What follows belongs to an exercise in optimizing a design on an open flow for small area and a short achievable clock period; a production flow would make more cautious choices. RTL that was checked went through simulation tests only; none was proved equivalent to the original. The series may have gaps, and a smaller design here may also do less where the tests do not look. Function not checked in run 2: the RTL went through the layout flow alone.

`design/flow/constraint.sdc`:
```
create_clock -name core_clock -period 150.0 [get_ports {clk}]
set_input_delay 30.0000 -clock core_clock [delete_from_list [all_inputs] [get_ports {clk}]]
set_output_delay 30.0000 -clock core_clock [all_outputs]
set_load 0.01 [all_outputs]
```
`design/flow/run.sh`:
```
#!/bin/bash
# synth_recipe.tcl (not shown) runs the flow's synth.tcl, then flattens the netlist and writes it again
# the make line also repeats each setting of config.mk as NAME=value (left out here)
make -C /OpenROAD-flow-scripts/flow DESIGN_CONFIG=/design/flow/config.mk WORK_HOME=/design/flow/orfs CLKGATE_MAP_FILE= SYNTH_SCRIPT=/design/flow/synth_recipe.tcl finish
```
`design/flow/config.mk`:
```
export PLATFORM = sky130hd
export DESIGN_NAME = cam_pixel_labeler
export DESIGN_NICKNAME = cam_pixel_labeler
export VERILOG_FILES = /design/flow/design.v
export SDC_FILE = /design/flow/constraint.sdc
export NUM_CORES = 4
export LEC_CHECK = 0
export CAP_MARGIN = 20
export CORE_MARGIN = 2
export CORE_UTILIZATION = 40
export SLEW_MARGIN = 20
```
`design/flow/design.v`:
```
`timescale 1ns / 1ps
module OV7670_MemController (
    input  logic        clk,
    input  logic        reset,
    input  logic        href,
    input  logic        vsync,
    input  logic [ 7:0] ov7670_data,
    output logic        we,
    output logic [16:0] wAddr,
    output logic [15:0] wData,
    output logic        camera_dp_en,
    output logic        v_finish_camera,
    output logic [ 9:0] x_pixel_camera,
    output logic [ 9:0] y_pixel_camera
);
    logic [15:0] pixel_data;
    logic [ 9:0] h_counter;   
    logic [ 9:0] v_counter;   
    assign wAddr = v_counter * 320 + h_counter[9:1];
    assign wData = pixel_data;
    assign x_pixel_camera = h_counter / 2;
    assign y_pixel_camera = v_counter;
    assign camera_dp_en = ((x_pixel_camera < 320) && (y_pixel_camera < 240));
    always_ff @(posedge clk, posedge reset) begin
        if (reset) begin
            h_counter  <= 0;
            pixel_data <= 0;
            we         <= 1'b0;
        end else begin
            if (href) begin
                h_counter <= h_counter + 1;
                if (h_counter[0] == 0) begin
                    pixel_data[15:8] <= ov7670_data;
                    we               <= 1'b0;
                end else begin
                    pixel_data[7:0] <= ov7670_data;
                    we              <= 1'b1;
                end
            end else begin
                h_counter <= 0;
                we        <= 1'b0;
            end
        end
    end
    always_ff @(posedge clk, posedge reset) begin
        if (reset) begin
            v_counter <= 0;
        end else begin
            if (vsync) begin
                v_counter <= 0;
            end else begin
                if (h_counter == (320 * 2 - 1)) begin
                    v_counter <= v_counter + 1;
                end
            end
        end
    end
    logic v_sync_flag;
    always_ff @(posedge clk or posedge reset) begin
        if (reset) begin
            v_sync_flag <= 0;
            v_finish_camera <= 0;
        end else if (vsync) begin
            if (!v_sync_flag) begin
                v_sync_flag <= 1;
                v_finish_camera <= 1;
            end else begin
                v_finish_camera <= 0;
            end
        end else begin
            v_sync_flag <= 0;
            v_finish_camera <= 0;
        end
    end
endmodule
module negedge_detect (
    input  logic clk,
    input  logic reset,
    input  logic x,
    output logic o_tick
);
    logic tmp_reg;
    always_ff @(posedge clk or posedge reset) begin
        if (reset) begin
            tmp_reg <= 0;
        end else begin
            tmp_reg <= x;
        end
    end
    assign o_tick = (~x) & tmp_reg;
endmodule
`timescale 1ns / 1ps
module rgb_to_hsv (
    input  logic [4:0] r_data,
    input  logic [5:0] g_data,
    input  logic [4:0] b_data,
    output logic [1:0] r_g_decision,     
    output logic [7:0] s_data,
    output logic [7:0] v_data
);
    localparam GREEN_R_MAX_THRESHOLD = 120;
    localparam GREEN_G_MIN_THRESHOLD = 180;
    localparam GREEN_B_MAX_THRESHOLD = 120;
    localparam RED_R_MIN_THRESHOLD = 190;
    localparam RED_G_MAX_THRESHOLD = 100;
    localparam RED_B_MAX_THRESHOLD = 100;
    logic [7:0] r_8b;
    logic [7:0] g_8b;
    logic [7:0] b_8b;
    logic [7:0] max_val;
    logic [7:0] min_val;
    assign r_8b = {r_data, r_data[4:2]};
    assign g_8b = {g_data, g_data[5:4]};
    assign b_8b = {b_data, b_data[4:2]};
    always_comb begin
        if ((g_8b >= GREEN_G_MIN_THRESHOLD) && (r_8b <= GREEN_R_MAX_THRESHOLD) && (b_8b <= GREEN_B_MAX_THRESHOLD)) begin
            r_g_decision = 1;
        end
        else if ((r_8b >= RED_R_MIN_THRESHOLD) && (g_8b <= RED_G_MAX_THRESHOLD) && (b_8b <= RED_B_MAX_THRESHOLD)) begin
            r_g_decision = 0;
        end else begin
            r_g_decision = 2;
        end
    end
    find_max_val U_MAX_VAL (
        .x1 (r_8b),
        .x2 (g_8b),
        .x3 (b_8b),
        .max(max_val)
    );
    find_min_val U_MIN_VAL (
        .x1 (r_8b),
        .x2 (g_8b),
        .x3 (b_8b),
        .min(min_val)
    );
    assign v_data = max_val;
    always_comb begin
        if (!max_val) begin
            s_data = 0;
        end else begin
            s_data = ((max_val - min_val) * 255) / max_val;
        end
    end
endmodule
module find_max_val (
    input  logic [7:0] x1,
    input  logic [7:0] x2,
    input  logic [7:0] x3,
    output logic [7:0] max
);
    logic [7:0] temp_max;
    assign temp_max = (x1 > x2) ? x1 : x2;
    assign max = (temp_max > x3) ? temp_max : x3;
endmodule
module find_min_val (
    input  logic [7:0] x1,
    input  logic [7:0] x2,
    input  logic [7:0] x3,
    output logic [7:0] min
);
    logic [7:0] temp_min;
    assign temp_min = (x1 < x2) ? x1 : x2;
    assign min = (temp_min < x3) ? temp_min : x3;
endmodule
`timescale 1ns / 1ps
module Label_Gen (
    input  logic [7:0] s_data,
    input  logic [7:0] v_data,
    input  logic [1:0] r_g_decision,
    output logic [2:0] label_data
);
    localparam ROAD = 0;
    localparam WALK_ROAD = 1;
    localparam BACKGROUND = 2;
    localparam CAR = 3;
    localparam HUMAN = 4;
    localparam ROAD_V_THRESHOLD = 38;
    localparam ROAD_S_THRESHOLD = 77;
    localparam WALK_V_THRESHOLD = 179;
    localparam WALK_S_THRESHOLD = 51;
    always_comb begin
        if (r_g_decision == 0) begin
            label_data = CAR;
        end 
        else if (r_g_decision == 1) begin
            label_data = HUMAN;
        end 
        else if ((v_data >= WALK_V_THRESHOLD) && (s_data <= WALK_S_THRESHOLD)) begin
            label_data = WALK_ROAD;
        end
        else if((v_data <= ROAD_V_THRESHOLD) && (s_data <= ROAD_S_THRESHOLD)) begin
            label_data = ROAD;
        end 
        else begin
            label_data = BACKGROUND;
        end
    end
endmodule
`timescale 1ns / 1ps
module cam_pixel_labeler (
    input  logic        clk,
    input  logic        reset,
    input  logic        href,
    input  logic        vsync,
    input  logic [ 7:0] ov7670_data,
    output logic        we,
    output logic [16:0] wAddr,
    output logic [ 2:0] label_data,
    output logic        camera_dp_en,
    output logic        v_finish_camera,
    output logic [ 9:0] x_pixel_camera,
    output logic [ 9:0] y_pixel_camera
);
    logic [15:0] ov7670_wData;
    logic [ 1:0] r_g_decision;
    logic [ 7:0] s_data;
    logic [ 7:0] v_data;
    OV7670_MemController U_OV7670_MemController (
        .clk            (clk),
        .reset          (reset),
        .href           (href),
        .vsync          (vsync),
        .ov7670_data    (ov7670_data),
        .we             (we),
        .wAddr          (wAddr),
        .wData          (ov7670_wData),
        .camera_dp_en   (camera_dp_en),
        .v_finish_camera(v_finish_camera),
        .x_pixel_camera (x_pixel_camera),
        .y_pixel_camera (y_pixel_camera)
    );
    rgb_to_hsv U_rgb_to_hsv (
        .r_data      (ov7670_wData[15:11]),
        .g_data      (ov7670_wData[10:5]),
        .b_data      (ov7670_wData[4:0]),
        .s_data      (s_data),
        .v_data      (v_data),
        .r_g_decision(r_g_decision)
    );
    Label_Gen U_Label_Gen (
        .r_g_decision(r_g_decision),
        .s_data      (s_data),
        .v_data      (v_data),
        .label_data  (label_data)
    );
endmodule
```
==> run_1/layers.png <==
Scale: 1.5 px per um.
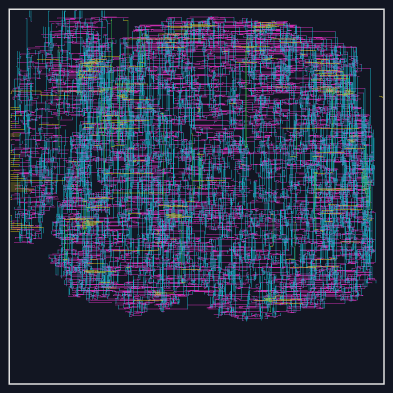
M1 -> magenta  # wire length 32.5 mm
M4 -> green  # wire length 1340 um
M3 -> yellow  # wire length 2170 um
M2 -> cyan  # wire length 31.8 mm
gr usage total: 0.2091
routed len/inst: 17.18 um
drt total wl: 67.77 mm
total number of vias: 23640

==> run_1/route_heat.png <==
Scale: 1.5 px per um. The die is cut into 25 by 25 equal tiles; dark blue is low, red is high, scaled to the fullest tile. Values are wire area over tile area, all layers added.
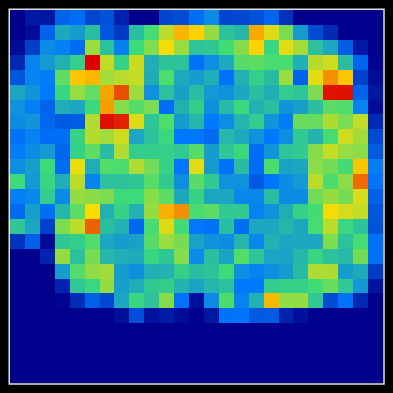
fullest tile = 0.53
mean over tiles = 0.17
emptiest ninth of the die = bottom left

==> flow_metrics.py, run 1 <==
metrics = {
    "critical_path": {
        "crit_cells": 435,
        "cp_common_cell": "o21a_1",
        "critical_path.max_stage_delay_ns": 0.74,
        "crit_fanout": 33,
        "crit_end": "label_data[1]",
        "cp_top_family": "compound AO/OA/AOI/OAI gates",
        "r2r_cells": 7,
        "critPathKind": "reg2out",
        "required_ns": 120.00,
        "r2r_start": "U_OV7670_MemController.h_counter[1]",
        "critPathLaunch": "U_OV7670_MemController.pixel_data[10]",
        "startpoint_type": "register",
        "rrSetupSlack_ns": 147.81,
        "arrival_ns": 99.08,
        "slowest_stage": "and3_1",
        "r2r-end": "U_OV7670_MemController.v_counter[7]",
        "cp-end-kind": "output port",
        "path_buf_inv": 32,
    },
    "layout": {
        "multi_input_area_mm2": 0.02176,
        "final_common_cell": "ha_1",
        "nets": 3514,
        "layout.cells.most_common_list": "301 x ha_1, 277 x nand2_1, 248 x nor2_1",
        "seq_area_um2": 975.9,
        "fillers": 6155,
        "drive_gt1_frac": 0.1280,
        "antenna_cells": 0,
        "syn2layout_area_growth_pct": 4.741,
        "stdcell_area_mm2": 0.02513,
    },
    "clock_network": {
        "root_buffer": "clkbuf_16",
        "cts.sinks": 39,
        "cts_tree": "done",
        "clock_latency_ns": 0.28,
        "cts_setup_buffers": 0,
        "cts.path.max_buffers": 2,
        "hold_buffers": 0,
        "htree_levels": 2,
        "cts_resized": 0,
        "numCtsBuffers": 5,
        "cts.clk_slew.worst_paths_ns": 0.06,
    },
    "routing": {
        "drt_iter0_drc": 1401,
        "final_antenna_net_count": 0,
        "vias_per_cell": 5.993,
        "first_pass_iters": 5,
        "drc": 0,
    },
    "synthesis": {
        "syn-cell-area_mm2": 0.02399,
        "synth_nets": 3529,
        "yosys_warnings": 3,
        "synth_seq_cells": 39,
        "yosysSeqAreaShare": 0.04068,
        "syn_avg_cell_area_um2": 7.532,
        "synth_flop_cell": "dfrtp_1",
        "ys_types": 174,
        "synth-edff-count": 0,
        "async_flop_share": 1.000,
        "synth_cells": 3185,
    },
    "worst_hold_path": {
        "hp-class": "reg2reg",
        "whs_endpoint": "U_OV7670_MemController.v_finish_camera",
        "min-delay-start": "U_OV7670_MemController.v_sync_flag",
        "min_path_cells": 1,
    },
    "floorplanning": {
        "fp.dieH_um": 248.9,
        "die_w_um": 248.9,
        "die-area_mm2": 0.06194,
        "num_io_pins": 55,
        "core.rowCount": 89,
        "initial_core_util": 0.4057,
        "core_area_mm2": 0.05913,
    },
    "timing": {
        "worstMarginPinSlew_ns": 0.9902,
        "min_period_over_period": 0.8605,
        "holdWs_ns": 0.3942,
        "hold_viol": 0,
        "fmax_mhz": 7.747,
        "tns_ns": 0,
        "clock_skew_ns": 0.003733,
        "rsz0062_at_grt": "no",
        "slew_headroom": 0.3359,
        "setup_violations": 0,
        "drv_slew": 0,
    },
    "run": {
        "maxCapViolCount": 0,
    },
    "grt": {
        "grt_overflow_total": 0,
        "grt_pass1_vias": 22210,
        "grt_max_degree": 40,
        "antenna_found_initial": 0,
        "grt_first_pass_wirelength_mm": 111.5,
    },
    "placement": {
        "post_dp_cell_area_mm2": 0.02498,
        "port_buffers": 53,
        "dpl.hpwl_mm": 55.33,
        "gp_congestion": 0.8990,
    },
    "outcome": {
        "status": "no timing/DRC/antenna violations",
    },
}
==> run_1/critical_path.png <==
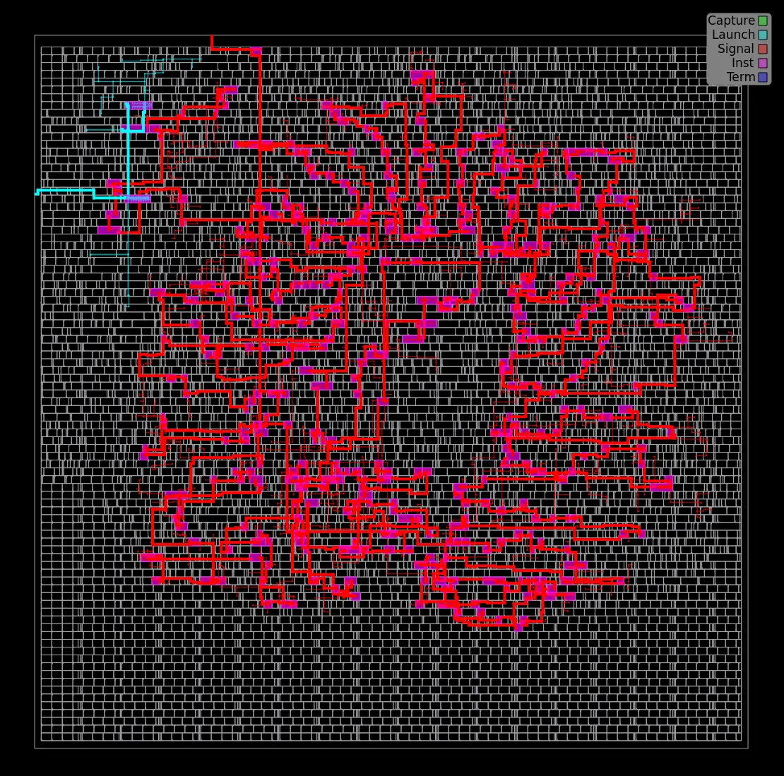
Final min period: 129.08 ns
Layout Utilization: 0.4249
Finished Layout Cells: 3944

run 1: cell type report:
class                           instances  area share
Clock buffer                            5    0.004980
Clock inverter                          3   0.0007968
Inverter                              156     0.02360
Multi-Input combinational cell       2894      0.8659
Sequential cell                        39     0.03884
Tap cell                              773     0.03849
Timing Repair Buffer                   74     0.02739
run 1: worst reg2reg max path: stages (launching register included):
cell	delay, ns
dfrtp_1	0.40
ha_1	0.19
and2_1	0.21
and4_1	0.33
and3_1	0.25
nand4_1	0.21
or3_1	0.37
a21oi_1	0.15
run 1: synthesized netlist by cell type (all sizes together) (50+ instances only):
master  instances  share of area
and2           50          0.014
a21oi         212          0.045
nor2          257          0.042
inv           154          0.024
xor2           75          0.029
nor3          200          0.046
o21ai         150          0.033
xnor2         133          0.050
a31oi          52          0.018
a21o           63          0.020
nand3          95          0.023
mux2i          53          0.023
buf            56          0.021
o21a          161          0.051
ha            301           0.16
o31ai          85          0.029
nand2         285          0.046
mux2           55          0.026
run 1: flip-flops by register name, summed over array words and instances, names as in the netlist:
signal and cells:
U_OV7670_MemController.v_sync_flag 1, U_OV7670_MemController.pixel_data 16, U_OV7670_MemController.v_counter 10, U_OV7670_MemController.v_finish_camera 1, U_OV7670_MemController.we 1, U_OV7670_MemController.h_counter 10
run 1: per-stage QoR:
stage / instances / utilization / setup slack [ns]
floorplan: 3185 / - / 32.63
global placement: 3936 / 0.4225 / 23.61
detailed placement: 3936 / 0.4225 / 22.23
CTS: 3944 / 0.4249 / 21.51
global route: 3944 / 0.4249 / 12.39
finish: 3944 / 0.4249 / 20.92
run 1: logic make-up (layout without fill, tap and decap cells):
family,after synthesis,after routing,synth area share
AOI/OAI and AO/OA,1014,1014,0.3135
xor gates and xnor gates,208,208,0.07876
adders and majority gates,337,337,0.1850
buffers and inverters,252,238,0.05310
DFF,39,39,0.04068
muxes,108,108,0.04986
other,1,1,0.0001563
and+or+nand+nor,1226,1226,0.2789
run 1: per-layer routing:
| layer | wire length (um) | track usage |
|---|---|---|
| met2 | 31750 | 0.3673 |
| met1 | 32500 | 0.2818 |
| met5 | 0 | 0 |
| met3 | 2172 | 0.01045 |
| met4 | 1342 | 0.04537 |
==> run_1/routed.png <==
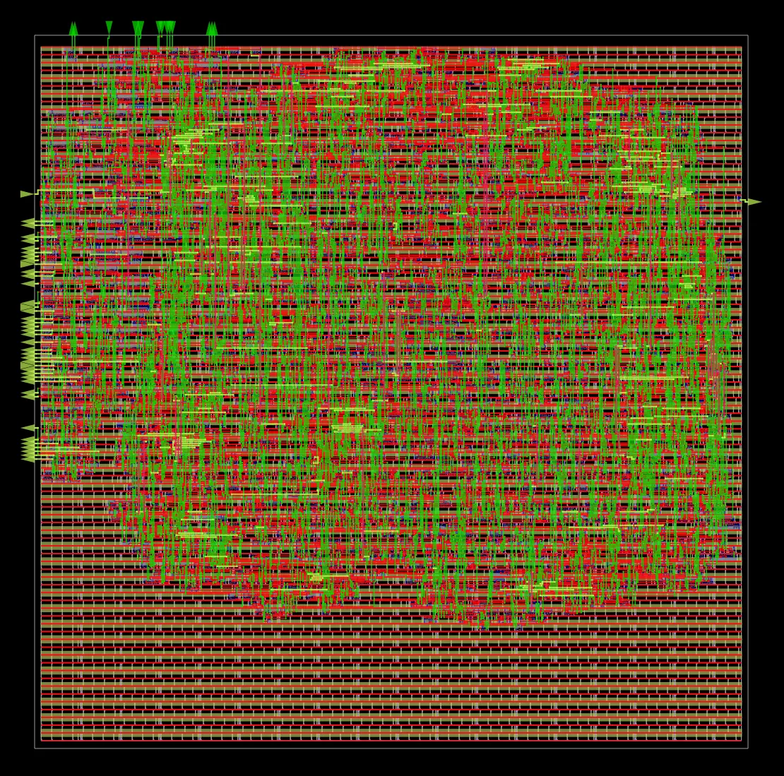

--- run 2 (changed files replaced; the others as in run 1) ---
==> design/flow/design.v <==
`timescale 1ns / 1ps
module Label_Gen (
    input  logic [15:0] pixel,
    output logic [ 2:0] label_data
);
    logic n20, n21, n22, n23, n24, n25, n26, n27, n28, n29, n30, n31, n32, n33, n34, n35, n36, n37, n38, n39, n40, n41, n42, n43, n44, n45, n46, n47, n48, n49, n50, n51, n52, n53, n54, n55, n56, n57, n58, n59, n60, n61, n62, n63, n64, n65, n66, n67, n68, n69, n70, n71, n72, n73, n74, n76, n77, n78, n79, n80, n81, n82, n83, n84, n85, n86, n87, n88, n89, n90, n91, n92, n93, n94, n95, n96, n97, n98, n99, n100, n101, n102, n103, n104, n105, n106, n107, n108, n109, n110, n111, n112, n113, n114, n115, n116, n117, n118, n119, n120, n121, n122, n123, n124, n125, n126, n127, n128, n129, n130, n131, n132, n133, n134, n135, n136, n137, n138, n139, n140, n141, n142, n143, n144, n145, n146, n147, n148, n149, n150, n151, n152, n153, n154, n155, n156, n157, n158, n159, n160, n161, n162, n163, n164, n165, n166, n167, n168, n169, n170, n171, n172, n173, n174, n175, n176, n177, n178, n179, n180, n181, n182, n183, n184, n185, n186, n187, n188, n189, n190, n191, n192, n193, n194, n195, n196, n197, n198, n199, n200, n201, n202, n203, n204, n205, n206, n207, n209, n210, n211, n212, n213, n214;
    assign n20 = pixel[13] & pixel[12];
    assign n21 = pixel[7] & pixel[6];
    assign n22 = ~pixel[7] & ~pixel[6];
    assign n23 = ~n21 & ~n22;
    assign n24 = ~pixel[2] & pixel[0];
    assign n25 = ~n23 & ~n24;
    assign n26 = pixel[1] & ~n25;
    assign n27 = ~pixel[1] & ~pixel[0];
    assign n28 = pixel[2] & n27;
    assign n29 = ~n26 & ~n28;
    assign n30 = ~n20 & ~n29;
    assign n31 = ~pixel[8] & ~pixel[7];
    assign n32 = ~pixel[13] & ~pixel[12];
    assign n33 = n31 & n32;
    assign n34 = ~n30 & ~n33;
    assign n35 = pixel[5] & ~pixel[0];
    assign n36 = pixel[1] & ~n35;
    assign n37 = ~n27 & ~n36;
    assign n38 = pixel[6] & ~n37;
    assign n39 = pixel[5] & ~pixel[2];
    assign n40 = ~pixel[1] & n39;
    assign n41 = pixel[11] & pixel[5];
    assign n42 = ~pixel[14] & ~n41;
    assign n43 = ~n40 & n42;
    assign n44 = ~n38 & n43;
    assign n45 = ~pixel[7] & ~n44;
    assign n46 = ~pixel[8] & ~pixel[6];
    assign n47 = ~pixel[13] & ~pixel[11];
    assign n48 = ~n46 & ~n47;
    assign n49 = pixel[11] & ~pixel[0];
    assign n50 = ~pixel[2] & ~pixel[0];
    assign n51 = ~n41 & ~n50;
    assign n52 = ~n49 & ~n51;
    assign n53 = ~n48 & ~n52;
    assign n54 = ~pixel[11] & pixel[0];
    assign n55 = ~pixel[12] & pixel[1];
    assign n56 = ~n54 & n55;
    assign n57 = ~pixel[10] & ~n56;
    assign n58 = ~n53 & n57;
    assign n59 = ~n45 & n58;
    assign n60 = ~n34 & n59;
    assign n61 = ~pixel[6] & ~pixel[5];
    assign n62 = pixel[8] & ~n61;
    assign n63 = pixel[7] & n62;
    assign n64 = ~pixel[9] & ~n63;
    assign n65 = ~n60 & n64;
    assign n66 = pixel[2] & pixel[1];
    assign n67 = pixel[0] & n66;
    assign n68 = pixel[3] & n67;
    assign n69 = pixel[11] & n20;
    assign n70 = pixel[14] & n69;
    assign n71 = ~n68 & ~n70;
    assign n72 = ~pixel[15] & n71;
    assign n73 = ~n65 & n72;
    assign n74 = pixel[10] & ~pixel[4];
    assign label_data[2] = n73 & n74;
    assign n76 = ~pixel[9] & ~pixel[8];
    assign n77 = pixel[6] & ~pixel[0];
    assign n78 = n76 & ~n77;
    assign n79 = pixel[3] & ~n78;
    assign n80 = ~pixel[5] & n22;
    assign n81 = pixel[9] & ~n80;
    assign n82 = ~pixel[14] & pixel[1];
    assign n83 = ~n81 & n82;
    assign n84 = ~pixel[2] & ~n83;
    assign n85 = pixel[9] & pixel[7];
    assign n86 = n27 & n85;
    assign n87 = pixel[8] & n21;
    assign n88 = ~n31 & ~n87;
    assign n89 = ~n69 & n88;
    assign n90 = n50 & ~n89;
    assign n91 = ~n86 & ~n90;
    assign n92 = ~n84 & n91;
    assign n93 = ~n79 & ~n92;
    assign n94 = pixel[1] & n54;
    assign n95 = ~pixel[3] & ~n94;
    assign n96 = ~pixel[11] & pixel[6];
    assign n97 = ~pixel[9] & ~n96;
    assign n98 = ~pixel[12] & ~n97;
    assign n99 = ~n95 & n98;
    assign n100 = pixel[14] & pixel[13];
    assign n101 = ~n99 & n100;
    assign n102 = pixel[3] & pixel[2];
    assign n103 = ~n77 & n102;
    assign n104 = ~n31 & ~n103;
    assign n105 = ~pixel[9] & ~n104;
    assign n106 = pixel[8] & n22;
    assign n107 = ~pixel[2] & ~n106;
    assign n108 = pixel[3] & pixel[1];
    assign n109 = ~n107 & n108;
    assign n110 = ~n105 & ~n109;
    assign n111 = ~n101 & n110;
    assign n112 = n31 & n61;
    assign n113 = pixel[9] & pixel[3];
    assign n114 = ~n112 & n113;
    assign n115 = ~n111 & ~n114;
    assign n116 = ~pixel[2] & n27;
    assign n117 = ~pixel[12] & n47;
    assign n118 = ~n116 & ~n117;
    assign n119 = n21 & ~n118;
    assign n120 = pixel[3] & ~n119;
    assign n121 = pixel[8] & n81;
    assign n122 = pixel[6] & pixel[5];
    assign n123 = ~pixel[7] & ~n122;
    assign n124 = pixel[0] & n123;
    assign n125 = n121 & ~n124;
    assign n126 = ~n120 & n125;
    assign n127 = pixel[9] & ~n20;
    assign n128 = ~n121 & ~n127;
    assign n129 = n69 & n123;
    assign n130 = ~pixel[12] & pixel[11];
    assign n131 = n46 & n130;
    assign n132 = ~pixel[14] & ~n31;
    assign n133 = ~n131 & n132;
    assign n134 = ~n129 & n133;
    assign n135 = ~n128 & n134;
    assign n136 = pixel[14] & pixel[12];
    assign n137 = ~n54 & n136;
    assign n138 = pixel[9] & ~n31;
    assign n139 = ~n46 & n138;
    assign n140 = ~n137 & ~n139;
    assign n141 = ~pixel[3] & ~n66;
    assign n142 = ~n140 & n141;
    assign n143 = n32 & n76;
    assign n144 = ~n122 & n143;
    assign n145 = pixel[4] & ~n144;
    assign n146 = ~n142 & n145;
    assign n147 = ~n135 & n146;
    assign n148 = ~n126 & n147;
    assign n149 = ~n115 & n148;
    assign n150 = ~n93 & n149;
    assign n151 = ~n73 & ~n150;
    assign n152 = pixel[8] & pixel[7];
    assign n153 = ~pixel[9] & ~n152;
    assign n154 = pixel[8] & n47;
    assign n155 = n122 & n154;
    assign n156 = pixel[14] & ~n155;
    assign n157 = pixel[2] & ~pixel[1];
    assign n158 = ~n156 & ~n157;
    assign n159 = ~n62 & n130;
    assign n160 = ~n158 & n159;
    assign n161 = ~n32 & n156;
    assign n162 = ~n67 & ~n69;
    assign n163 = n46 & ~n162;
    assign n164 = pixel[8] & ~pixel[2];
    assign n165 = ~pixel[6] & pixel[0];
    assign n166 = n164 & ~n165;
    assign n167 = ~n36 & n166;
    assign n168 = pixel[3] & ~n40;
    assign n169 = ~n167 & n168;
    assign n170 = ~n163 & ~n169;
    assign n171 = ~n161 & n170;
    assign n172 = ~n160 & n171;
    assign n173 = n153 & ~n172;
    assign n174 = pixel[5] & n164;
    assign n175 = ~pixel[4] & n153;
    assign n176 = ~n174 & n175;
    assign n177 = ~pixel[10] & ~n176;
    assign n178 = n31 & ~n122;
    assign n179 = n118 & ~n178;
    assign n180 = ~n71 & ~n179;
    assign n181 = ~n177 & ~n180;
    assign n182 = ~n173 & n181;
    assign n183 = ~n151 & n182;
    assign n184 = ~n67 & n88;
    assign n185 = n47 & ~n184;
    assign n186 = n27 & n69;
    assign n187 = ~pixel[3] & ~n32;
    assign n188 = ~n49 & n55;
    assign n189 = pixel[13] & ~pixel[2];
    assign n190 = ~n188 & n189;
    assign n191 = ~n187 & ~n190;
    assign n192 = ~pixel[3] & ~pixel[2];
    assign n193 = ~n31 & ~n157;
    assign n194 = ~pixel[11] & pixel[7];
    assign n195 = pixel[13] & ~pixel[8];
    assign n196 = ~n194 & n195;
    assign n197 = ~n193 & ~n196;
    assign n198 = ~n192 & ~n197;
    assign n199 = ~n20 & ~n112;
    assign n200 = ~n63 & n199;
    assign n201 = ~n198 & n200;
    assign n202 = ~n191 & ~n201;
    assign n203 = ~n186 & ~n202;
    assign n204 = ~n185 & ~n203;
    assign n205 = ~pixel[14] & ~n204;
    assign n206 = pixel[15] & ~n205;
    assign n207 = pixel[4] & ~n206;
    assign label_data[1] = ~n183 | n207;
    assign n209 = ~n27 & n102;
    assign n210 = pixel[14] & ~pixel[10];
    assign n211 = ~pixel[4] & n210;
    assign n212 = ~n209 & n211;
    assign n213 = ~n121 & n212;
    assign n214 = ~n183 & ~n213;
    assign label_data[0] = n206 & ~n214;
endmodule
`timescale 1ns / 1ps
module cam_pixel_labeler (
    input  logic        clk,
    input  logic        reset,
    input  logic        href,
    input  logic        vsync,
    input  logic [ 7:0] ov7670_data,
    output logic        we,
    output logic [16:0] wAddr,
    output logic [ 2:0] label_data,
    output logic        camera_dp_en,
    output logic        v_finish_camera,
    output logic [ 9:0] x_pixel_camera,
    output logic [ 9:0] y_pixel_camera
);
    logic [9:0] h_counter;
    logic [9:0] v_counter;
    logic       v_sync_flag;
    logic [7:0] hi_byte;
    logic [2:0] label_next;
    assign x_pixel_camera = h_counter[9:1];
    assign y_pixel_camera = v_counter;
    assign camera_dp_en = ~(h_counter[9] & (h_counter[8] | h_counter[7])) &
                          ~(v_counter[9] | v_counter[8] | (&v_counter[7:4]));
    assign wAddr[5:0]  = h_counter[6:1];
    assign wAddr[16:6] = {1'b0, v_counter} + {v_counter[8:0], 2'b00} + h_counter[9:7];
    always_ff @(posedge clk, posedge reset) begin
        if (reset) begin
            h_counter       <= 0;
            v_counter       <= 0;
            we              <= 1'b0;
            v_sync_flag     <= 1'b0;
            v_finish_camera <= 1'b0;
        end else begin
            h_counter       <= href ? h_counter + 1'b1 : 10'd0;
            we              <= href & h_counter[0];
            v_sync_flag     <= vsync;
            v_finish_camera <= vsync & ~v_sync_flag;
            if (vsync) v_counter <= 0;
            else if (h_counter == 639) v_counter <= v_counter + 1'b1;
        end
    end
    always_ff @(posedge clk) begin
        hi_byte    <= ov7670_data;
        label_data <= label_next;
    end
    Label_Gen U_Label_Gen (
        .pixel     ({hi_byte, ov7670_data}),
        .label_data(label_next)
    );
endmodule
==> run_2/routed.png <==
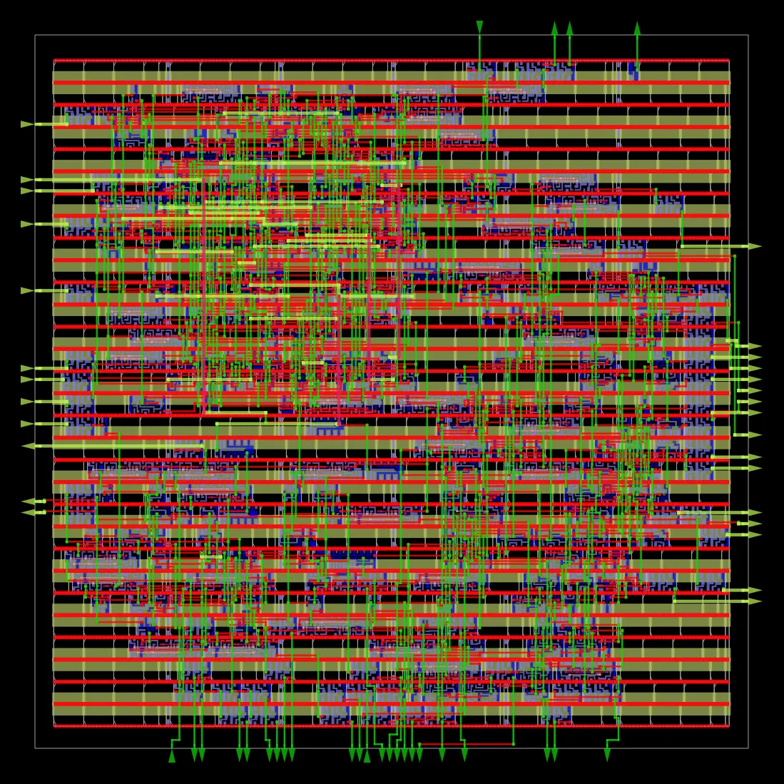
total number of vias: 2430
met3 wire length: 369 um
met2 wire length: 2.923 mm
routed len/inst: 14.77 um

==> run_2/critical_path.png <==
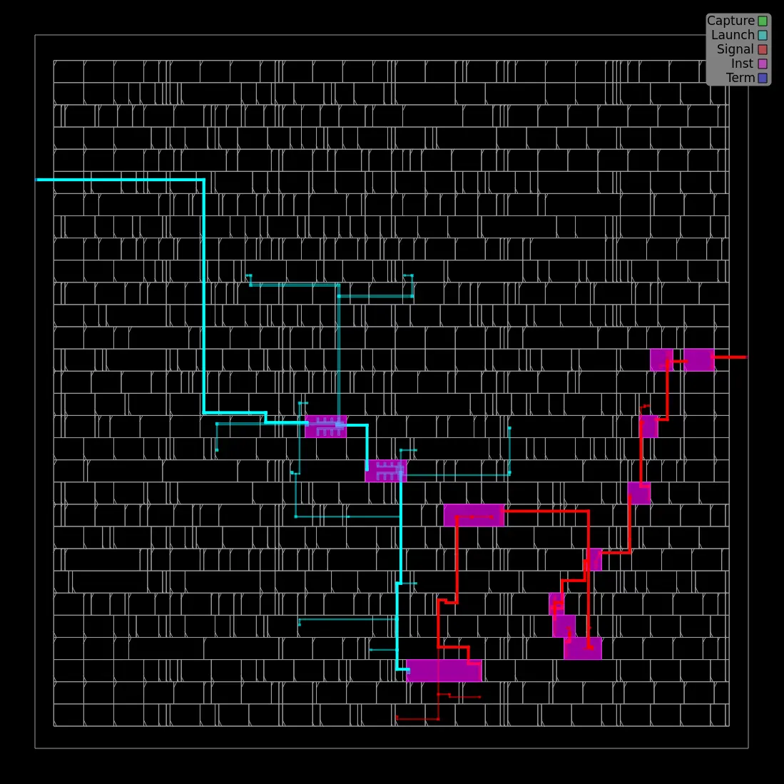
Finished Layout Cells: 438
Layout Utilization: 0.4891
setup TNS: 0 ns
Final min period: 33.41 ns

==> run 2 against run 1 <==
Effect of this change:
- still clean on timing, DRC and antenna
- via count fell by 90%
- routed wire length down 90%
- critical path depth fell by 426
- area after synthesis shrank 88%
- hold slack lost 0.0031 ns
- worst setup slack better by 96 ns
- register-to-register slack got worse by 0.02 ns
- utilization is 6.4 points higher
- maximum frequency grew to 3.9 times the previous value
- final cell count down 89%
- global-route usage is 2.5 points lower
- non-clock buffer count fell by 21
- critical path type unchanged
==> flow_metrics.py, run 2 <==
metrics = {
    "outcome": {
        "status": "no timing/DRC/antenna violations",
    },
    "critical_path": {
        "cp-end-kind": "output port",
        "critical_path.max_stage_delay_ns": 0.56,
        "critPathLaunch": "v_counter[0]",
        "startpoint_type": "register",
        "slowest_stage": "clkdlybuf4s50_1",
        "r2r_start": "hi_byte[0]",
        "required_ns": 120.00,
        "arrival_ns": 3.41,
        "crit_fanout": 6,
    },
    "synthesis": {
        "synth-edff-count": 0,
        "yosys_warnings": 1,
        "synth_nets": 365,
        "yosysTopAreaCellShare": 0.2066,
        "yosysSeqAreaShare": 0.2857,
        "synth.top_cells.by_count": "26 x nor2_1, 23 x dfrtp_1, 22 x ha_1, 22 x nand2_1, 18 x o21ai_0",
        "synth-xor-area-share": 0.06918,
        "async_flop_share": 0.6765,
        "synth-simple-area-share": 0.2601,
    },
    "timing": {
        "worstMarginPinSlew_ns": 0.8826,
        "hold_viol": 0,
        "fmax_mhz": 29.93,
        "min_period_over_period": 0.2227,
        "slew_headroom": 0.4110,
    },
    "layout": {
        "layout.cells.most_common_list": "53 x clkdlybuf4s50_1, 26 x nor2_1, 23 x dfrtp_1",
        "antenna_cells": 0,
        "syn2layout_area_growth_pct": 18.64,
        "reg.largest.list": "h_counter (10), v_counter (10), hi_byte (8)",
    },
    "clock_network": {
        "cts.clk_slew.worst_paths_ns": 0.07,
        "cts.sinks": 34,
        "htree_levels": 2,
        "cts_tree": "done",
    },
    "grt": {
        "grt_first_pass_wirelength_mm": 11.32,
        "antenna_found_initial": 0,
    },
    "worst_hold_path": {
        "hp-class": "reg2reg",
    },
    "floorplanning": {
        "die_w_um": 87.45,
        "num_io_pins": 55,
        "initial_core_util": 0.4122,
    },
    "routing": {
        "final_antenna_net_count": 0,
        "drt_iter0_drc": 118,
        "wirelength_mm": 6.470,
        "first_pass_iters": 4,
    },
    "placement": {
        "gp_congestion": 0.8504,
        "port_buffers": 53,
    },
}
==> run_2/clock_wires.png <==
Scale: 6 px per um.
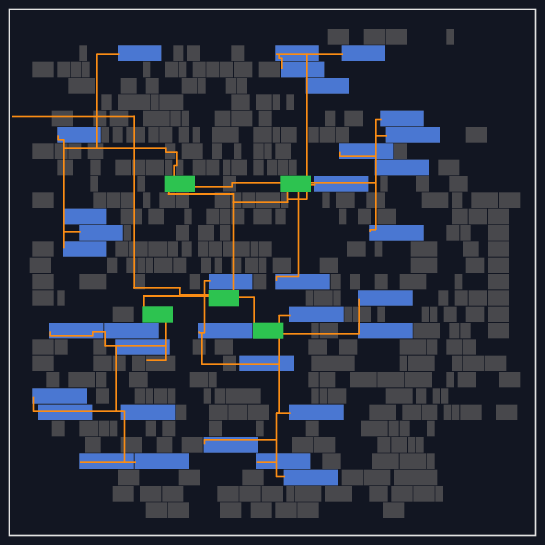
clock wires -> orange  # length 502 um
clock-net drivers -> green  # count 5
flip-flops -> blue  # count 34
routed clock nets = 6
latest clock arrival within the worst-skew pair: 0.28 ns
Worst Skew: 0.007130 ns

-- run 2: changes by cell type after synthesis, moves of 69 or more --
cell     change
o21a_1     -153
o31ai_1     -75
nand2_1    -255
nor2_1     -222
ha_1       -279
o21ai_0     -96
xnor2_1    -120
a21oi_1    -196
nand3_1     -69
nor3_1     -176
inv_1      -136
-- run 2: final timing paths --
check                                  end  depth (start not counted)  slack (ns)
max                              wAddr[16]                          9      116.59
min                        v_finish_camera                          1        0.39
max reg2reg                  label_data[1]                          6      147.79
min reg2reg                v_finish_camera                          1        0.39
max in group asynchronous     v_counter[9]                          2      119.25
min in group asynchronous     v_counter[4]                          2       30.20
-- run 2: final cells by class --
class	instances	area (um2)	share of cell area
tap	80	100.1	0.03029
clock buffer	7	86.33	0.02613
multi-input combinational	250	1738	0.5259
inverter	13	48.80	0.01477
clock inverter	1	5.005	0.001515
timing repair buffer	53	530.5	0.1605
sequential	34	795.8	0.2408
-- run 2: per-stage QoR --
stage                     std cells  area [um2]  setup slack [ns]  hold slack (ns)
after global placement          430        3213            116.92           0.3795
after floorplan                 329        2785            117.42           0.3777
after CTS                       438        3304            116.56           0.3926
after detailed placement        430        3213            116.88           0.3833
after global routing            438        3304            116.38           0.4051
final                           438        3304            116.59           0.3911
-- run 2: kinds of logic (layout without fill, tap and decap cells) --
kind of cell             count (synthesis)  after routing
multiplexers                             1              1
other                                    1              1
AND/OR/NAND/NOR                        131            131
flip-flops                              34             34
buffers and inverters                   45             74
AO/OA/AOI/OAI                           71             71
XOR/XNOR                                22             22
adder cells (fa/ha/maj)                 24             24
-- run 2: worst max-delay path, delay by kind of cell, from the launching register on --
| kind | cells | cell delay, ns |
|---|---|---|
| AOI/OAI and AO/OA | 4 | 0.67 |
| and+or+nand+nor | 2 | 0.61 |
| buffers and inverters | 1 | 0.56 |
| adders and majority gates | 2 | 0.84 |
| DFF | 1 | 0.47 |
-- run 2: layer usage --
layer / vias up / track usage / share of wire
met5: - / 0 / 0
met4: 0 / 0.04336 / 0.013
met3: 8 / 0.02844 / 0.057
met2: 74 / 0.2858 / 0.45
met1: 1141 / 0.2678 / 0.48
li1: 1207 / - / -
==> run_2/class_map.png <==
Scale: 6 px per um.
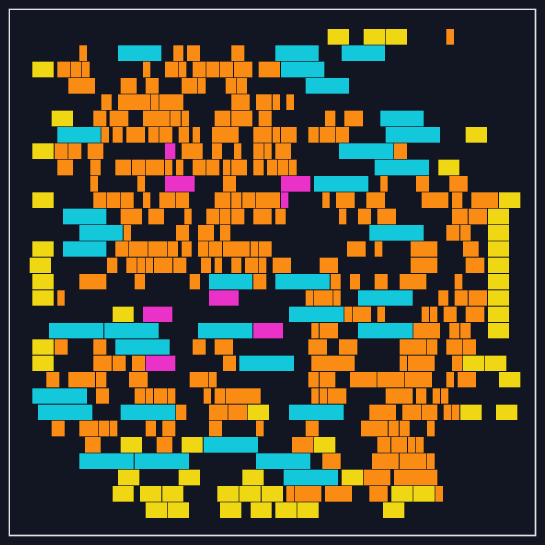

==> run 3, diff against run 2 <==
--- a/design/flow/design.v
+++ b/design/flow/design.v
@@ -221,12 +221,40 @@
     logic       v_sync_flag;
     logic [7:0] hi_byte;
     logic [2:0] label_next;
+    logic [9:0] h_next, v_next;
+    logic [9:0] h_carry, v_carry;
+    logic       line_end;
+    logic [10:0] addr_hi, addr_sum;
+    logic [11:0] addr_carry;
     assign x_pixel_camera = h_counter[9:1];
     assign y_pixel_camera = v_counter;
     assign camera_dp_en = ~(h_counter[9] & (h_counter[8] | h_counter[7])) &
                           ~(v_counter[9] | v_counter[8] | (&v_counter[7:4]));
+    logic [10:0] op_a, op_b, cs_sum, cs_carry;
+    assign op_a = {1'b0, v_counter};
+    assign op_b = {v_counter[8:0], h_counter[8:7]};
+    assign cs_sum   = op_a ^ op_b ^ {8'd0, h_counter[9], 2'b00};
+    assign cs_carry = (op_a & op_b) | ((op_a ^ op_b) & {8'd0, h_counter[9], 2'b00});
+    assign addr_hi  = cs_sum;
+    assign addr_carry[0] = 1'b0;
+    for (genvar i = 0; i < 11; i++) begin : g_addr
+        logic y;
+        if (i == 0) assign y = 1'b0;
+        else        assign y = cs_carry[i-1];
+        assign addr_sum[i]     = addr_hi[i] ^ y ^ addr_carry[i];
+        assign addr_carry[i+1] = (addr_hi[i] & y) | (addr_carry[i] & (addr_hi[i] ^ y));
+    end
     assign wAddr[5:0]  = h_counter[6:1];
-    assign wAddr[16:6] = {1'b0, v_counter} + {v_counter[8:0], 2'b00} + h_counter[9:7];
+    assign wAddr[16:6] = addr_sum;
+    assign h_carry[0] = 1'b1;
+    assign v_carry[0] = line_end;
+    for (genvar i = 1; i < 10; i++) begin : g_carry
+        assign h_carry[i] = h_carry[i-1] & h_counter[i-1];
+        assign v_carry[i] = v_carry[i-1] & v_counter[i-1];
+    end
+    assign line_end = (h_counter == 10'd639);
+    assign h_next = {10{href}} & (h_counter ^ h_carry);
+    assign v_next = {10{~vsync}} & (v_counter ^ v_carry);
     always_ff @(posedge clk, posedge reset) begin
         if (reset) begin
             h_counter       <= 0;
@@ -235,12 +263,11 @@
             v_sync_flag     <= 1'b0;
             v_finish_camera <= 1'b0;
         end else begin
-            h_counter       <= href ? h_counter + 1'b1 : 10'd0;
+            h_counter       <= h_next;
+            v_counter       <= v_next;
             we              <= href & h_counter[0];
             v_sync_flag     <= vsync;
             v_finish_camera <= vsync & ~v_sync_flag;
-            if (vsync) v_counter <= 0;
-            else if (h_counter == 639) v_counter <= v_counter + 1'b1;
         end
     end
     always_ff @(posedge clk) begin
==> design/flow/flow/run.sh (new file) <==
#!/bin/bash
# Layout flow: the standard synthesis, then the combinational logic between the
# registers is re-synthesised for area with ABC (registers, their names and cell types
# untouched, equivalence checked), then the standard layout from that netlist, with
# the port buffers made from the smallest buffer cell.
set -euo pipefail
WORK=$PWD
FLOW=$WORK/flow
RES=$WORK/orfs/results/$FLOW_PLATFORM/cam_pixel_labeler/base
YOSYS=$(command -v yosys || echo "$FLOW_HOME/../tools/install/yosys/bin/yosys")
export LIBERTY=$FLOW_HOME/platforms/sky130hd/lib/sky130_fd_sc_hd__tt_025C_1v80.lib
export FLOWDIR=$FLOW

bash standard.sh synth > 1_standard_synth.log 2>&1
cp "$RES/1_2_yosys.v" std_synth.v

NET=std_synth.v
if "$YOSYS" -c "$FLOW/reopt.tcl" > 2_reopt.log 2>&1 && [[ -s reopt.v ]]; then
  if "$YOSYS" -c "$FLOW/equiv.tcl" > 3_equiv.log 2>&1; then
    NET=reopt.v
  fi
fi
echo "netlist used: $NET" > netlist_choice.txt

bash standard.sh clean_synth > 4_clean_synth.log 2>&1
bash standard.sh "SYNTH_NETLIST_FILES=$WORK/$NET" \
  "BUFFER_PORTS_ARGS=-buffer_cell sky130_fd_sc_hd__buf_1" finish > 5_layout.log 2>&1
==> design/flow/flow/area.abc (new file) <==
strash
&get -n
&deepsyn -T 20 -S 1
&put
dch -f
amap
topo
==> design/flow/flow/equiv.tcl (new file) <==
yosys -import
read_liberty -ignore_miss_func $::env(LIBERTY)
read_verilog std_synth.v
rename cam_pixel_labeler gold
read_verilog reopt.v
rename cam_pixel_labeler gate
flatten gold gate
opt_clean
async2sync
equiv_make gold gate eq
hierarchy -top eq
equiv_simple -seq 2
equiv_induct
equiv_status -assert
==> design/flow/flow/reopt.tcl (new file) <==
yosys -import
set lib $::env(LIBERTY)
set flow $::env(FLOWDIR)
read_liberty -ignore_miss_func $lib
read_verilog std_synth.v
hierarchy -top cam_pixel_labeler
# registers and tie cells stay as they are; everything else becomes plain gates
setattr -mod -set keep_hierarchy 1 sky130_fd_sc_hd__df*
setattr -mod -set keep_hierarchy 1 sky130_fd_sc_hd__conb_1
flatten
opt_clean
abc -script $flow/area.abc -liberty $lib -dont_use sky130_fd_sc_hd__lpflow_bleeder_1 -dont_use sky130_fd_sc_hd__lpflow_clkbufkapwr_1 -dont_use sky130_fd_sc_hd__lpflow_clkbufkapwr_16 -dont_use sky130_fd_sc_hd__lpflow_clkbufkapwr_2 -dont_use sky130_fd_sc_hd__lpflow_clkbufkapwr_4 -dont_use sky130_fd_sc_hd__lpflow_clkbufkapwr_8 -dont_use sky130_fd_sc_hd__lpflow_clkinvkapwr_1 -dont_use sky130_fd_sc_hd__lpflow_clkinvkapwr_16 -dont_use sky130_fd_sc_hd__lpflow_clkinvkapwr_2 -dont_use sky130_fd_sc_hd__lpflow_clkinvkapwr_4 -dont_use sky130_fd_sc_hd__lpflow_clkinvkapwr_8 -dont_use sky130_fd_sc_hd__lpflow_decapkapwr_12 -dont_use sky130_fd_sc_hd__lpflow_decapkapwr_3 -dont_use sky130_fd_sc_hd__lpflow_decapkapwr_4 -dont_use sky130_fd_sc_hd__lpflow_decapkapwr_6 -dont_use sky130_fd_sc_hd__lpflow_decapkapwr_8 -dont_use sky130_fd_sc_hd__lpflow_inputiso0n_1 -dont_use sky130_fd_sc_hd__lpflow_inputiso0p_1 -dont_use sky130_fd_sc_hd__lpflow_inputiso1n_1 -dont_use sky130_fd_sc_hd__lpflow_inputiso1p_1 -dont_use sky130_fd_sc_hd__lpflow_inputisolatch_1 -dont_use sky130_fd_sc_hd__lpflow_isobufsrc_1 -dont_use sky130_fd_sc_hd__lpflow_isobufsrc_16 -dont_use sky130_fd_sc_hd__lpflow_isobufsrc_2 -dont_use sky130_fd_sc_hd__lpflow_isobufsrc_4 -dont_use sky130_fd_sc_hd__lpflow_isobufsrc_8 -dont_use sky130_fd_sc_hd__lpflow_isobufsrckapwr_16 -dont_use sky130_fd_sc_hd__lpflow_lsbuf_lh_hl_isowell_tap_1 -dont_use sky130_fd_sc_hd__lpflow_lsbuf_lh_hl_isowell_tap_2 -dont_use sky130_fd_sc_hd__lpflow_lsbuf_lh_hl_isowell_tap_4 -dont_use sky130_fd_sc_hd__lpflow_lsbuf_lh_isowell_4 -dont_use sky130_fd_sc_hd__lpflow_lsbuf_lh_isowell_tap_1 -dont_use sky130_fd_sc_hd__lpflow_lsbuf_lh_isowell_tap_2 -dont_use sky130_fd_sc_hd__lpflow_lsbuf_lh_isowell_tap_4 -dont_use sky130_fd_sc_hd__probe_p_8 -dont_use sky130_fd_sc_hd__probec_p_8 
opt_clean -purge
hilomap -singleton -hicell sky130_fd_sc_hd__conb_1 HI -locell sky130_fd_sc_hd__conb_1 LO
select cam_pixel_labeler
write_verilog -noattr -selected reopt.v
==> design/flow/standard.sh (new file) <==
#!/bin/bash
# synth_recipe.tcl (not shown) runs the flow's synth.tcl, then flattens the netlist and writes it again
# the make line also repeats each setting of config.mk as NAME=value (left out here)
make -C /OpenROAD-flow-scripts/flow DESIGN_CONFIG=/design/flow/config.mk WORK_HOME=/design/flow/orfs CLKGATE_MAP_FILE= SYNTH_SCRIPT=/design/flow/synth_recipe.tcl "${@:-finish}"
removed: design/flow/run.sh
==> run_3/class_map.png <==
Scale: 6 px per um.
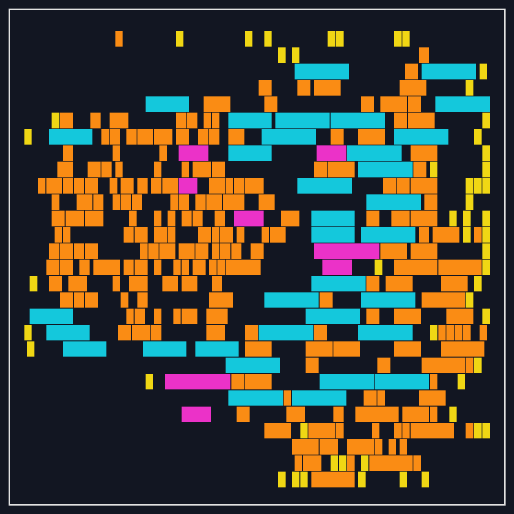
remaining buffers and delay cells -> yellow  # cells 53, share of their area 7.5%
remaining logic cells -> orange  # cells 215, share of their area 58%
sequential cells -> cyan  # cells 34, share of their area 30%
clock drivers and dummy loads -> magenta  # cells 8, share of their area 5.2%
post-route cell area: 0.002763 mm2
# rows: 28
core area: 0.005921 mm2

==> run_3/layers.png <==
Scale: 4 px per um.
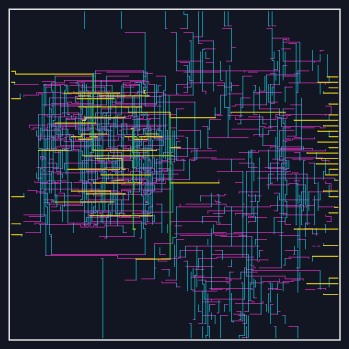
M2 -> cyan  # wire length 2570 um
M3 -> yellow  # wire length 454 um
M1 -> magenta  # wire length 2420 um
M4 -> green  # wire length 79.6 um
routed len/inst: 14.34 um
drt total wl: 5.519 mm
total number of vias: 2080

==> run_3/clock_wires.png <==
Scale: 6 px per um.
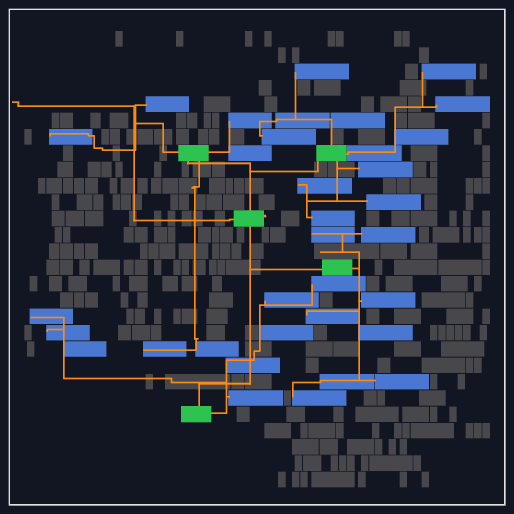
clock-net drivers -> green  # count 5
clock wires -> orange  # length 493 um
flip-flops -> blue  # count 34
routed clock nets = 6
latest clock arrival within the worst-skew pair: 0.30 ns
Worst Skew: 0.01140 ns

==> run 3 against run 2 <==
Effect of this change:
- routed wire length shrank 15%
- critical path depth increased by 4
- critical path type unchanged
- still clean on timing, DRC and antenna
- clock skew up 0.0043 ns
- sequential share of layout area up 4.7 points
- highest routed layer unchanged
==> flow_metrics.py, run 3 <==
metrics = {
    "routing": {
        "first_pass_iters": 4,
        "drt_iter0_drc": 186,
        "final_antenna_net_count": 0,
    },
    "floorplanning": {
        "num_io_pins": 55,
        "initial_core_util": 0.4146,
    },
    "placement": {
        "dp_cells": 377,
        "pre_cts_ws_ns": 115.76,
        "gp_congestion": 0.9049,
        "post_dp_cell_area_mm2": 0.002625,
    },
    "clock_network": {
        "cts_tree": "done",
        "htree_levels": 2,
        "cts.clk_slew.worst_paths_ns": 0.07,
        "cts.sinks": 34,
    },
    "timing": {
        "fmax_mhz": 28.97,
        "min_period_over_period": 0.2301,
        "hold_viol": 0,
        "slew_headroom": 0.4339,
        "tns_ns": 0,
        "worst_slack_ns": 115.48,
        "worstMarginPinSlew_ns": 0.8482,
        "fin_crit_ns": 34.52,
    },
    "critical_path": {
        "critPathLaunch": "h_counter[9]",
        "crit_fanout": 5,
        "arrival_ns": 4.52,
        "startpoint_type": "register",
        "r2r_start": "h_counter[1]",
        "cp-end-kind": "output port",
        "required_ns": 120.00,
    },
    "outcome": {
        "status": "no timing/DRC/antenna violations",
    },
    "synthesis": {
        "yosys_warnings": 0,
    },
    "worst_hold_path": {
        "hp-class": "reg2reg",
    },
    "grt": {
        "grt_first_pass_wirelength_mm": 9.384,
        "antenna_found_initial": 0,
    },
    "layout": {
        "fin_util": 0.4666,
        "finalNonFillerCells": 385,
        "reg.largest.list": "h_counter (10), v_counter (10), hi_byte (8)",
        "layout.cells.most_common_list": "53 x buf_1, 29 x ha_1, 24 x inv_1",
    },
}
## run 3: cell count changes in the layout (fill, tap and decap cells not counted), sizes merged, moves of 8 or more
cell           previous run  this run
xnor2                    10         2
clkdlybuf4s50            53         0
nand2                    22        14
inv                      13        28
xor2                     12         2
nor2                     26        15
buf                       0        53
## run 3: layer usage
metal  vias to the layer above  track usage  share of wire
li1                       1004            -              -
met1                       966       0.2347           0.44
met2                       102       0.2839           0.47
met3                         8      0.04022          0.082
met4                         0      0.07333          0.014
met5                         -            0              0
## run 3: cell type report
| type | instances | area, um2 | area share |
|---|---|---|---|
| clock buffers | 5 | 68.82 | 0.02491 |
| clock inverters | 3 | 68.82 | 0.02491 |
| inverters | 28 | 105.1 | 0.03804 |
| multi-input cells | 187 | 1431 | 0.5181 |
| flip-flops and latches | 34 | 795.8 | 0.2880 |
| well taps | 75 | 93.84 | 0.03397 |
| repair buffers | 53 | 198.9 | 0.07201 |
## run 3: metrics by stage
stage	hold WS [ns]
after floorplan	0.3777
after global placement	0.3806
final	0.3995
after CTS	0.3997
after detailed placement	0.3830
after global routing	0.4169
## run 3: final timing paths
| path | depth (start not counted) | slack, ns | endpoint |
|---|---|---|---|
| max | 13 | 115.48 | wAddr[16] |
| min | 1 | 0.40 | v_finish_camera |
| max reg2reg | 13 | 147.24 | v_counter[8] |
| min reg2reg | 1 | 0.40 | v_finish_camera |
| max in group asynchronous | 2 | 119.63 | v_counter[3] |
| min in group asynchronous | 2 | 29.85 | v_counter[4] |
## run 3: worst max-delay path: stages, from the launching register on
cell and delay, ns:
dfrtp_1 0.45, fa_1 0.58, fa_1 0.19, fa_1 0.17, inv_1 0.05, fa_1 0.37
fa_1 0.40, fa_1 0.39, fa_1 0.39, fa_1 0.40, fa_1 0.38, xor2_1 0.17
xnor2_1 0.13, buf_1 0.16
==> run_3/routed.png <==
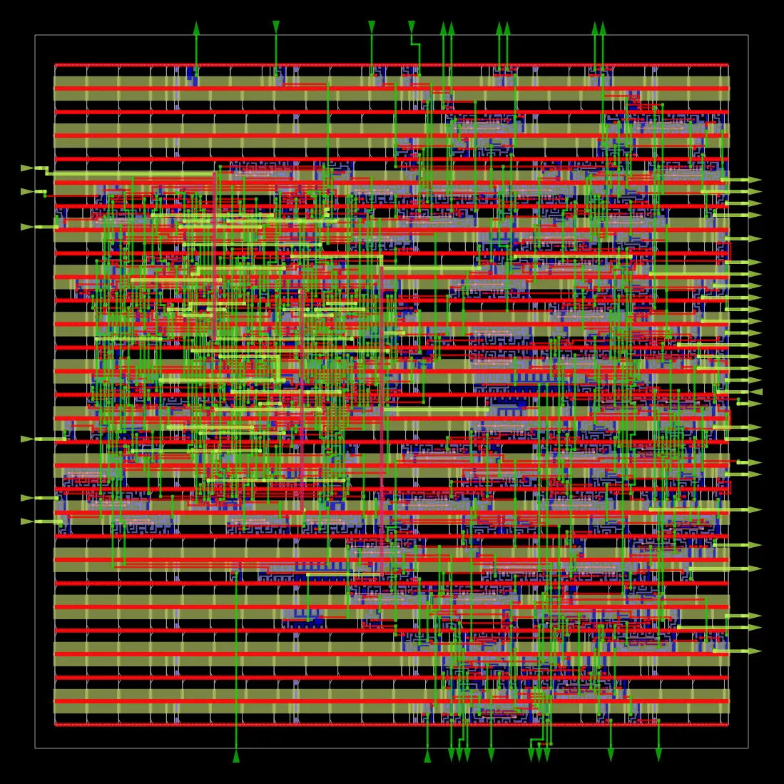

==> run 4, diff against run 3 <==
==> design/flow/flow/equiv.tcl (replaced) <==
yosys -import
read_liberty -ignore_miss_func $::env(LIBERTY)
read_verilog std_synth.v
yosys rename cam_pixel_labeler gold
read_verilog reopt.v
yosys rename cam_pixel_labeler gate
flatten gold gate
opt_clean
async2sync
equiv_make gold gate eq
hierarchy -top eq
equiv_simple -seq 2
equiv_induct
equiv_status -assert
==> run_4/routed.png <==
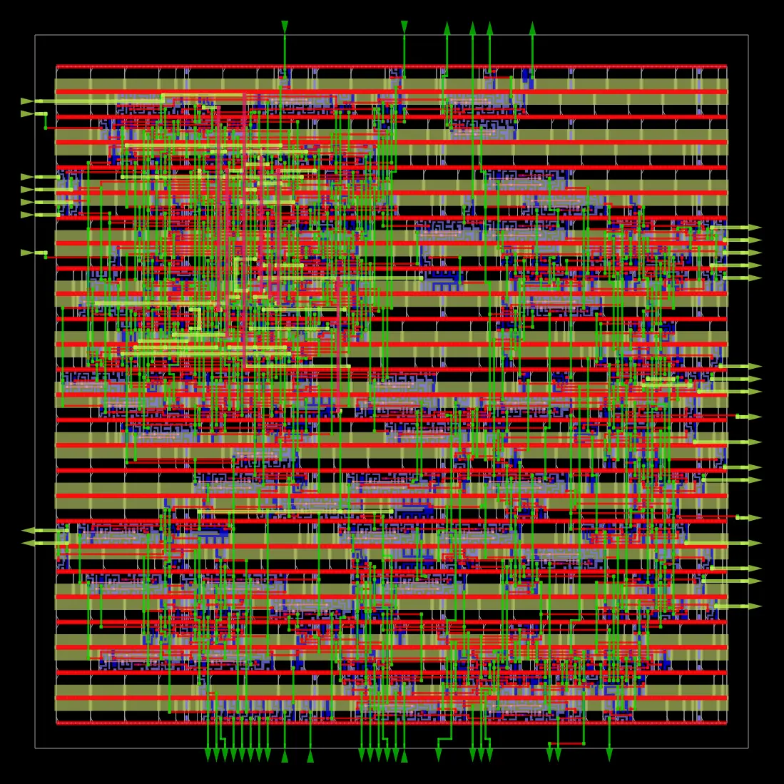
routed len/inst: 13.01 um
drt total wl: 5.672 mm
met3 wire length: 309 um
highest routed layer: met4
met1 WL: 2.580 mm

==> run_4/layers.png <==
Scale: 4 px per um.
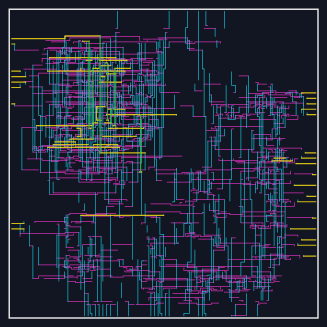
M2 -> cyan  # wire length 2670 um
M3 -> yellow  # wire length 310 um
M1 -> magenta  # wire length 2580 um
M4 -> green  # wire length 115 um
gr usage total: 0.2004
total number of vias: 2350

==> run_4/clock_wires.png <==
Scale: 6 px per um.
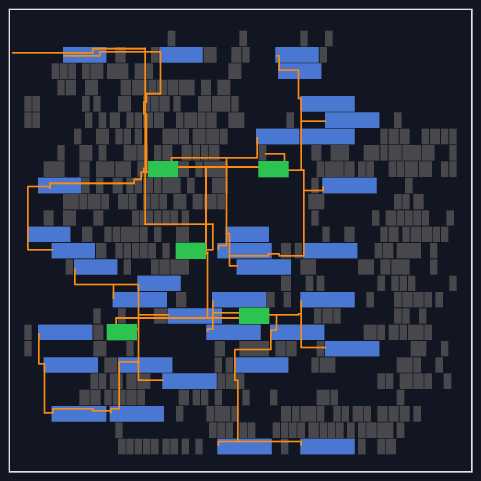
clock wires -> orange  # length 496 um
flip-flops -> blue  # count 34
clock-net drivers -> green  # count 5
routed clock nets = 6
Worst Skew: 0.01091 ns

==> run 4 against run 3 <==
Effect of this change:
- still clean on timing, DRC and antenna
- global-route usage up 2.2 points
- flip-flop and latch count unchanged
==> flow_metrics.py, run 4 <==
metrics = {
    "critical_path": {
        "cp_common_cell": "nand2_1",
        "slowest_stage": "dfrtp_1",
        "rrSetupSlack_ns": 147.25,
        "cp-end-kind": "output port",
        "arrival_ns": 4.09,
        "startpoint_type": "register",
        "required_ns": 120.00,
        "critical_path.max_stage_delay_ns": 0.37,
        "crit_fanout": 5,
    },
    "grt": {
        "antenna_found_initial": 0,
        "grt_pass1_vias": 2147,
        "grt_first_pass_wirelength_mm": 9.701,
        "grt_max_degree": 24,
        "grt_overflow_total": 0,
    },
    "timing": {
        "min_period_over_period": 0.2273,
        "hold_viol": 0,
        "worst_slack_ns": 115.91,
        "fmax_mhz": 29.33,
        "fin_crit_ns": 34.10,
        "worstMarginPinSlew_ns": 0.8213,
        "drv_slew": 0,
        "slew_headroom": 0.4491,
        "tns_ns": 0,
    },
    "layout": {
        "nets": 377,
        "layout.cells.most_common_list": "67 x nor2_1, 53 x buf_1, 42 x clkinv_1",
        "reg.largest.list": "h_counter (10), v_counter (10), hi_byte (8)",
        "fillers": 537,
        "seq_area_um2": 795.8,
        "multi_input_area_mm2": 0.001169,
    },
    "floorplanning": {
        "initial_core_util": 0.4155,
        "core.rowCount": 26,
        "die_w_um": 76.84,
        "die-area_mm2": 0.005904,
        "core_area_mm2": 0.005107,
        "num_io_pins": 55,
    },
    "placement": {
        "port_buffers": 53,
        "dpl.hpwl_mm": 4.355,
        "pre_cts_ws_ns": 116.23,
        "gp_congestion": 0.9974,
    },
    "routing": {
        "final_antenna_net_count": 0,
        "drc": 0,
        "vias_per_cell": 5.390,
        "first_pass_iters": 4,
        "drt_iter0_drc": 165,
    },
    "clock_network": {
        "cts.sinks": 34,
        "cts.clk_slew.worst_paths_ns": 0.08,
        "cts_tree": "done",
        "numCtsBuffers": 5,
        "clock_latency_ns": 0.29,
        "cts_resized": 0,
        "htree_levels": 2,
        "hold_buffers": 0,
    },
    "synthesis": {
        "yosys_warnings": 0,
        "synth_cells": 305,
        "syn-cell-area_mm2": 0.002122,
    },
    "outcome": {
        "status": "no timing/DRC/antenna violations",
    },
    "run": {
        "maxCapViolCount": 0,
    },
    "worst_hold_path": {
        "hp-class": "reg2reg",
    },
}
-- run 4: stage by stage --
step           cell area, um2    util  cells  hold WS, ns
6_report                 2500  0.4895    436       0.3806
5_1_grt                  2500  0.4895    436       0.4093
4_1_cts                  2500  0.4895    436       0.3886
3_5_place_dp             2409  0.4716    428       0.3868
3_3_place_gp             2409  0.4716    428       0.3746
2_1_floorplan            2122       -    305       0.3730
-- run 4: final cells by class --
cell class,instances,area share
Inverter,42,0.06306
Timing Repair Buffer,53,0.07958
Clock inverter,1,0.002002
Sequential cell,34,0.3183
Clock buffer,7,0.03453
Tap cell,70,0.03504
Multi-Input combinational cell,229,0.4675
-- run 4: final timing paths --
check / startpoint / end / cells after the start
setup / recovery: v_counter[0] / wAddr[16] / 26
hold / removal: v_sync_flag / v_finish_camera / 1
setup reg to reg: hi_byte[3] / label_data[1] / 12
hold reg to reg: v_sync_flag / v_finish_camera / 1
max in group asynchronous: reset / v_counter[7] / 2
min in group asynchronous: reset / v_finish_camera / 2
-- run 4: per-layer routing --
layer,up-vias,GRT usage,share of wire
met2,87,0.3272,0.47
met3,14,0.04118,0.054
met5,-,0,0
li1,1187,-,-
met1,1062,0.2598,0.45
met4,0,0.07818,0.020
-- run 4: critical path: cells and delay by family, from the launching register on --
kind	cells	cell delay (ns)
AND/OR/NAND/NOR	14	1.83
AO/OA/AOI/OAI	7	1.10
buffers and inverters	5	0.50
flip-flops	1	0.37
==> run_4/route_heat.png <==
Scale: 4 px per um. The die is cut into 15 by 15 equal tiles; dark blue is low, red is high, scaled to the fullest tile. Values are wire area over tile area, all layers added.
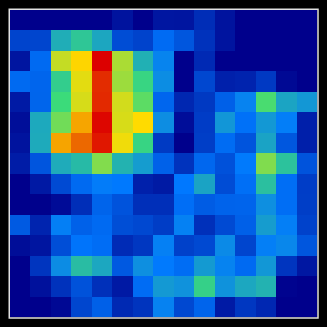

==> run 5, diff against run 4 <==
==> design/flow/flow/area.abc (replaced) <==
strash
&get -n
&deepsyn -T 20 -S 1
&dch -f
&nf -a -R 1000
&put
topo
--- a/design/flow/config.mk
+++ b/design/flow/config.mk
@@ -8,4 +8,5 @@
 export CAP_MARGIN = 20
 export CORE_MARGIN = 2
 export CORE_UTILIZATION = 40
+export CTS_BUF_LIST = sky130_fd_sc_hd__clkbuf_4
 export SLEW_MARGIN = 20
==> run_5/route_heat.png <==
Scale: 4 px per um. The die is cut into 15 by 15 equal tiles; dark blue is low, red is high, scaled to the fullest tile. Values are wire area over tile area, all layers added.
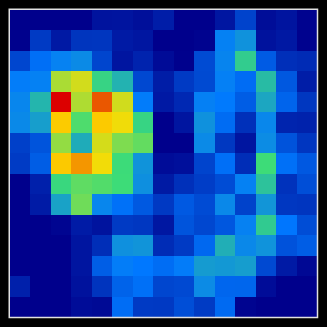
densest ninth of the die = left middle
tiles over half the peak = 9.8%
fullest tile = 0.74
nearly empty tiles = 17%
gr usage total: 0.1820
total number of vias: 2280
drt total wl: 5.333 mm
routed len/inst: 13.37 um

==> run_5/layers.png <==
Scale: 4 px per um.
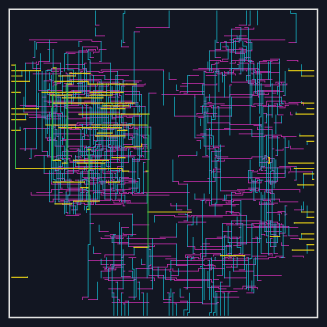
M3 -> yellow  # wire length 376 um
M2 -> cyan  # wire length 2460 um
M1 -> magenta  # wire length 2380 um
M4 -> green  # wire length 119 um

==> run_5/class_map.png <==
Scale: 8 px per um.
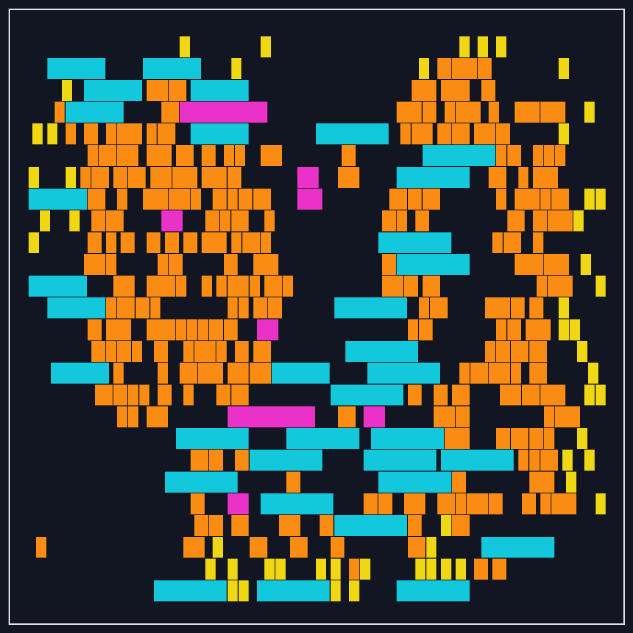
remaining logic cells -> orange  # cells 234, share of their area 54%
sequential cells -> cyan  # cells 34, share of their area 33%
clock drivers and dummy loads -> magenta  # cells 8, share of their area 4.4%
remaining buffers and delay cells -> yellow  # cells 53, share of their area 8.2%
# rows: 26
post-route cell area: 0.002506 mm2

==> run 5 against run 4 <==
Effect of this change:
- still clean
- sequential share of layout area shrank 0.079 points
- final area grew 0.25%
- routed wire length shrank 6.0%
- flip-flop and latch count is the same
- worst setup slack lost 0.45 ns
- clock skew grew 0.0036 ns
- clock-buffer cell count shrank 2
- first-iteration DRC count grew 18%
- critical path depth shrank 7
- critical path type unchanged
==> flow_metrics.py, run 5 <==
metrics = {
    "layout": {
        "fillers": 534,
        "reg.largest.list": "h_counter (10), v_counter (10), hi_byte (8)",
        "nets": 340,
        "syn2layout_area_growth_pct": 18.59,
        "multi_input_area_mm2": 0.001291,
        "seq_area_um2": 795.8,
        "antenna_cells": 0,
        "layout.cells.most_common_list": "53 x buf_1, 32 x nor2_1, 30 x a21oi_1",
    },
    "critical_path": {
        "startpoint_type": "register",
        "crit_fanout": 11,
        "required_ns": 120.00,
        "arrival_ns": 4.54,
        "cp-end-kind": "output port",
    },
    "grt": {
        "grt_max_degree": 24,
        "grt_first_pass_wirelength_mm": 8.832,
        "antenna_found_initial": 0,
        "grt_overflow_total": 0,
        "grt_pass1_vias": 1962,
    },
    "placement": {
        "gp_congestion": 0.9426,
        "dpl.hpwl_mm": 3.806,
        "pre_cts_ws_ns": 115.91,
    },
    "clock_network": {
        "cts.sinks": 34,
        "cts.clk_slew.worst_paths_ns": 0.12,
        "hold_buffers": 0,
        "cts_resized": 0,
        "numCtsBuffers": 5,
        "cts_tree": "done",
        "htree_levels": 2,
        "root_buffer": "clkbuf_4",
        "clock_latency_ns": 0.34,
    },
    "floorplanning": {
        "initial_core_util": 0.4138,
        "die-area_mm2": 0.005881,
        "num_io_pins": 55,
        "die_w_um": 76.69,
        "core_area_mm2": 0.005107,
    },
    "timing": {
        "hold_viol": 0,
        "worstMarginPinSlew_ns": 0.8209,
        "tns_ns": 0,
        "worst_slack_ns": 115.46,
        "slew_headroom": 0.4493,
        "holdWs_ns": 0.4008,
        "min_period_over_period": 0.2303,
        "drv_slew": 0,
        "clock_skew_ns": 0.01455,
        "fmax_mhz": 28.95,
        "fin_crit_ns": 34.54,
    },
    "run": {
        "maxCapViolCount": 0,
    },
    "routing": {
        "first_pass_iters": 5,
        "final_antenna_net_count": 0,
        "drc": 0,
    },
    "worst_hold_path": {
        "hp-class": "reg2reg",
    },
    "synthesis": {
        "yosys_warnings": 0,
        "syn-cell-area_mm2": 0.002113,
        "synth_cells": 268,
    },
    "outcome": {
        "status": "no timing/DRC/antenna violations",
    },
}
## run 5: routing by layer
metal | wire length (um) | GRT usage | up-vias
li1 | - | - | 1118
met1 | 2379 | 0.2418 | 1041
met2 | 2459 | 0.2860 | 107
met3 | 375 | 0.03529 | 14
met4 | 119 | 0.08364 | 0
met5 | 0 | 0 | -
## run 5: critical path, stage by stage (launching register included)
cell	delay (ns)
dfrtp_1	0.52
and2_0	0.23
nor2_1	0.08
a21oi_1	0.23
nor2b_1	0.34
a21o_1	0.14
nand3_1	0.11
nand2_1	0.10
xor2_1	0.20
o21ai_0	0.14
maj3_1	0.38
a21oi_1	0.21
nor2_1	0.10
o21ai_0	0.37
and3_1	0.25
a21oi_1	0.07
mux2i_1	0.18
a21oi_1	0.06
o311ai_0	0.29
buf_1	0.19
## run 5: metrics by stage
stage                     cells  utilization  cell area (um2)
after floorplan             268            -             2113
after global placement      391       0.4699             2400
after detailed placement    391       0.4699             2400
after CTS                   399       0.4907             2506
after global routing        399       0.4907             2506
final                       399       0.4907             2506
## run 5: final timing paths
kind,endpoint,cells past startpoint,slack [ns],from
worst max-delay path,wAddr[16],19,115.46,v_counter[1]
worst min-delay path,v_finish_camera,1,0.40,v_sync_flag
worst max register to register,v_counter[9],9,147.20,h_counter[0]
worst min register to register,v_finish_camera,1,0.40,v_sync_flag
max in group asynchronous,v_counter[6],2,119.93,reset
min in group asynchronous,h_counter[6],2,29.67,reset
## run 5: cell type report
type	instances	area share
multi-input cells	227	0.5152
flip-flops and latches	34	0.3175
repair buffers	53	0.07938
well taps	70	0.03495
clock inverters	3	0.02746
clock buffers	5	0.01498
inverters	7	0.01048
==> run_5/clock_wires.png <==
Scale: 6 px per um.
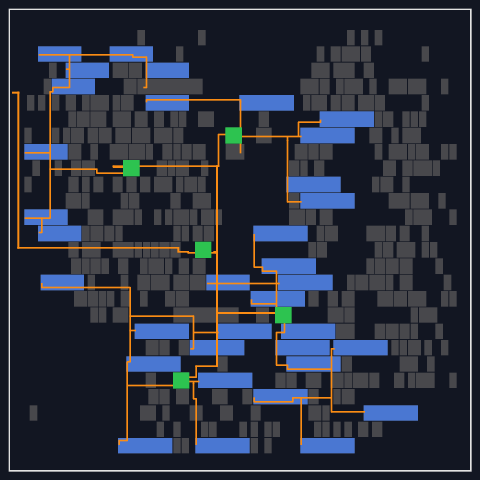

==> run 6, diff against run 5 <==
==> design/flow/flow/area.abc (replaced) <==
strash
&get -n
&deepsyn -T 20 -S 1
&put
dch -f
amap
topo
--- a/design/flow/flow/reopt.tcl
+++ b/design/flow/flow/reopt.tcl
@@ -7,6 +7,8 @@
 # registers and tie cells stay as they are; everything else becomes plain gates
 setattr -mod -set keep_hierarchy 1 sky130_fd_sc_hd__df*
 setattr -mod -set keep_hierarchy 1 sky130_fd_sc_hd__conb_1
+# full-adder cells from the adder mapping are kept too
+setattr -mod -set keep_hierarchy 1 sky130_fd_sc_hd__fa_*
 flatten
 opt_clean
 abc -script $flow/area.abc -liberty $lib -dont_use sky130_fd_sc_hd__lpflow_bleeder_1 -dont_use sky130_fd_sc_hd__lpflow_clkbufkapwr_1 -dont_use sky130_fd_sc_hd__lpflow_clkbufkapwr_16 -dont_use sky130_fd_sc_hd__lpflow_clkbufkapwr_2 -dont_use sky130_fd_sc_hd__lpflow_clkbufkapwr_4 -dont_use sky130_fd_sc_hd__lpflow_clkbufkapwr_8 -dont_use sky130_fd_sc_hd__lpflow_clkinvkapwr_1 -dont_use sky130_fd_sc_hd__lpflow_clkinvkapwr_16 -dont_use sky130_fd_sc_hd__lpflow_clkinvkapwr_2 -dont_use sky130_fd_sc_hd__lpflow_clkinvkapwr_4 -dont_use sky130_fd_sc_hd__lpflow_clkinvkapwr_8 -dont_use sky130_fd_sc_hd__lpflow_decapkapwr_12 -dont_use sky130_fd_sc_hd__lpflow_decapkapwr_3 -dont_use sky130_fd_sc_hd__lpflow_decapkapwr_4 -dont_use sky130_fd_sc_hd__lpflow_decapkapwr_6 -dont_use sky130_fd_sc_hd__lpflow_decapkapwr_8 -dont_use sky130_fd_sc_hd__lpflow_inputiso0n_1 -dont_use sky130_fd_sc_hd__lpflow_inputiso0p_1 -dont_use sky130_fd_sc_hd__lpflow_inputiso1n_1 -dont_use sky130_fd_sc_hd__lpflow_inputiso1p_1 -dont_use sky130_fd_sc_hd__lpflow_inputisolatch_1 -dont_use sky130_fd_sc_hd__lpflow_isobufsrc_1 -dont_use sky130_fd_sc_hd__lpflow_isobufsrc_16 -dont_use sky130_fd_sc_hd__lpflow_isobufsrc_2 -dont_use sky130_fd_sc_hd__lpflow_isobufsrc_4 -dont_use sky130_fd_sc_hd__lpflow_isobufsrc_8 -dont_use sky130_fd_sc_hd__lpflow_isobufsrckapwr_16 -dont_use sky130_fd_sc_hd__lpflow_lsbuf_lh_hl_isowell_tap_1 -dont_use sky130_fd_sc_hd__lpflow_lsbuf_lh_hl_isowell_tap_2 -dont_use sky130_fd_sc_hd__lpflow_lsbuf_lh_hl_isowell_tap_4 -dont_use sky130_fd_sc_hd__lpflow_lsbuf_lh_isowell_4 -dont_use sky130_fd_sc_hd__lpflow_lsbuf_lh_isowell_tap_1 -dont_use sky130_fd_sc_hd__lpflow_lsbuf_lh_isowell_tap_2 -dont_use sky130_fd_sc_hd__lpflow_lsbuf_lh_isowell_tap_4 -dont_use sky130_fd_sc_hd__probe_p_8 -dont_use sky130_fd_sc_hd__probec_p_8 
--- a/design/flow/config.mk
+++ b/design/flow/config.mk
@@ -8,5 +8,4 @@
 export CAP_MARGIN = 20
 export CORE_MARGIN = 2
 export CORE_UTILIZATION = 40
-export CTS_BUF_LIST = sky130_fd_sc_hd__clkbuf_4
 export SLEW_MARGIN = 20
==> run_6/clock_wires.png <==
Scale: 6 px per um.
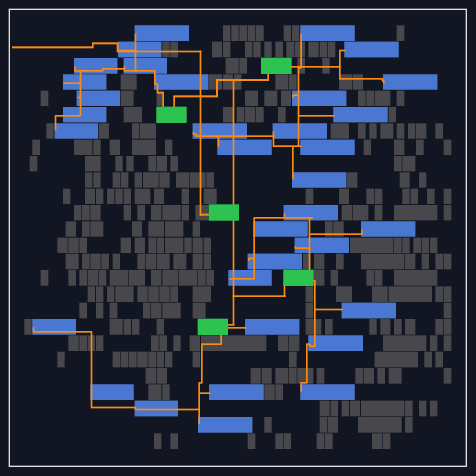
flip-flops -> blue  # count 34
clock-net drivers -> green  # count 5
clock wires -> orange  # length 426 um
flops lie = all over the die

==> run_6/layers.png <==
Scale: 4 px per um.
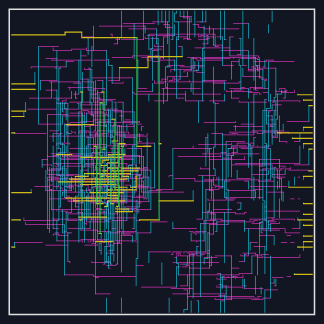
M3 -> yellow  # wire length 331 um
M2 -> cyan  # wire length 2340 um
M4 -> green  # wire length 225 um
M1 -> magenta  # wire length 2170 um
routed len/inst: 12.67 um
gr usage total: 0.1849
drt total wl: 5.068 mm

==> run 6 against run 5 <==
Effect of this change:
- critical path depth down 5
- synthesized cell count up 0.37%
- clock-buffer cell count up 2
- utilization down 0.24 points
- via count down 7.3%
- final area down 1.7%
- critical path type unchanged
- worst setup slack worse by 0.063 ns
- still clean
==> flow_metrics.py, run 6 <==
metrics = {
    "layout": {
        "finalNonFillerCells": 400,
        "stdcell_area_mm2": 0.002462,
        "layout.cells.most_common_list": "55 x nor2_1, 53 x buf_1, 38 x clkinv_1",
        "syn2layout_area_growth_pct": 18.98,
        "reg.largest.list": "h_counter (10), v_counter (10), hi_byte (8)",
        "nets": 350,
        "antenna_cells": 0,
        "fillers": 516,
        "final_common_cell": "nor2_1",
        "drive_gt1_frac": 0.01818,
    },
    "clock_network": {
        "cts_resized": 0,
        "hold_buffers": 0,
        "cts.clk_slew.worst_paths_ns": 0.07,
        "numCtsBuffers": 5,
        "cts.sinks": 34,
        "cts.path.max_buffers": 2,
        "clock_latency_ns": 0.28,
        "cts_setup_buffers": 0,
        "root_buffer": "clkbuf_8",
        "htree_levels": 2,
        "cts_tree": "done",
    },
    "routing": {
        "final_antenna_net_count": 0,
        "first_pass_iters": 5,
        "vias_per_cell": 5.285,
        "drc": 0,
        "drt_iter0_drc": 122,
        "vias": 2114,
    },
    "critical_path": {
        "slowest_stage": "fa_1",
        "arrival_ns": 4.61,
        "required_ns": 120.00,
        "critical_path.max_stage_delay_ns": 0.57,
        "cp-end-kind": "output port",
        "startpoint_type": "register",
        "path_buf_inv": 2,
        "path_cells": "fa_1 -> fa_1 -> fa_1 -> clkinv_1 -> fa_1 -> fa_1 -> fa_1 -> fa_1 -> fa_1 -> fa_1 -> a21oi_1 -> nor2_1 -> a21oi_1 -> buf_1",
        "critPathKind": "reg2out",
        "crit_fanout": 7,
        "cp_top_family": "adder cells",
        "cp_common_cell": "fa_1",
    },
    "placement": {
        "dp_cells": 392,
        "post_dp_cell_area_mm2": 0.002356,
        "port_buffers": 53,
        "gp_congestion": 0.9244,
        "dpl.hpwl_mm": 3.989,
    },
    "timing": {
        "setup_violations": 0,
        "slew_headroom": 0.4576,
        "drv_slew": 0,
        "fin_crit_ns": 34.61,
        "clock_skew_ns": 0.005281,
        "worstMarginPinSlew_ns": 0.8086,
        "min_period_over_period": 0.2307,
        "fmax_mhz": 28.90,
        "tns_ns": 0,
        "holdWs_ns": 0.3952,
        "rsz0062_at_grt": "no",
        "hold_viol": 0,
    },
    "run": {
        "maxCapViolCount": 0,
    },
    "floorplanning": {
        "core.rowCount": 26,
        "core_area_mm2": 0.005042,
        "fp.dieH_um": 75.93,
        "die_w_um": 75.93,
        "num_io_pins": 55,
        "initial_core_util": 0.4104,
        "die-area_mm2": 0.005765,
    },
    "outcome": {
        "status": "no timing/DRC/antenna violations",
    },
    "synthesis": {
        "synth_nets": 290,
        "syn-cell-area_mm2": 0.002069,
        "synth_cells": 269,
        "syn_avg_cell_area_um2": 7.693,
        "yosys_warnings": 0,
    },
    "worst_hold_path": {
        "hp-class": "reg2reg",
    },
    "grt": {
        "grt_overflow_total": 0,
        "antenna_found_initial": 0,
        "grt_first_pass_wirelength_mm": 8.721,
        "grt_max_degree": 24,
        "grt_pass1_vias": 1932,
    },
}
==> run_6/routed.png <==
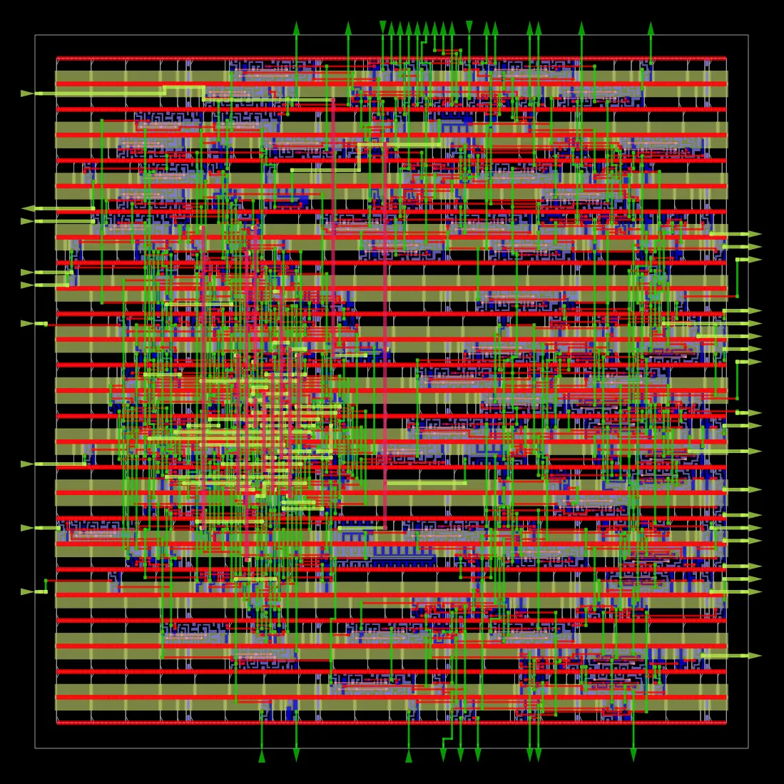
met3 wire length: 330 um
met2 wire length: 2.338 mm
met1 WL: 2.173 mm

-- run 6: layer usage --
| layer | global-route usage | share of wire |
|---|---|---|
| met2 | 0.3027 | 0.46 |
| met5 | 0 | 0 |
| met3 | 0.03452 | 0.065 |
| met1 | 0.2341 | 0.43 |
| met4 | 0.09455 | 0.044 |
-- run 6: worst paths after layout --
path / depth (start not counted) / end / startpoint / slack, ns
setup / recovery: 14 / wAddr[16] / v_counter[0] / 115.39
hold / removal: 1 / v_finish_camera / v_sync_flag / 0.40
setup reg to reg: 16 / v_counter[9] / h_counter[0] / 146.76
hold reg to reg: 1 / v_finish_camera / v_sync_flag / 0.40
max in group asynchronous: 2 / v_counter[6] / reset / 119.87
min in group asynchronous: 2 / h_counter[3] / reset / 29.74
-- run 6: final cells by class --
cell class | count | area, um2 | share of cell area
Multi-Input combinational cell | 197 | 1131 | 0.4593
Sequential cell | 34 | 795.8 | 0.3232
Inverter | 38 | 142.6 | 0.05793
Clock buffer | 7 | 76.32 | 0.03100
Clock inverter | 1 | 30.03 | 0.01220
Timing Repair Buffer | 53 | 198.9 | 0.08079
Tap cell | 70 | 87.58 | 0.03557
-- run 6: worst reg2reg max path, stage by stage, from the launching register on --
cell     delay [ns]
dfrtp_1        0.40
and2_0         0.20
and3_1         0.23
and3_1         0.24
nand2_1        0.12
nor4_1         0.36
nand2_1        0.13
nor2_1         0.21
nand2_1        0.10
nor2_1         0.20
nand2_1        0.10
nor2_1         0.21
nand2_1        0.10
nor2_1         0.16
and2_0         0.20
o21ai_0        0.09
a21oi_1        0.12
-- run 6: stage by stage --
step	setup slack, ns	utilization
after floorplan	115.88	-
after global placement	115.76	0.4672
after detailed placement	115.69	0.4672
after CTS	115.38	0.4883
after global routing	115.15	0.4883
final	115.39	0.4883
==> run_6/route_heat.png <==
Scale: 4 px per um. The die is cut into 15 by 15 equal tiles; dark blue is low, red is high, scaled to the fullest tile. Values are wire area over tile area, all layers added.
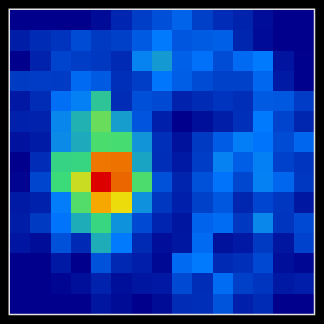

==> run 7, diff against run 6 <==
--- a/design/flow/flow/run.sh
+++ b/design/flow/flow/run.sh
@@ -2,7 +2,7 @@
 # Layout flow: the standard synthesis, then the combinational logic between the
 # registers is re-synthesised for area with ABC (registers, their names and cell types
 # untouched, equivalence checked), then the standard layout from that netlist, with
-# the port buffers made from the smallest buffer cell.
+# the port buffers made from the smallest buffer cell and a small clock tree.
 set -euo pipefail
 WORK=$PWD
 FLOW=$WORK/flow
@@ -24,4 +24,6 @@
 
 bash standard.sh clean_synth > 4_clean_synth.log 2>&1
 bash standard.sh "SYNTH_NETLIST_FILES=$WORK/$NET" \
-  "BUFFER_PORTS_ARGS=-buffer_cell sky130_fd_sc_hd__buf_1" finish > 5_layout.log 2>&1
+  "BUFFER_PORTS_ARGS=-buffer_cell sky130_fd_sc_hd__buf_1" \
+  "CTS_ARGS=-repair_clock_nets -dont_use_dummy_load -buf_list sky130_fd_sc_hd__clkbuf_16 -root_buf sky130_fd_sc_hd__clkbuf_16" \
+  finish > 5_layout.log 2>&1
==> run_7/route_heat.png <==
Scale: 4 px per um. The die is cut into 15 by 15 equal tiles; dark blue is low, red is high, scaled to the fullest tile. Values are wire area over tile area, all layers added.
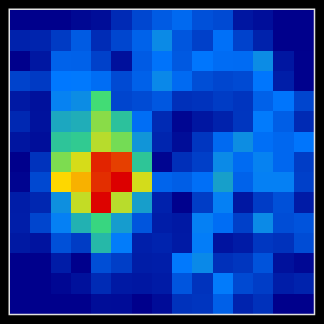
tiles over half the peak = 7.1%
mean over tiles = 0.15
nearly empty tiles = 13%
fullest tile = 0.80
gr usage total: 0.1844
drt total wl: 5.092 mm
routed len/inst: 12.83 um

==> run_7/layers.png <==
Scale: 4 px per um.
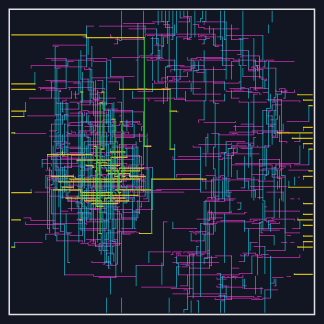
M1 -> magenta  # wire length 2200 um
M2 -> cyan  # wire length 2370 um
M4 -> green  # wire length 194 um
M3 -> yellow  # wire length 330 um
total number of vias: 2109

==> run 7 against run 6 <==
Effect of this change:
- register-to-register slack hardly changed
- clock skew is 0.0046 ns higher
- global-route usage fell by 0.051 points
- clock-buffer cell count shrank 2
- maximum frequency hardly changed
- final area rose by 0.76%
- area after synthesis unchanged
- hold slack got worse by 0.0032 ns
- critical path depth is the same
- non-clock buffer count unchanged
- largest cell class unchanged
- highest routed layer unchanged
==> flow_metrics.py, run 7 <==
metrics = {
    "outcome": {
        "status": "no timing/DRC/antenna violations",
    },
    "critical_path": {
        "arrival_ns": 4.59,
        "slowest_stage": "fa_1",
        "cp-end-kind": "output port",
        "path_cells": "fa_1 -> fa_1 -> fa_1 -> clkinv_1 -> fa_1 -> fa_1 -> fa_1 -> fa_1 -> fa_1 -> fa_1 -> a21oi_1 -> nor2_1 -> a21oi_1 -> buf_1",
        "critPathKind": "reg2out",
        "cp_common_cell": "fa_1",
        "required_ns": 120.00,
    },
    "routing": {
        "drc": 0,
        "wl_met1_mm": 2.199,
        "met3_length_um": 329,
        "first_pass_iters": 6,
        "vias_per_cell": 5.312,
        "final_antenna_net_count": 0,
        "drt_iter0_drc": 119,
    },
    "floorplanning": {
        "core_area_mm2": 0.005042,
        "fp.dieH_um": 75.93,
        "num_io_pins": 55,
        "die-area_mm2": 0.005765,
    },
    "clock_network": {
        "cts_setup_buffers": 0,
        "cts.path.max_buffers": 2,
        "root_buffer": "clkbuf_16",
        "cts_resized": 0,
        "cts.clk_slew.worst_paths_ns": 0.05,
        "htree_levels": 2,
    },
    "layout": {
        "final_common_cell": "nor2_1",
        "reg.largest.list": "h_counter (10), v_counter (10), hi_byte (8)",
        "antenna_cells": 0,
        "syn2layout_area_growth_pct": 19.89,
        "finalNonFillerCells": 397,
        "fillers": 512,
        "seq_area_um2": 795.8,
        "nets": 350,
        "multi_input_area_mm2": 0.001131,
        "drive_gt1_frac": 0.01529,
    },
    "placement": {
        "dp_cells": 392,
        "post_dp_cell_area_mm2": 0.002356,
        "dpl.hpwl_mm": 3.989,
        "pre_cts_ws_ns": 115.69,
        "gp_congestion": 0.9244,
    },
    "synthesis": {
        "syn_avg_cell_area_um2": 7.693,
        "synth_nets": 290,
        "synth_cells": 269,
        "syn-cell-area_mm2": 0.002069,
    },
    "grt": {
        "grt_max_degree": 24,
        "antenna_found_initial": 0,
        "grt_pass1_vias": 1921,
        "grt_first_pass_wirelength_mm": 8.673,
    },
    "timing": {
        "min_period_over_period": 0.2306,
        "setup_violations": 0,
        "fin_crit_ns": 34.59,
        "slew_headroom": 0.4528,
        "fmax_mhz": 28.91,
        "worst_slack_ns": 115.41,
        "holdWs_ns": 0.3920,
        "rsz0062_at_grt": "no",
    },
    "worst_hold_path": {
        "hp-class": "reg2reg",
    },
    "run": {
        "maxCapViolCount": 0,
    },
}
==> run_7/clock_wires.png <==
Scale: 6 px per um.
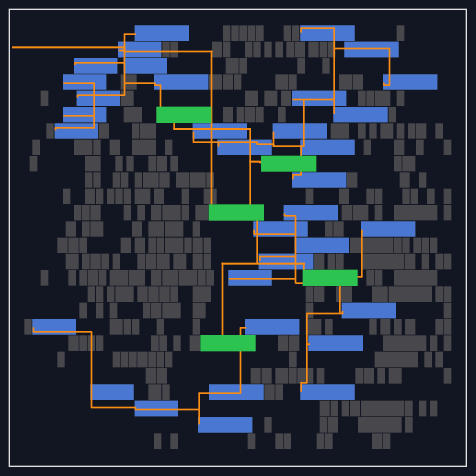
flip-flops -> blue  # count 34
clock wires -> orange  # length 441 um
clock-net drivers -> green  # count 5
routed clock nets = 6
flops lie = all over the die
latest clock arrival within the worst-skew pair: 0.27 ns
Worst Skew: 0.009908 ns

[run 7: cell count changes in the layout (fill, tap and decap cells not counted), sizes merged]
cell    change
clkbuf      -2
bufinv      -1
[run 7: worst paths after layout]
| check | from | end | slack [ns] | cells after the start |
|---|---|---|---|---|
| max reg2reg | h_counter[0] | v_counter[9] | 146.77 | 16 |
| min | v_sync_flag | v_finish_camera | 0.39 | 1 |
| min in group asynchronous | reset | h_counter[5] | 29.76 | 2 |
| min reg2reg | v_sync_flag | v_finish_camera | 0.39 | 1 |
| max | v_counter[0] | wAddr[16] | 115.41 | 14 |
| max in group asynchronous | reset | v_counter[8] | 119.84 | 2 |
[run 7: worst max-delay path, delay by kind of cell (launching register included)]
| kind | cells | cell delay, ns |
|---|---|---|
| compound gates | 2 | 0.30 |
| fa+ha+maj | 9 | 3.27 |
| buf+inv | 2 | 0.23 |
| flops | 1 | 0.46 |
| simple gates | 1 | 0.06 |
[run 7: metal layers]
layer	track usage	up-vias
li1	-	1052
met1	0.2303	930
met2	0.3027	104
met3	0.03810	23
met4	0.09455	0
met5	0	-
[run 7: final cells by class]
type | instances | share of cell area
multi-input combinational | 197 | 0.4559
clock buffer | 5 | 0.05043
sequential | 34 | 0.3207
timing repair buffer | 53 | 0.08018
inverter | 38 | 0.05749
tap | 70 | 0.03530
==> run_7/routed.png <==
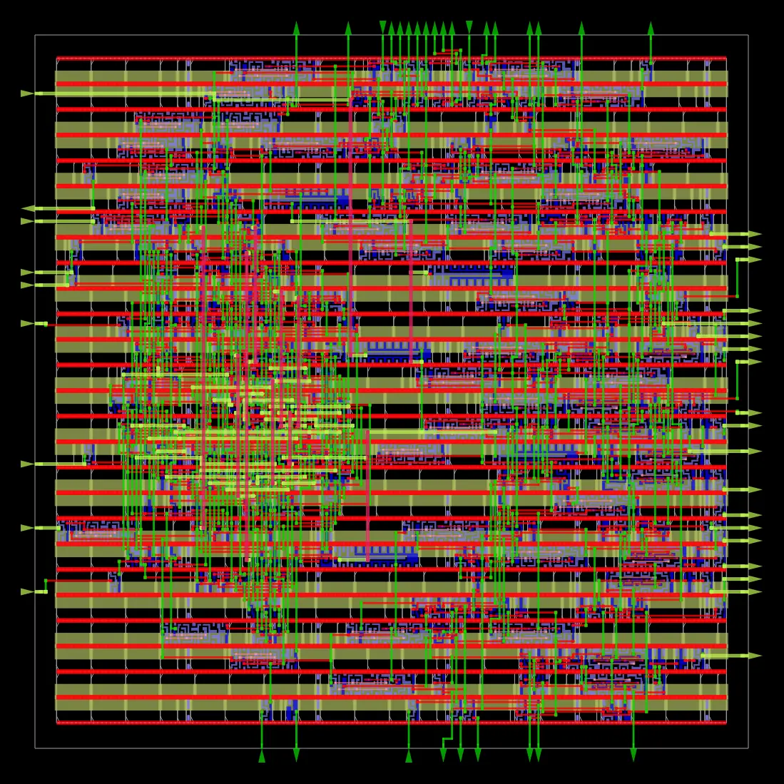

==> run 8, diff against run 7 <==
--- a/design/flow/flow/run.sh
+++ b/design/flow/flow/run.sh
@@ -25,5 +25,5 @@
 bash standard.sh clean_synth > 4_clean_synth.log 2>&1
 bash standard.sh "SYNTH_NETLIST_FILES=$WORK/$NET" \
   "BUFFER_PORTS_ARGS=-buffer_cell sky130_fd_sc_hd__buf_1" \
-  "CTS_ARGS=-repair_clock_nets -dont_use_dummy_load -buf_list sky130_fd_sc_hd__clkbuf_16 -root_buf sky130_fd_sc_hd__clkbuf_16" \
+  "CTS_ARGS=-sink_clustering_enable -repair_clock_nets -dont_use_dummy_load -sink_clustering_size 40 -sink_clustering_max_diameter 300 -buf_list sky130_fd_sc_hd__clkbuf_8 -root_buf sky130_fd_sc_hd__clkbuf_8" \
   finish > 5_layout.log 2>&1
==> run_8/routed.png <==
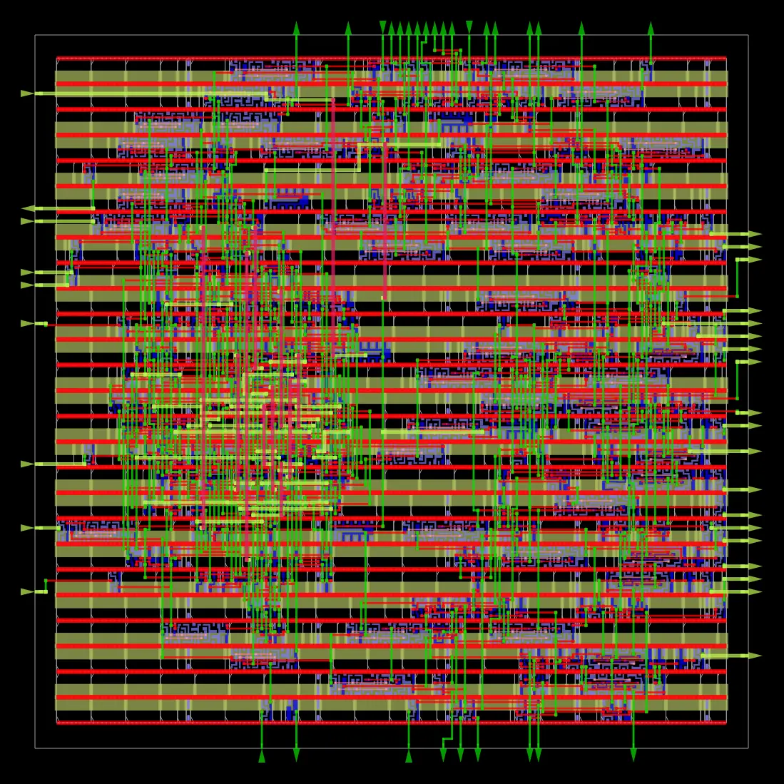
routed len/inst: 12.79 um
met3 wire length: 322 um
total number of vias: 2106
drt total wl: 5.079 mm
met1 WL: 2.165 mm

==> run_8/route_heat.png <==
Scale: 4 px per um. The die is cut into 15 by 15 equal tiles; dark blue is low, red is high, scaled to the fullest tile. Values are wire area over tile area, all layers added.
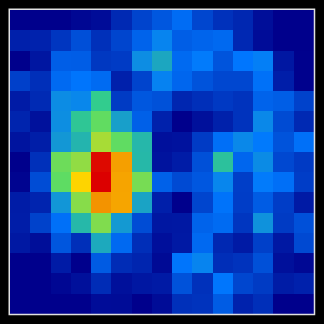
fullest tile = 0.83
mean over tiles = 0.15
tiles over half the peak = 7.1%
gr usage total: 0.1869

==> run_8/layers.png <==
Scale: 4 px per um.
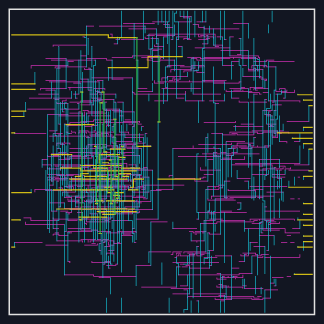
M2 -> cyan  # wire length 2400 um
M3 -> yellow  # wire length 323 um
M4 -> green  # wire length 192 um
M1 -> magenta  # wire length 2170 um

==> run 8 against run 7 <==
Effect of this change:
- critical path depth did not move
- global-route usage rose by 0.25 points
- non-clock buffer count did not move
- critical path type unchanged
==> flow_metrics.py, run 8 <==
metrics = {
    "worst_hold_path": {
        "hp-class": "reg2reg",
        "whs_endpoint": "v_finish_camera",
        "min-delay-start": "v_sync_flag",
        "min_path_cells": 1,
    },
    "critical_path": {
        "slowest_stage": "fa_1",
        "required_ns": 120.00,
        "r2r_start": "h_counter[0]",
        "cp-end-kind": "output port",
        "rrSetupSlack_ns": 146.72,
        "r2r_cells": 16,
        "arrival_ns": 4.60,
        "critPathKind": "reg2out",
        "crit_fanout": 7,
        "r2r-end": "v_counter[9]",
        "path_cells": "fa_1 -> fa_1 -> fa_1 -> clkinv_1 -> fa_1 -> fa_1 -> fa_1 -> fa_1 -> fa_1 -> fa_1 -> a21oi_1 -> nor2_1 -> a21oi_1 -> buf_1",
    },
    "synthesis": {
        "syn_avg_cell_area_um2": 7.693,
        "synth_nets": 290,
        "syn-cell-area_mm2": 0.002069,
    },
    "floorplanning": {
        "fp.dieH_um": 75.93,
        "num_io_pins": 55,
        "core_area_mm2": 0.005042,
    },
    "timing": {
        "fmax_mhz": 28.90,
        "rsz0062_at_grt": "no",
        "slew_headroom": 0.4570,
        "clock_skew_ns": 0.01425,
        "fin_crit_ns": 34.60,
        "min_period_over_period": 0.2307,
        "setup_violations": 0,
    },
    "grt": {
        "grt_first_pass_wirelength_mm": 8.783,
        "grt_pass1_vias": 1946,
        "grt_max_degree": 24,
    },
    "placement": {
        "post_dp_cell_area_mm2": 0.002356,
        "port_buffers": 53,
        "dpl.hpwl_mm": 3.989,
        "gp_congestion": 0.9244,
    },
    "routing": {
        "first_pass_iters": 5,
        "drc": 0,
        "final_antenna_net_count": 0,
        "vias_per_cell": 5.305,
        "drt_iter0_drc": 142,
    },
    "layout": {
        "drive_gt1_frac": 0.01529,
        "layout.cells.most_common_list": "55 x nor2_1, 53 x buf_1, 38 x clkinv_1",
        "syn2layout_area_growth_pct": 17.17,
        "antenna_cells": 0,
        "final_common_cell": "nor2_1",
        "reg.largest.list": "h_counter (10), v_counter (10), hi_byte (8)",
        "nets": 350,
        "stdcell_area_mm2": 0.002425,
    },
    "clock_network": {
        "cts.clk_slew.worst_paths_ns": 0.07,
        "cts_resized": 0,
        "clock_latency_ns": 0.28,
        "htree_levels": 2,
        "cts.path.max_buffers": 2,
        "cts_setup_buffers": 0,
    },
    "outcome": {
        "status": "no timing/DRC/antenna violations",
    },
    "run": {
        "maxCapViolCount": 0,
    },
}
run 8: cell types whose count changed in the layout (fill, tap and decap cells not counted):
cell | before | now
clkbuf_16 | 5 | 0
clkbuf_8 | 0 | 5
run 8: how the worst max path moves through the flow:
| stage | from | end |
|---|---|---|
| 6_report | v_counter[0] | wAddr[16] |
| 3_5_place_dp | v_counter[0] | wAddr[16] |
| 2_1_floorplan | h_counter[9] | wAddr[16] |
| 4_1_cts | v_counter[0] | wAddr[16] |
| 5_1_grt | v_counter[0] | wAddr[16] |
| 3_3_place_gp | h_counter[9] | wAddr[16] |
run 8: layer usage:
| layer | track usage | up-vias | wire [um] |
|---|---|---|---|
| met4 | 0.09455 | 0 | 191 |
| met1 | 0.2357 | 930 | 2165 |
| met5 | 0 | - | 0 |
| li1 | - | 1051 | - |
| met3 | 0.03810 | 24 | 322 |
| met2 | 0.3054 | 101 | 2399 |
run 8: final cells by class:
class | count | area [um2]
Clock buffer | 5 | 68.82
Fill cell | 518 | 2618
Inverter | 38 | 142.6
Multi-Input combinational cell | 197 | 1131
Sequential cell | 34 | 795.8
Tap cell | 70 | 87.58
Timing Repair Buffer | 53 | 198.9
run 8: critical path: cells and delay by family, from the launching register on:
| family | cells | cell delay (ns) |
|---|---|---|
| AND/OR/NAND/NOR | 1 | 0.06 |
| flip-flops | 1 | 0.46 |
| AO/OA/AOI/OAI | 2 | 0.30 |
| buffers and inverters | 2 | 0.23 |
| adder cells (fa/ha/maj) | 9 | 3.27 |
run 8: metrics by stage:
stage	std cells	utilization	setup WS, ns
3_3_place_gp	392	0.4672	115.76
6_report	397	0.4809	115.40
4_1_cts	397	0.4809	115.38
5_1_grt	397	0.4809	115.15
2_1_floorplan	269	-	115.88
3_5_place_dp	392	0.4672	115.69
==> run 9, diff against run 8 <==
--- a/design/flow/flow/run.sh
+++ b/design/flow/flow/run.sh
@@ -25,5 +25,5 @@
 bash standard.sh clean_synth > 4_clean_synth.log 2>&1
 bash standard.sh "SYNTH_NETLIST_FILES=$WORK/$NET" \
   "BUFFER_PORTS_ARGS=-buffer_cell sky130_fd_sc_hd__buf_1" \
-  "CTS_ARGS=-sink_clustering_enable -repair_clock_nets -dont_use_dummy_load -sink_clustering_size 40 -sink_clustering_max_diameter 300 -buf_list sky130_fd_sc_hd__clkbuf_8 -root_buf sky130_fd_sc_hd__clkbuf_8" \
+  "CTS_ARGS=-sink_clustering_enable -repair_clock_nets -dont_use_dummy_load -buf_list sky130_fd_sc_hd__clkbuf_2 -root_buf sky130_fd_sc_hd__clkbuf_8" \
   finish > 5_layout.log 2>&1
==> run_9/critical_path.png <==
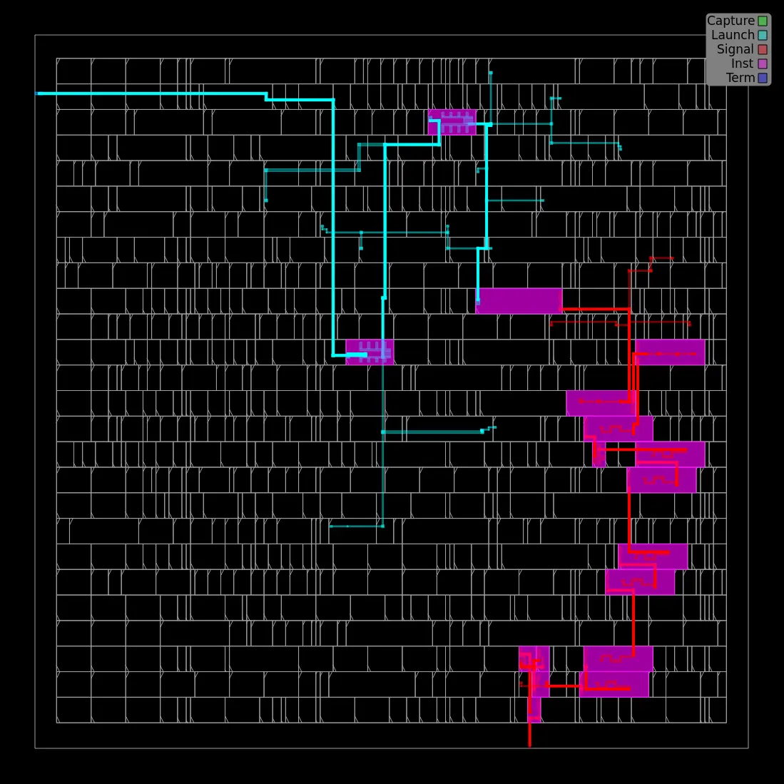
Layout Utilization: 0.4809
setup ws final: 115.40 ns

==> run_9/class_map.png <==
Scale: 8 px per um.
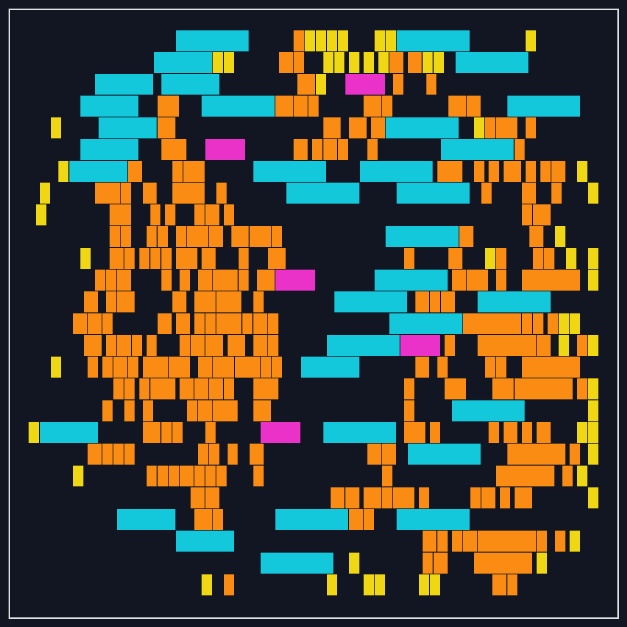
remaining buffers and delay cells -> yellow  # cells 53, share of their area 8.5%
clock-net drivers -> magenta  # cells 5, share of their area 2.9%
sequential cells -> cyan  # cells 34, share of their area 34%
remaining logic cells -> orange  # cells 235, share of their area 54%
core area: 0.005042 mm2
post-route cell area: 0.002425 mm2
fraction of area in registers: 0.3282

==> run_9/clock_wires.png <==
Scale: 6 px per um.
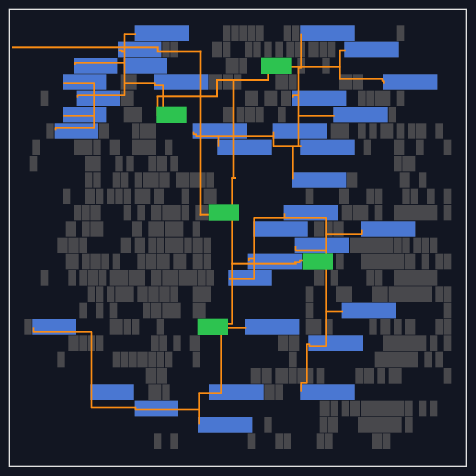
clock wires -> orange  # length 439 um
clock-net drivers -> green  # count 5
flip-flops -> blue  # count 34
routed clock nets = 6
flops lie = all over the die
Worst Skew: 0.01425 ns
latest clock arrival within the worst-skew pair: 0.28 ns

==> run 9 against run 8 <==
Effect of this change:
- still clean
- final area is the same
- via count did not move
- final cell count is the same
- die area did not move
==> flow_metrics.py, run 9 <==
metrics = {
    "critical_path": {
        "arrival_ns": 4.60,
        "r2r_start": "h_counter[0]",
        "cp-end-kind": "output port",
        "rrSetupSlack_ns": 146.72,
        "path_cells": "fa_1 -> fa_1 -> fa_1 -> clkinv_1 -> fa_1 -> fa_1 -> fa_1 -> fa_1 -> fa_1 -> fa_1 -> a21oi_1 -> nor2_1 -> a21oi_1 -> buf_1",
        "slowest_stage": "fa_1",
        "r2r_cells": 16,
        "critPathKind": "reg2out",
        "required_ns": 120.00,
        "r2r-end": "v_counter[9]",
        "crit_fanout": 7,
        "cp_common_cell": "fa_1",
    },
    "placement": {
        "port_buffers": 53,
        "dp_cells": 392,
        "dpl.hpwl_mm": 3.989,
        "gp_congestion": 0.9244,
        "pre_cts_ws_ns": 115.69,
    },
    "routing": {
        "wirelength_mm": 5.079,
        "drt_iter0_drc": 142,
        "final_antenna_net_count": 0,
        "first_pass_iters": 5,
        "drc": 0,
        "wl_per_cell_um": 12.79,
        "vias_per_cell": 5.305,
        "vias": 2106,
    },
    "synthesis": {
        "syn_avg_cell_area_um2": 7.693,
        "syn-cell-area_mm2": 0.002069,
        "synth_nets": 290,
    },
    "outcome": {
        "status": "no timing/DRC/antenna violations",
    },
    "clock_network": {
        "cts.path.max_buffers": 2,
        "htree_levels": 2,
        "cts.clk_slew.worst_paths_ns": 0.07,
        "cts_resized": 0,
        "cts_setup_buffers": 0,
    },
    "timing": {
        "rsz0062_at_grt": "no",
        "fmax_mhz": 28.90,
        "slew_headroom": 0.4570,
        "fin_crit_ns": 34.60,
        "setup_violations": 0,
        "min_period_over_period": 0.2307,
        "worstMarginPinSlew_ns": 0.8095,
    },
    "grt": {
        "grt_max_degree": 24,
        "grt_first_pass_wirelength_mm": 8.783,
        "grt_pass1_vias": 1946,
        "track_usage": 0.1869,
    },
    "worst_hold_path": {
        "whs_endpoint": "v_finish_camera",
        "min-delay-start": "v_sync_flag",
        "min_path_cells": 1,
        "hp-class": "reg2reg",
    },
    "layout": {
        "syn2layout_area_growth_pct": 17.17,
        "finalNonFillerCells": 397,
        "reg.largest.list": "h_counter (10), v_counter (10), hi_byte (8)",
        "drive_gt1_frac": 0.01529,
        "antenna_cells": 0,
        "layout.cells.most_common_list": "55 x nor2_1, 53 x buf_1, 38 x clkinv_1",
        "nets": 350,
    },
    "floorplanning": {
        "fp.dieH_um": 75.93,
        "die-area_mm2": 0.005765,
        "num_io_pins": 55,
        "core.rowCount": 26,
    },
    "run": {
        "maxCapViolCount": 0,
    },
}
-- run 9: cell counts in the layout (fill, tap and decap cells not counted) --
No cell type changed its count.
-- run 9: cell type report --
type	count	area, um2
multi-input combinational	197	1131
fill	518	2618
clock buffer	5	68.82
timing repair buffer	53	198.9
sequential	34	795.8
tap	70	87.58
inverter	38	142.6
-- run 9: worst max-delay path: cells and delay by family (launching register included) --
| kind | cells | cell delay, ns |
|---|---|---|
| AOI/OAI and AO/OA | 2 | 0.30 |
| adders and majority gates | 9 | 3.27 |
| buffers and inverters | 2 | 0.23 |
| DFF | 1 | 0.46 |
| and+or+nand+nor | 1 | 0.06 |
-- run 9: how the worst max path moves through the flow --
stage,from,end,slack [ns]
global route,v_counter[0],wAddr[16],115.15
finish,v_counter[0],wAddr[16],115.40
CTS,v_counter[0],wAddr[16],115.38
detailed placement,v_counter[0],wAddr[16],115.69
floorplan,h_counter[9],wAddr[16],115.88
global placement,h_counter[9],wAddr[16],115.76
-- run 9: per-stage QoR --
stage               instance area [um2]  hold WS (ns)
floorplan                          2069        0.3730
global placement                   2356        0.3944
detailed placement                 2356        0.3907
CTS                                2425        0.3996
global route                       2425        0.4146
finish                             2425        0.3946
-- run 9: per-layer routing --
metal	track usage	vias up	part of all wire
met2	0.3054	101	0.47
met3	0.03810	24	0.063
met5	0	-	0
met4	0.09455	0	0.038
li1	-	1051	-
met1	0.2357	930	0.43
==> run 10, diff against run 9 <==
--- a/design/flow/flow/run.sh
+++ b/design/flow/flow/run.sh
@@ -25,5 +25,5 @@
 bash standard.sh clean_synth > 4_clean_synth.log 2>&1
 bash standard.sh "SYNTH_NETLIST_FILES=$WORK/$NET" \
   "BUFFER_PORTS_ARGS=-buffer_cell sky130_fd_sc_hd__buf_1" \
-  "CTS_ARGS=-sink_clustering_enable -repair_clock_nets -dont_use_dummy_load -buf_list sky130_fd_sc_hd__clkbuf_2 -root_buf sky130_fd_sc_hd__clkbuf_8" \
+  "CTS_ARGS=-sink_clustering_enable -repair_clock_nets -dont_use_dummy_load -buf_list sky130_fd_sc_hd__clkbuf_4 -root_buf sky130_fd_sc_hd__clkbuf_4" \
   finish > 5_layout.log 2>&1
==> run_10/layers.png <==
Scale: 4 px per um.
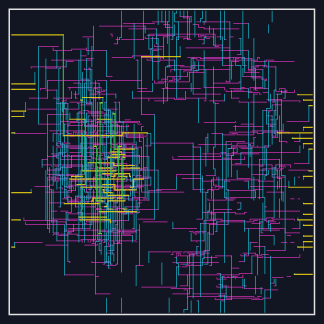
M4 -> green  # wire length 171 um
M2 -> cyan  # wire length 2390 um
M1 -> magenta  # wire length 2240 um
M3 -> yellow  # wire length 294 um
drt total wl: 5.088 mm
routed len/inst: 12.82 um
gr usage total: 0.1859
total number of vias: 2101

==> run_10/class_map.png <==
Scale: 8 px per um.
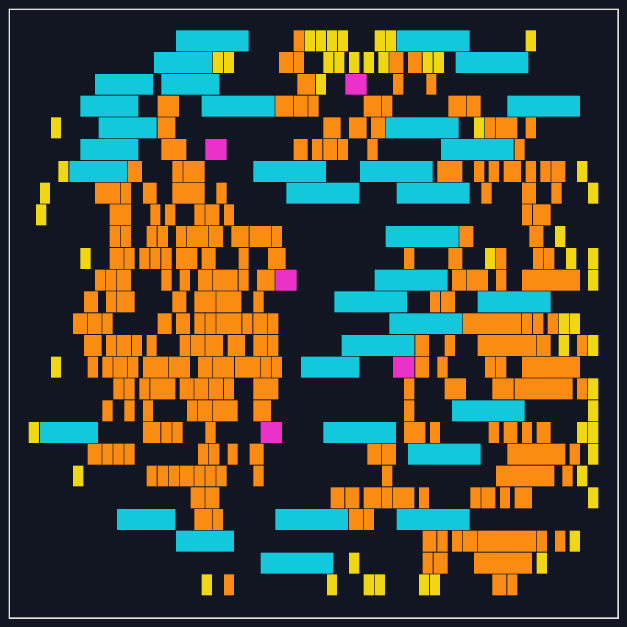
remaining buffers and delay cells -> yellow  # cells 53, share of their area 8.6%
sequential cells -> cyan  # cells 34, share of their area 35%
clock-net drivers -> magenta  # cells 5, share of their area 1.6%
remaining logic cells -> orange  # cells 235, share of their area 55%
Layout Utilization: 0.4747
fraction of area in registers: 0.3325
post-route cell area: 0.002394 mm2

==> run 10 against run 9 <==
Effect of this change:
- global-route usage is 0.10 points lower
- clock-buffer cell count stayed put
- largest cell class unchanged
- die area stayed put
- final cell count stayed put
- first-iteration DRC count is 8.5% lower
- final area is 1.3% lower
- still clean on timing, DRC and antenna
- via count is 0.24% lower
- highest routed layer unchanged
- flip-flop and latch count stayed put
- hold slack better by 0.0042 ns
- maximum frequency is 0.18% lower
==> flow_metrics.py, run 10 <==
metrics = {
    "timing": {
        "fmax_mhz": 28.85,
        "worstMarginPinSlew_ns": 0.8099,
        "setup_violations": 0,
        "rsz0062_at_grt": "no",
        "slew_headroom": 0.4568,
        "fin_crit_ns": 34.66,
    },
    "grt": {
        "grt_first_pass_wirelength_mm": 8.714,
        "grt_pass1_vias": 1926,
    },
    "synthesis": {
        "syn-cell-area_mm2": 0.002069,
    },
    "critical_path": {
        "cp_common_cell": "fa_1",
        "crit_fanout": 7,
        "rrSetupSlack_ns": 146.73,
        "required_ns": 120.00,
        "arrival_ns": 4.66,
        "slowest_stage": "fa_1",
        "critPathKind": "reg2out",
        "cp-end-kind": "output port",
    },
    "floorplanning": {
        "core.rowCount": 26,
        "die-area_mm2": 0.005765,
        "core_area_mm2": 0.005042,
    },
    "outcome": {
        "status": "no timing/DRC/antenna violations",
    },
    "placement": {
        "dpl.hpwl_mm": 3.989,
        "dp_cells": 392,
        "gp_congestion": 0.9244,
        "post_dp_cell_area_mm2": 0.002356,
        "port_buffers": 53,
    },
    "worst_hold_path": {
        "min-delay-start": "v_sync_flag",
        "whs_endpoint": "v_finish_camera",
        "hp-class": "reg2reg",
    },
    "routing": {
        "drc": 0,
        "final_antenna_net_count": 0,
        "vias_per_cell": 5.292,
        "first_pass_iters": 4,
        "drt_iter0_drc": 130,
    },
    "layout": {
        "syn2layout_area_growth_pct": 15.66,
        "fillers": 521,
        "nets": 350,
    },
    "clock_network": {
        "clock_latency_ns": 0.33,
        "cts.path.max_buffers": 2,
    },
    "run": {
        "maxCapViolCount": 0,
    },
}
==> run_10/routed.png <==
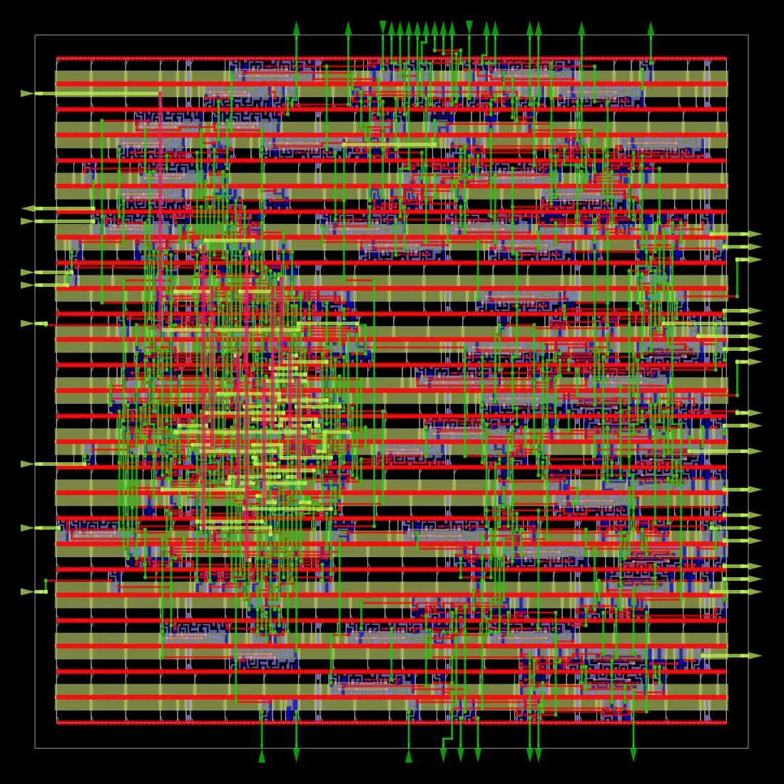
met2 wire length: 2.387 mm
met1 WL: 2.236 mm
met3 wire length: 293 um

run 10: worst max-delay path by stage:
stage / cells past startpoint / end
finish: 14 / wAddr[16]
global route: 14 / wAddr[16]
CTS: 14 / wAddr[16]
detailed placement: 14 / wAddr[16]
global placement: 14 / wAddr[16]
floorplan: 13 / wAddr[16]
run 10: final cells by class:
type	count	area, um2	area share
Clock buffer	5	37.54	0.01568
Inverter	38	142.6	0.05959
Timing Repair Buffer	53	198.9	0.08312
Tap cell	70	87.58	0.03659
Sequential cell	34	795.8	0.3325
Multi-Input combinational cell	197	1131	0.4726
run 10: through the flow:
step	hold WS, ns	setup slack, ns	utilization
after global placement	0.3944	115.76	0.4672
after detailed placement	0.3907	115.69	0.4672
after CTS	0.4043	115.31	0.4747
final	0.3987	115.34	0.4747
after floorplan	0.3730	115.88	-
after global routing	0.4203	115.06	0.4747
run 10: per-layer routing:
layer	part of all wire	routed length, um	global-route usage	vias to the layer above
met5	0	0	0	-
met1	0.44	2236	0.2341	936
met4	0.034	171	0.1018	0
li1	-	-	-	1053
met3	0.058	293	0.03929	20
met2	0.47	2387	0.2991	92
run 10: worst max-delay path, delay by kind of cell, from the launching register on:
kind | cells | cell delay (ns)
simple gates | 1 | 0.06
fa+ha+maj | 9 | 3.27
buf+inv | 2 | 0.23
flops | 1 | 0.48
compound gates | 2 | 0.30

-- static timing again, ports no longer ideal --
In the flow no input, the clock included, has a driving cell. The finished layouts below were timed again as built, in two steps. Step 1, drivers: a clkbuf_16 drives clk and a buf_2 each remaining input, both assumed. Step 2 times the ports against the registers' clock, not the clock port: input delays grow and output delays shrink by t, the midpoint of the rising clock arrivals with the driver on. a / b / c = ideal / step 1 / step 2; a / b = the first two.
| run | shift t [ns] | setup WS [ns] | worst hold slack (ns) | worst data-port slew with drivers (ns) |
|---|---|---|---|---|
| run 1 | 0.307 | 20.923 / 20.897 / 21.204 | 0.394 / 0.394 / 0.394 | 0.05 |
| run 2 | 0.309 | 116.590 / 116.560 / 116.869 | 0.391 / 0.391 / 0.391 | 0.03 |
| run 3 | 0.318 | 115.479 / 115.451 / 115.769 | 0.400 / 0.400 / 0.400 | 0.03 |
| run 4 | 0.312 | 115.905 / 115.875 / 116.187 | 0.381 / 0.381 / 0.381 | 0.03 |
| run 5 | 0.360 | 115.456 / 115.432 / 115.792 | 0.401 / 0.401 / 0.401 | 0.03 |
| run 6 | 0.304 | 115.393 / 115.366 / 115.670 | 0.395 / 0.395 / 0.395 | 0.03 |
| run 7 | 0.296 | 115.414 / 115.383 / 115.679 | 0.392 / 0.392 / 0.392 | 0.03 |
| run 8 | 0.298 | 115.400 / 115.373 / 115.671 | 0.395 / 0.395 / 0.395 | 0.03 |
| run 9 | 0.298 | 115.400 / 115.373 / 115.671 | 0.395 / 0.395 / 0.395 | 0.03 |
| run 10 | 0.344 | 115.337 / 115.311 / 115.655 | 0.399 / 0.399 / 0.399 | 0.03 |
After both steps every run listed still meets setup and hold.
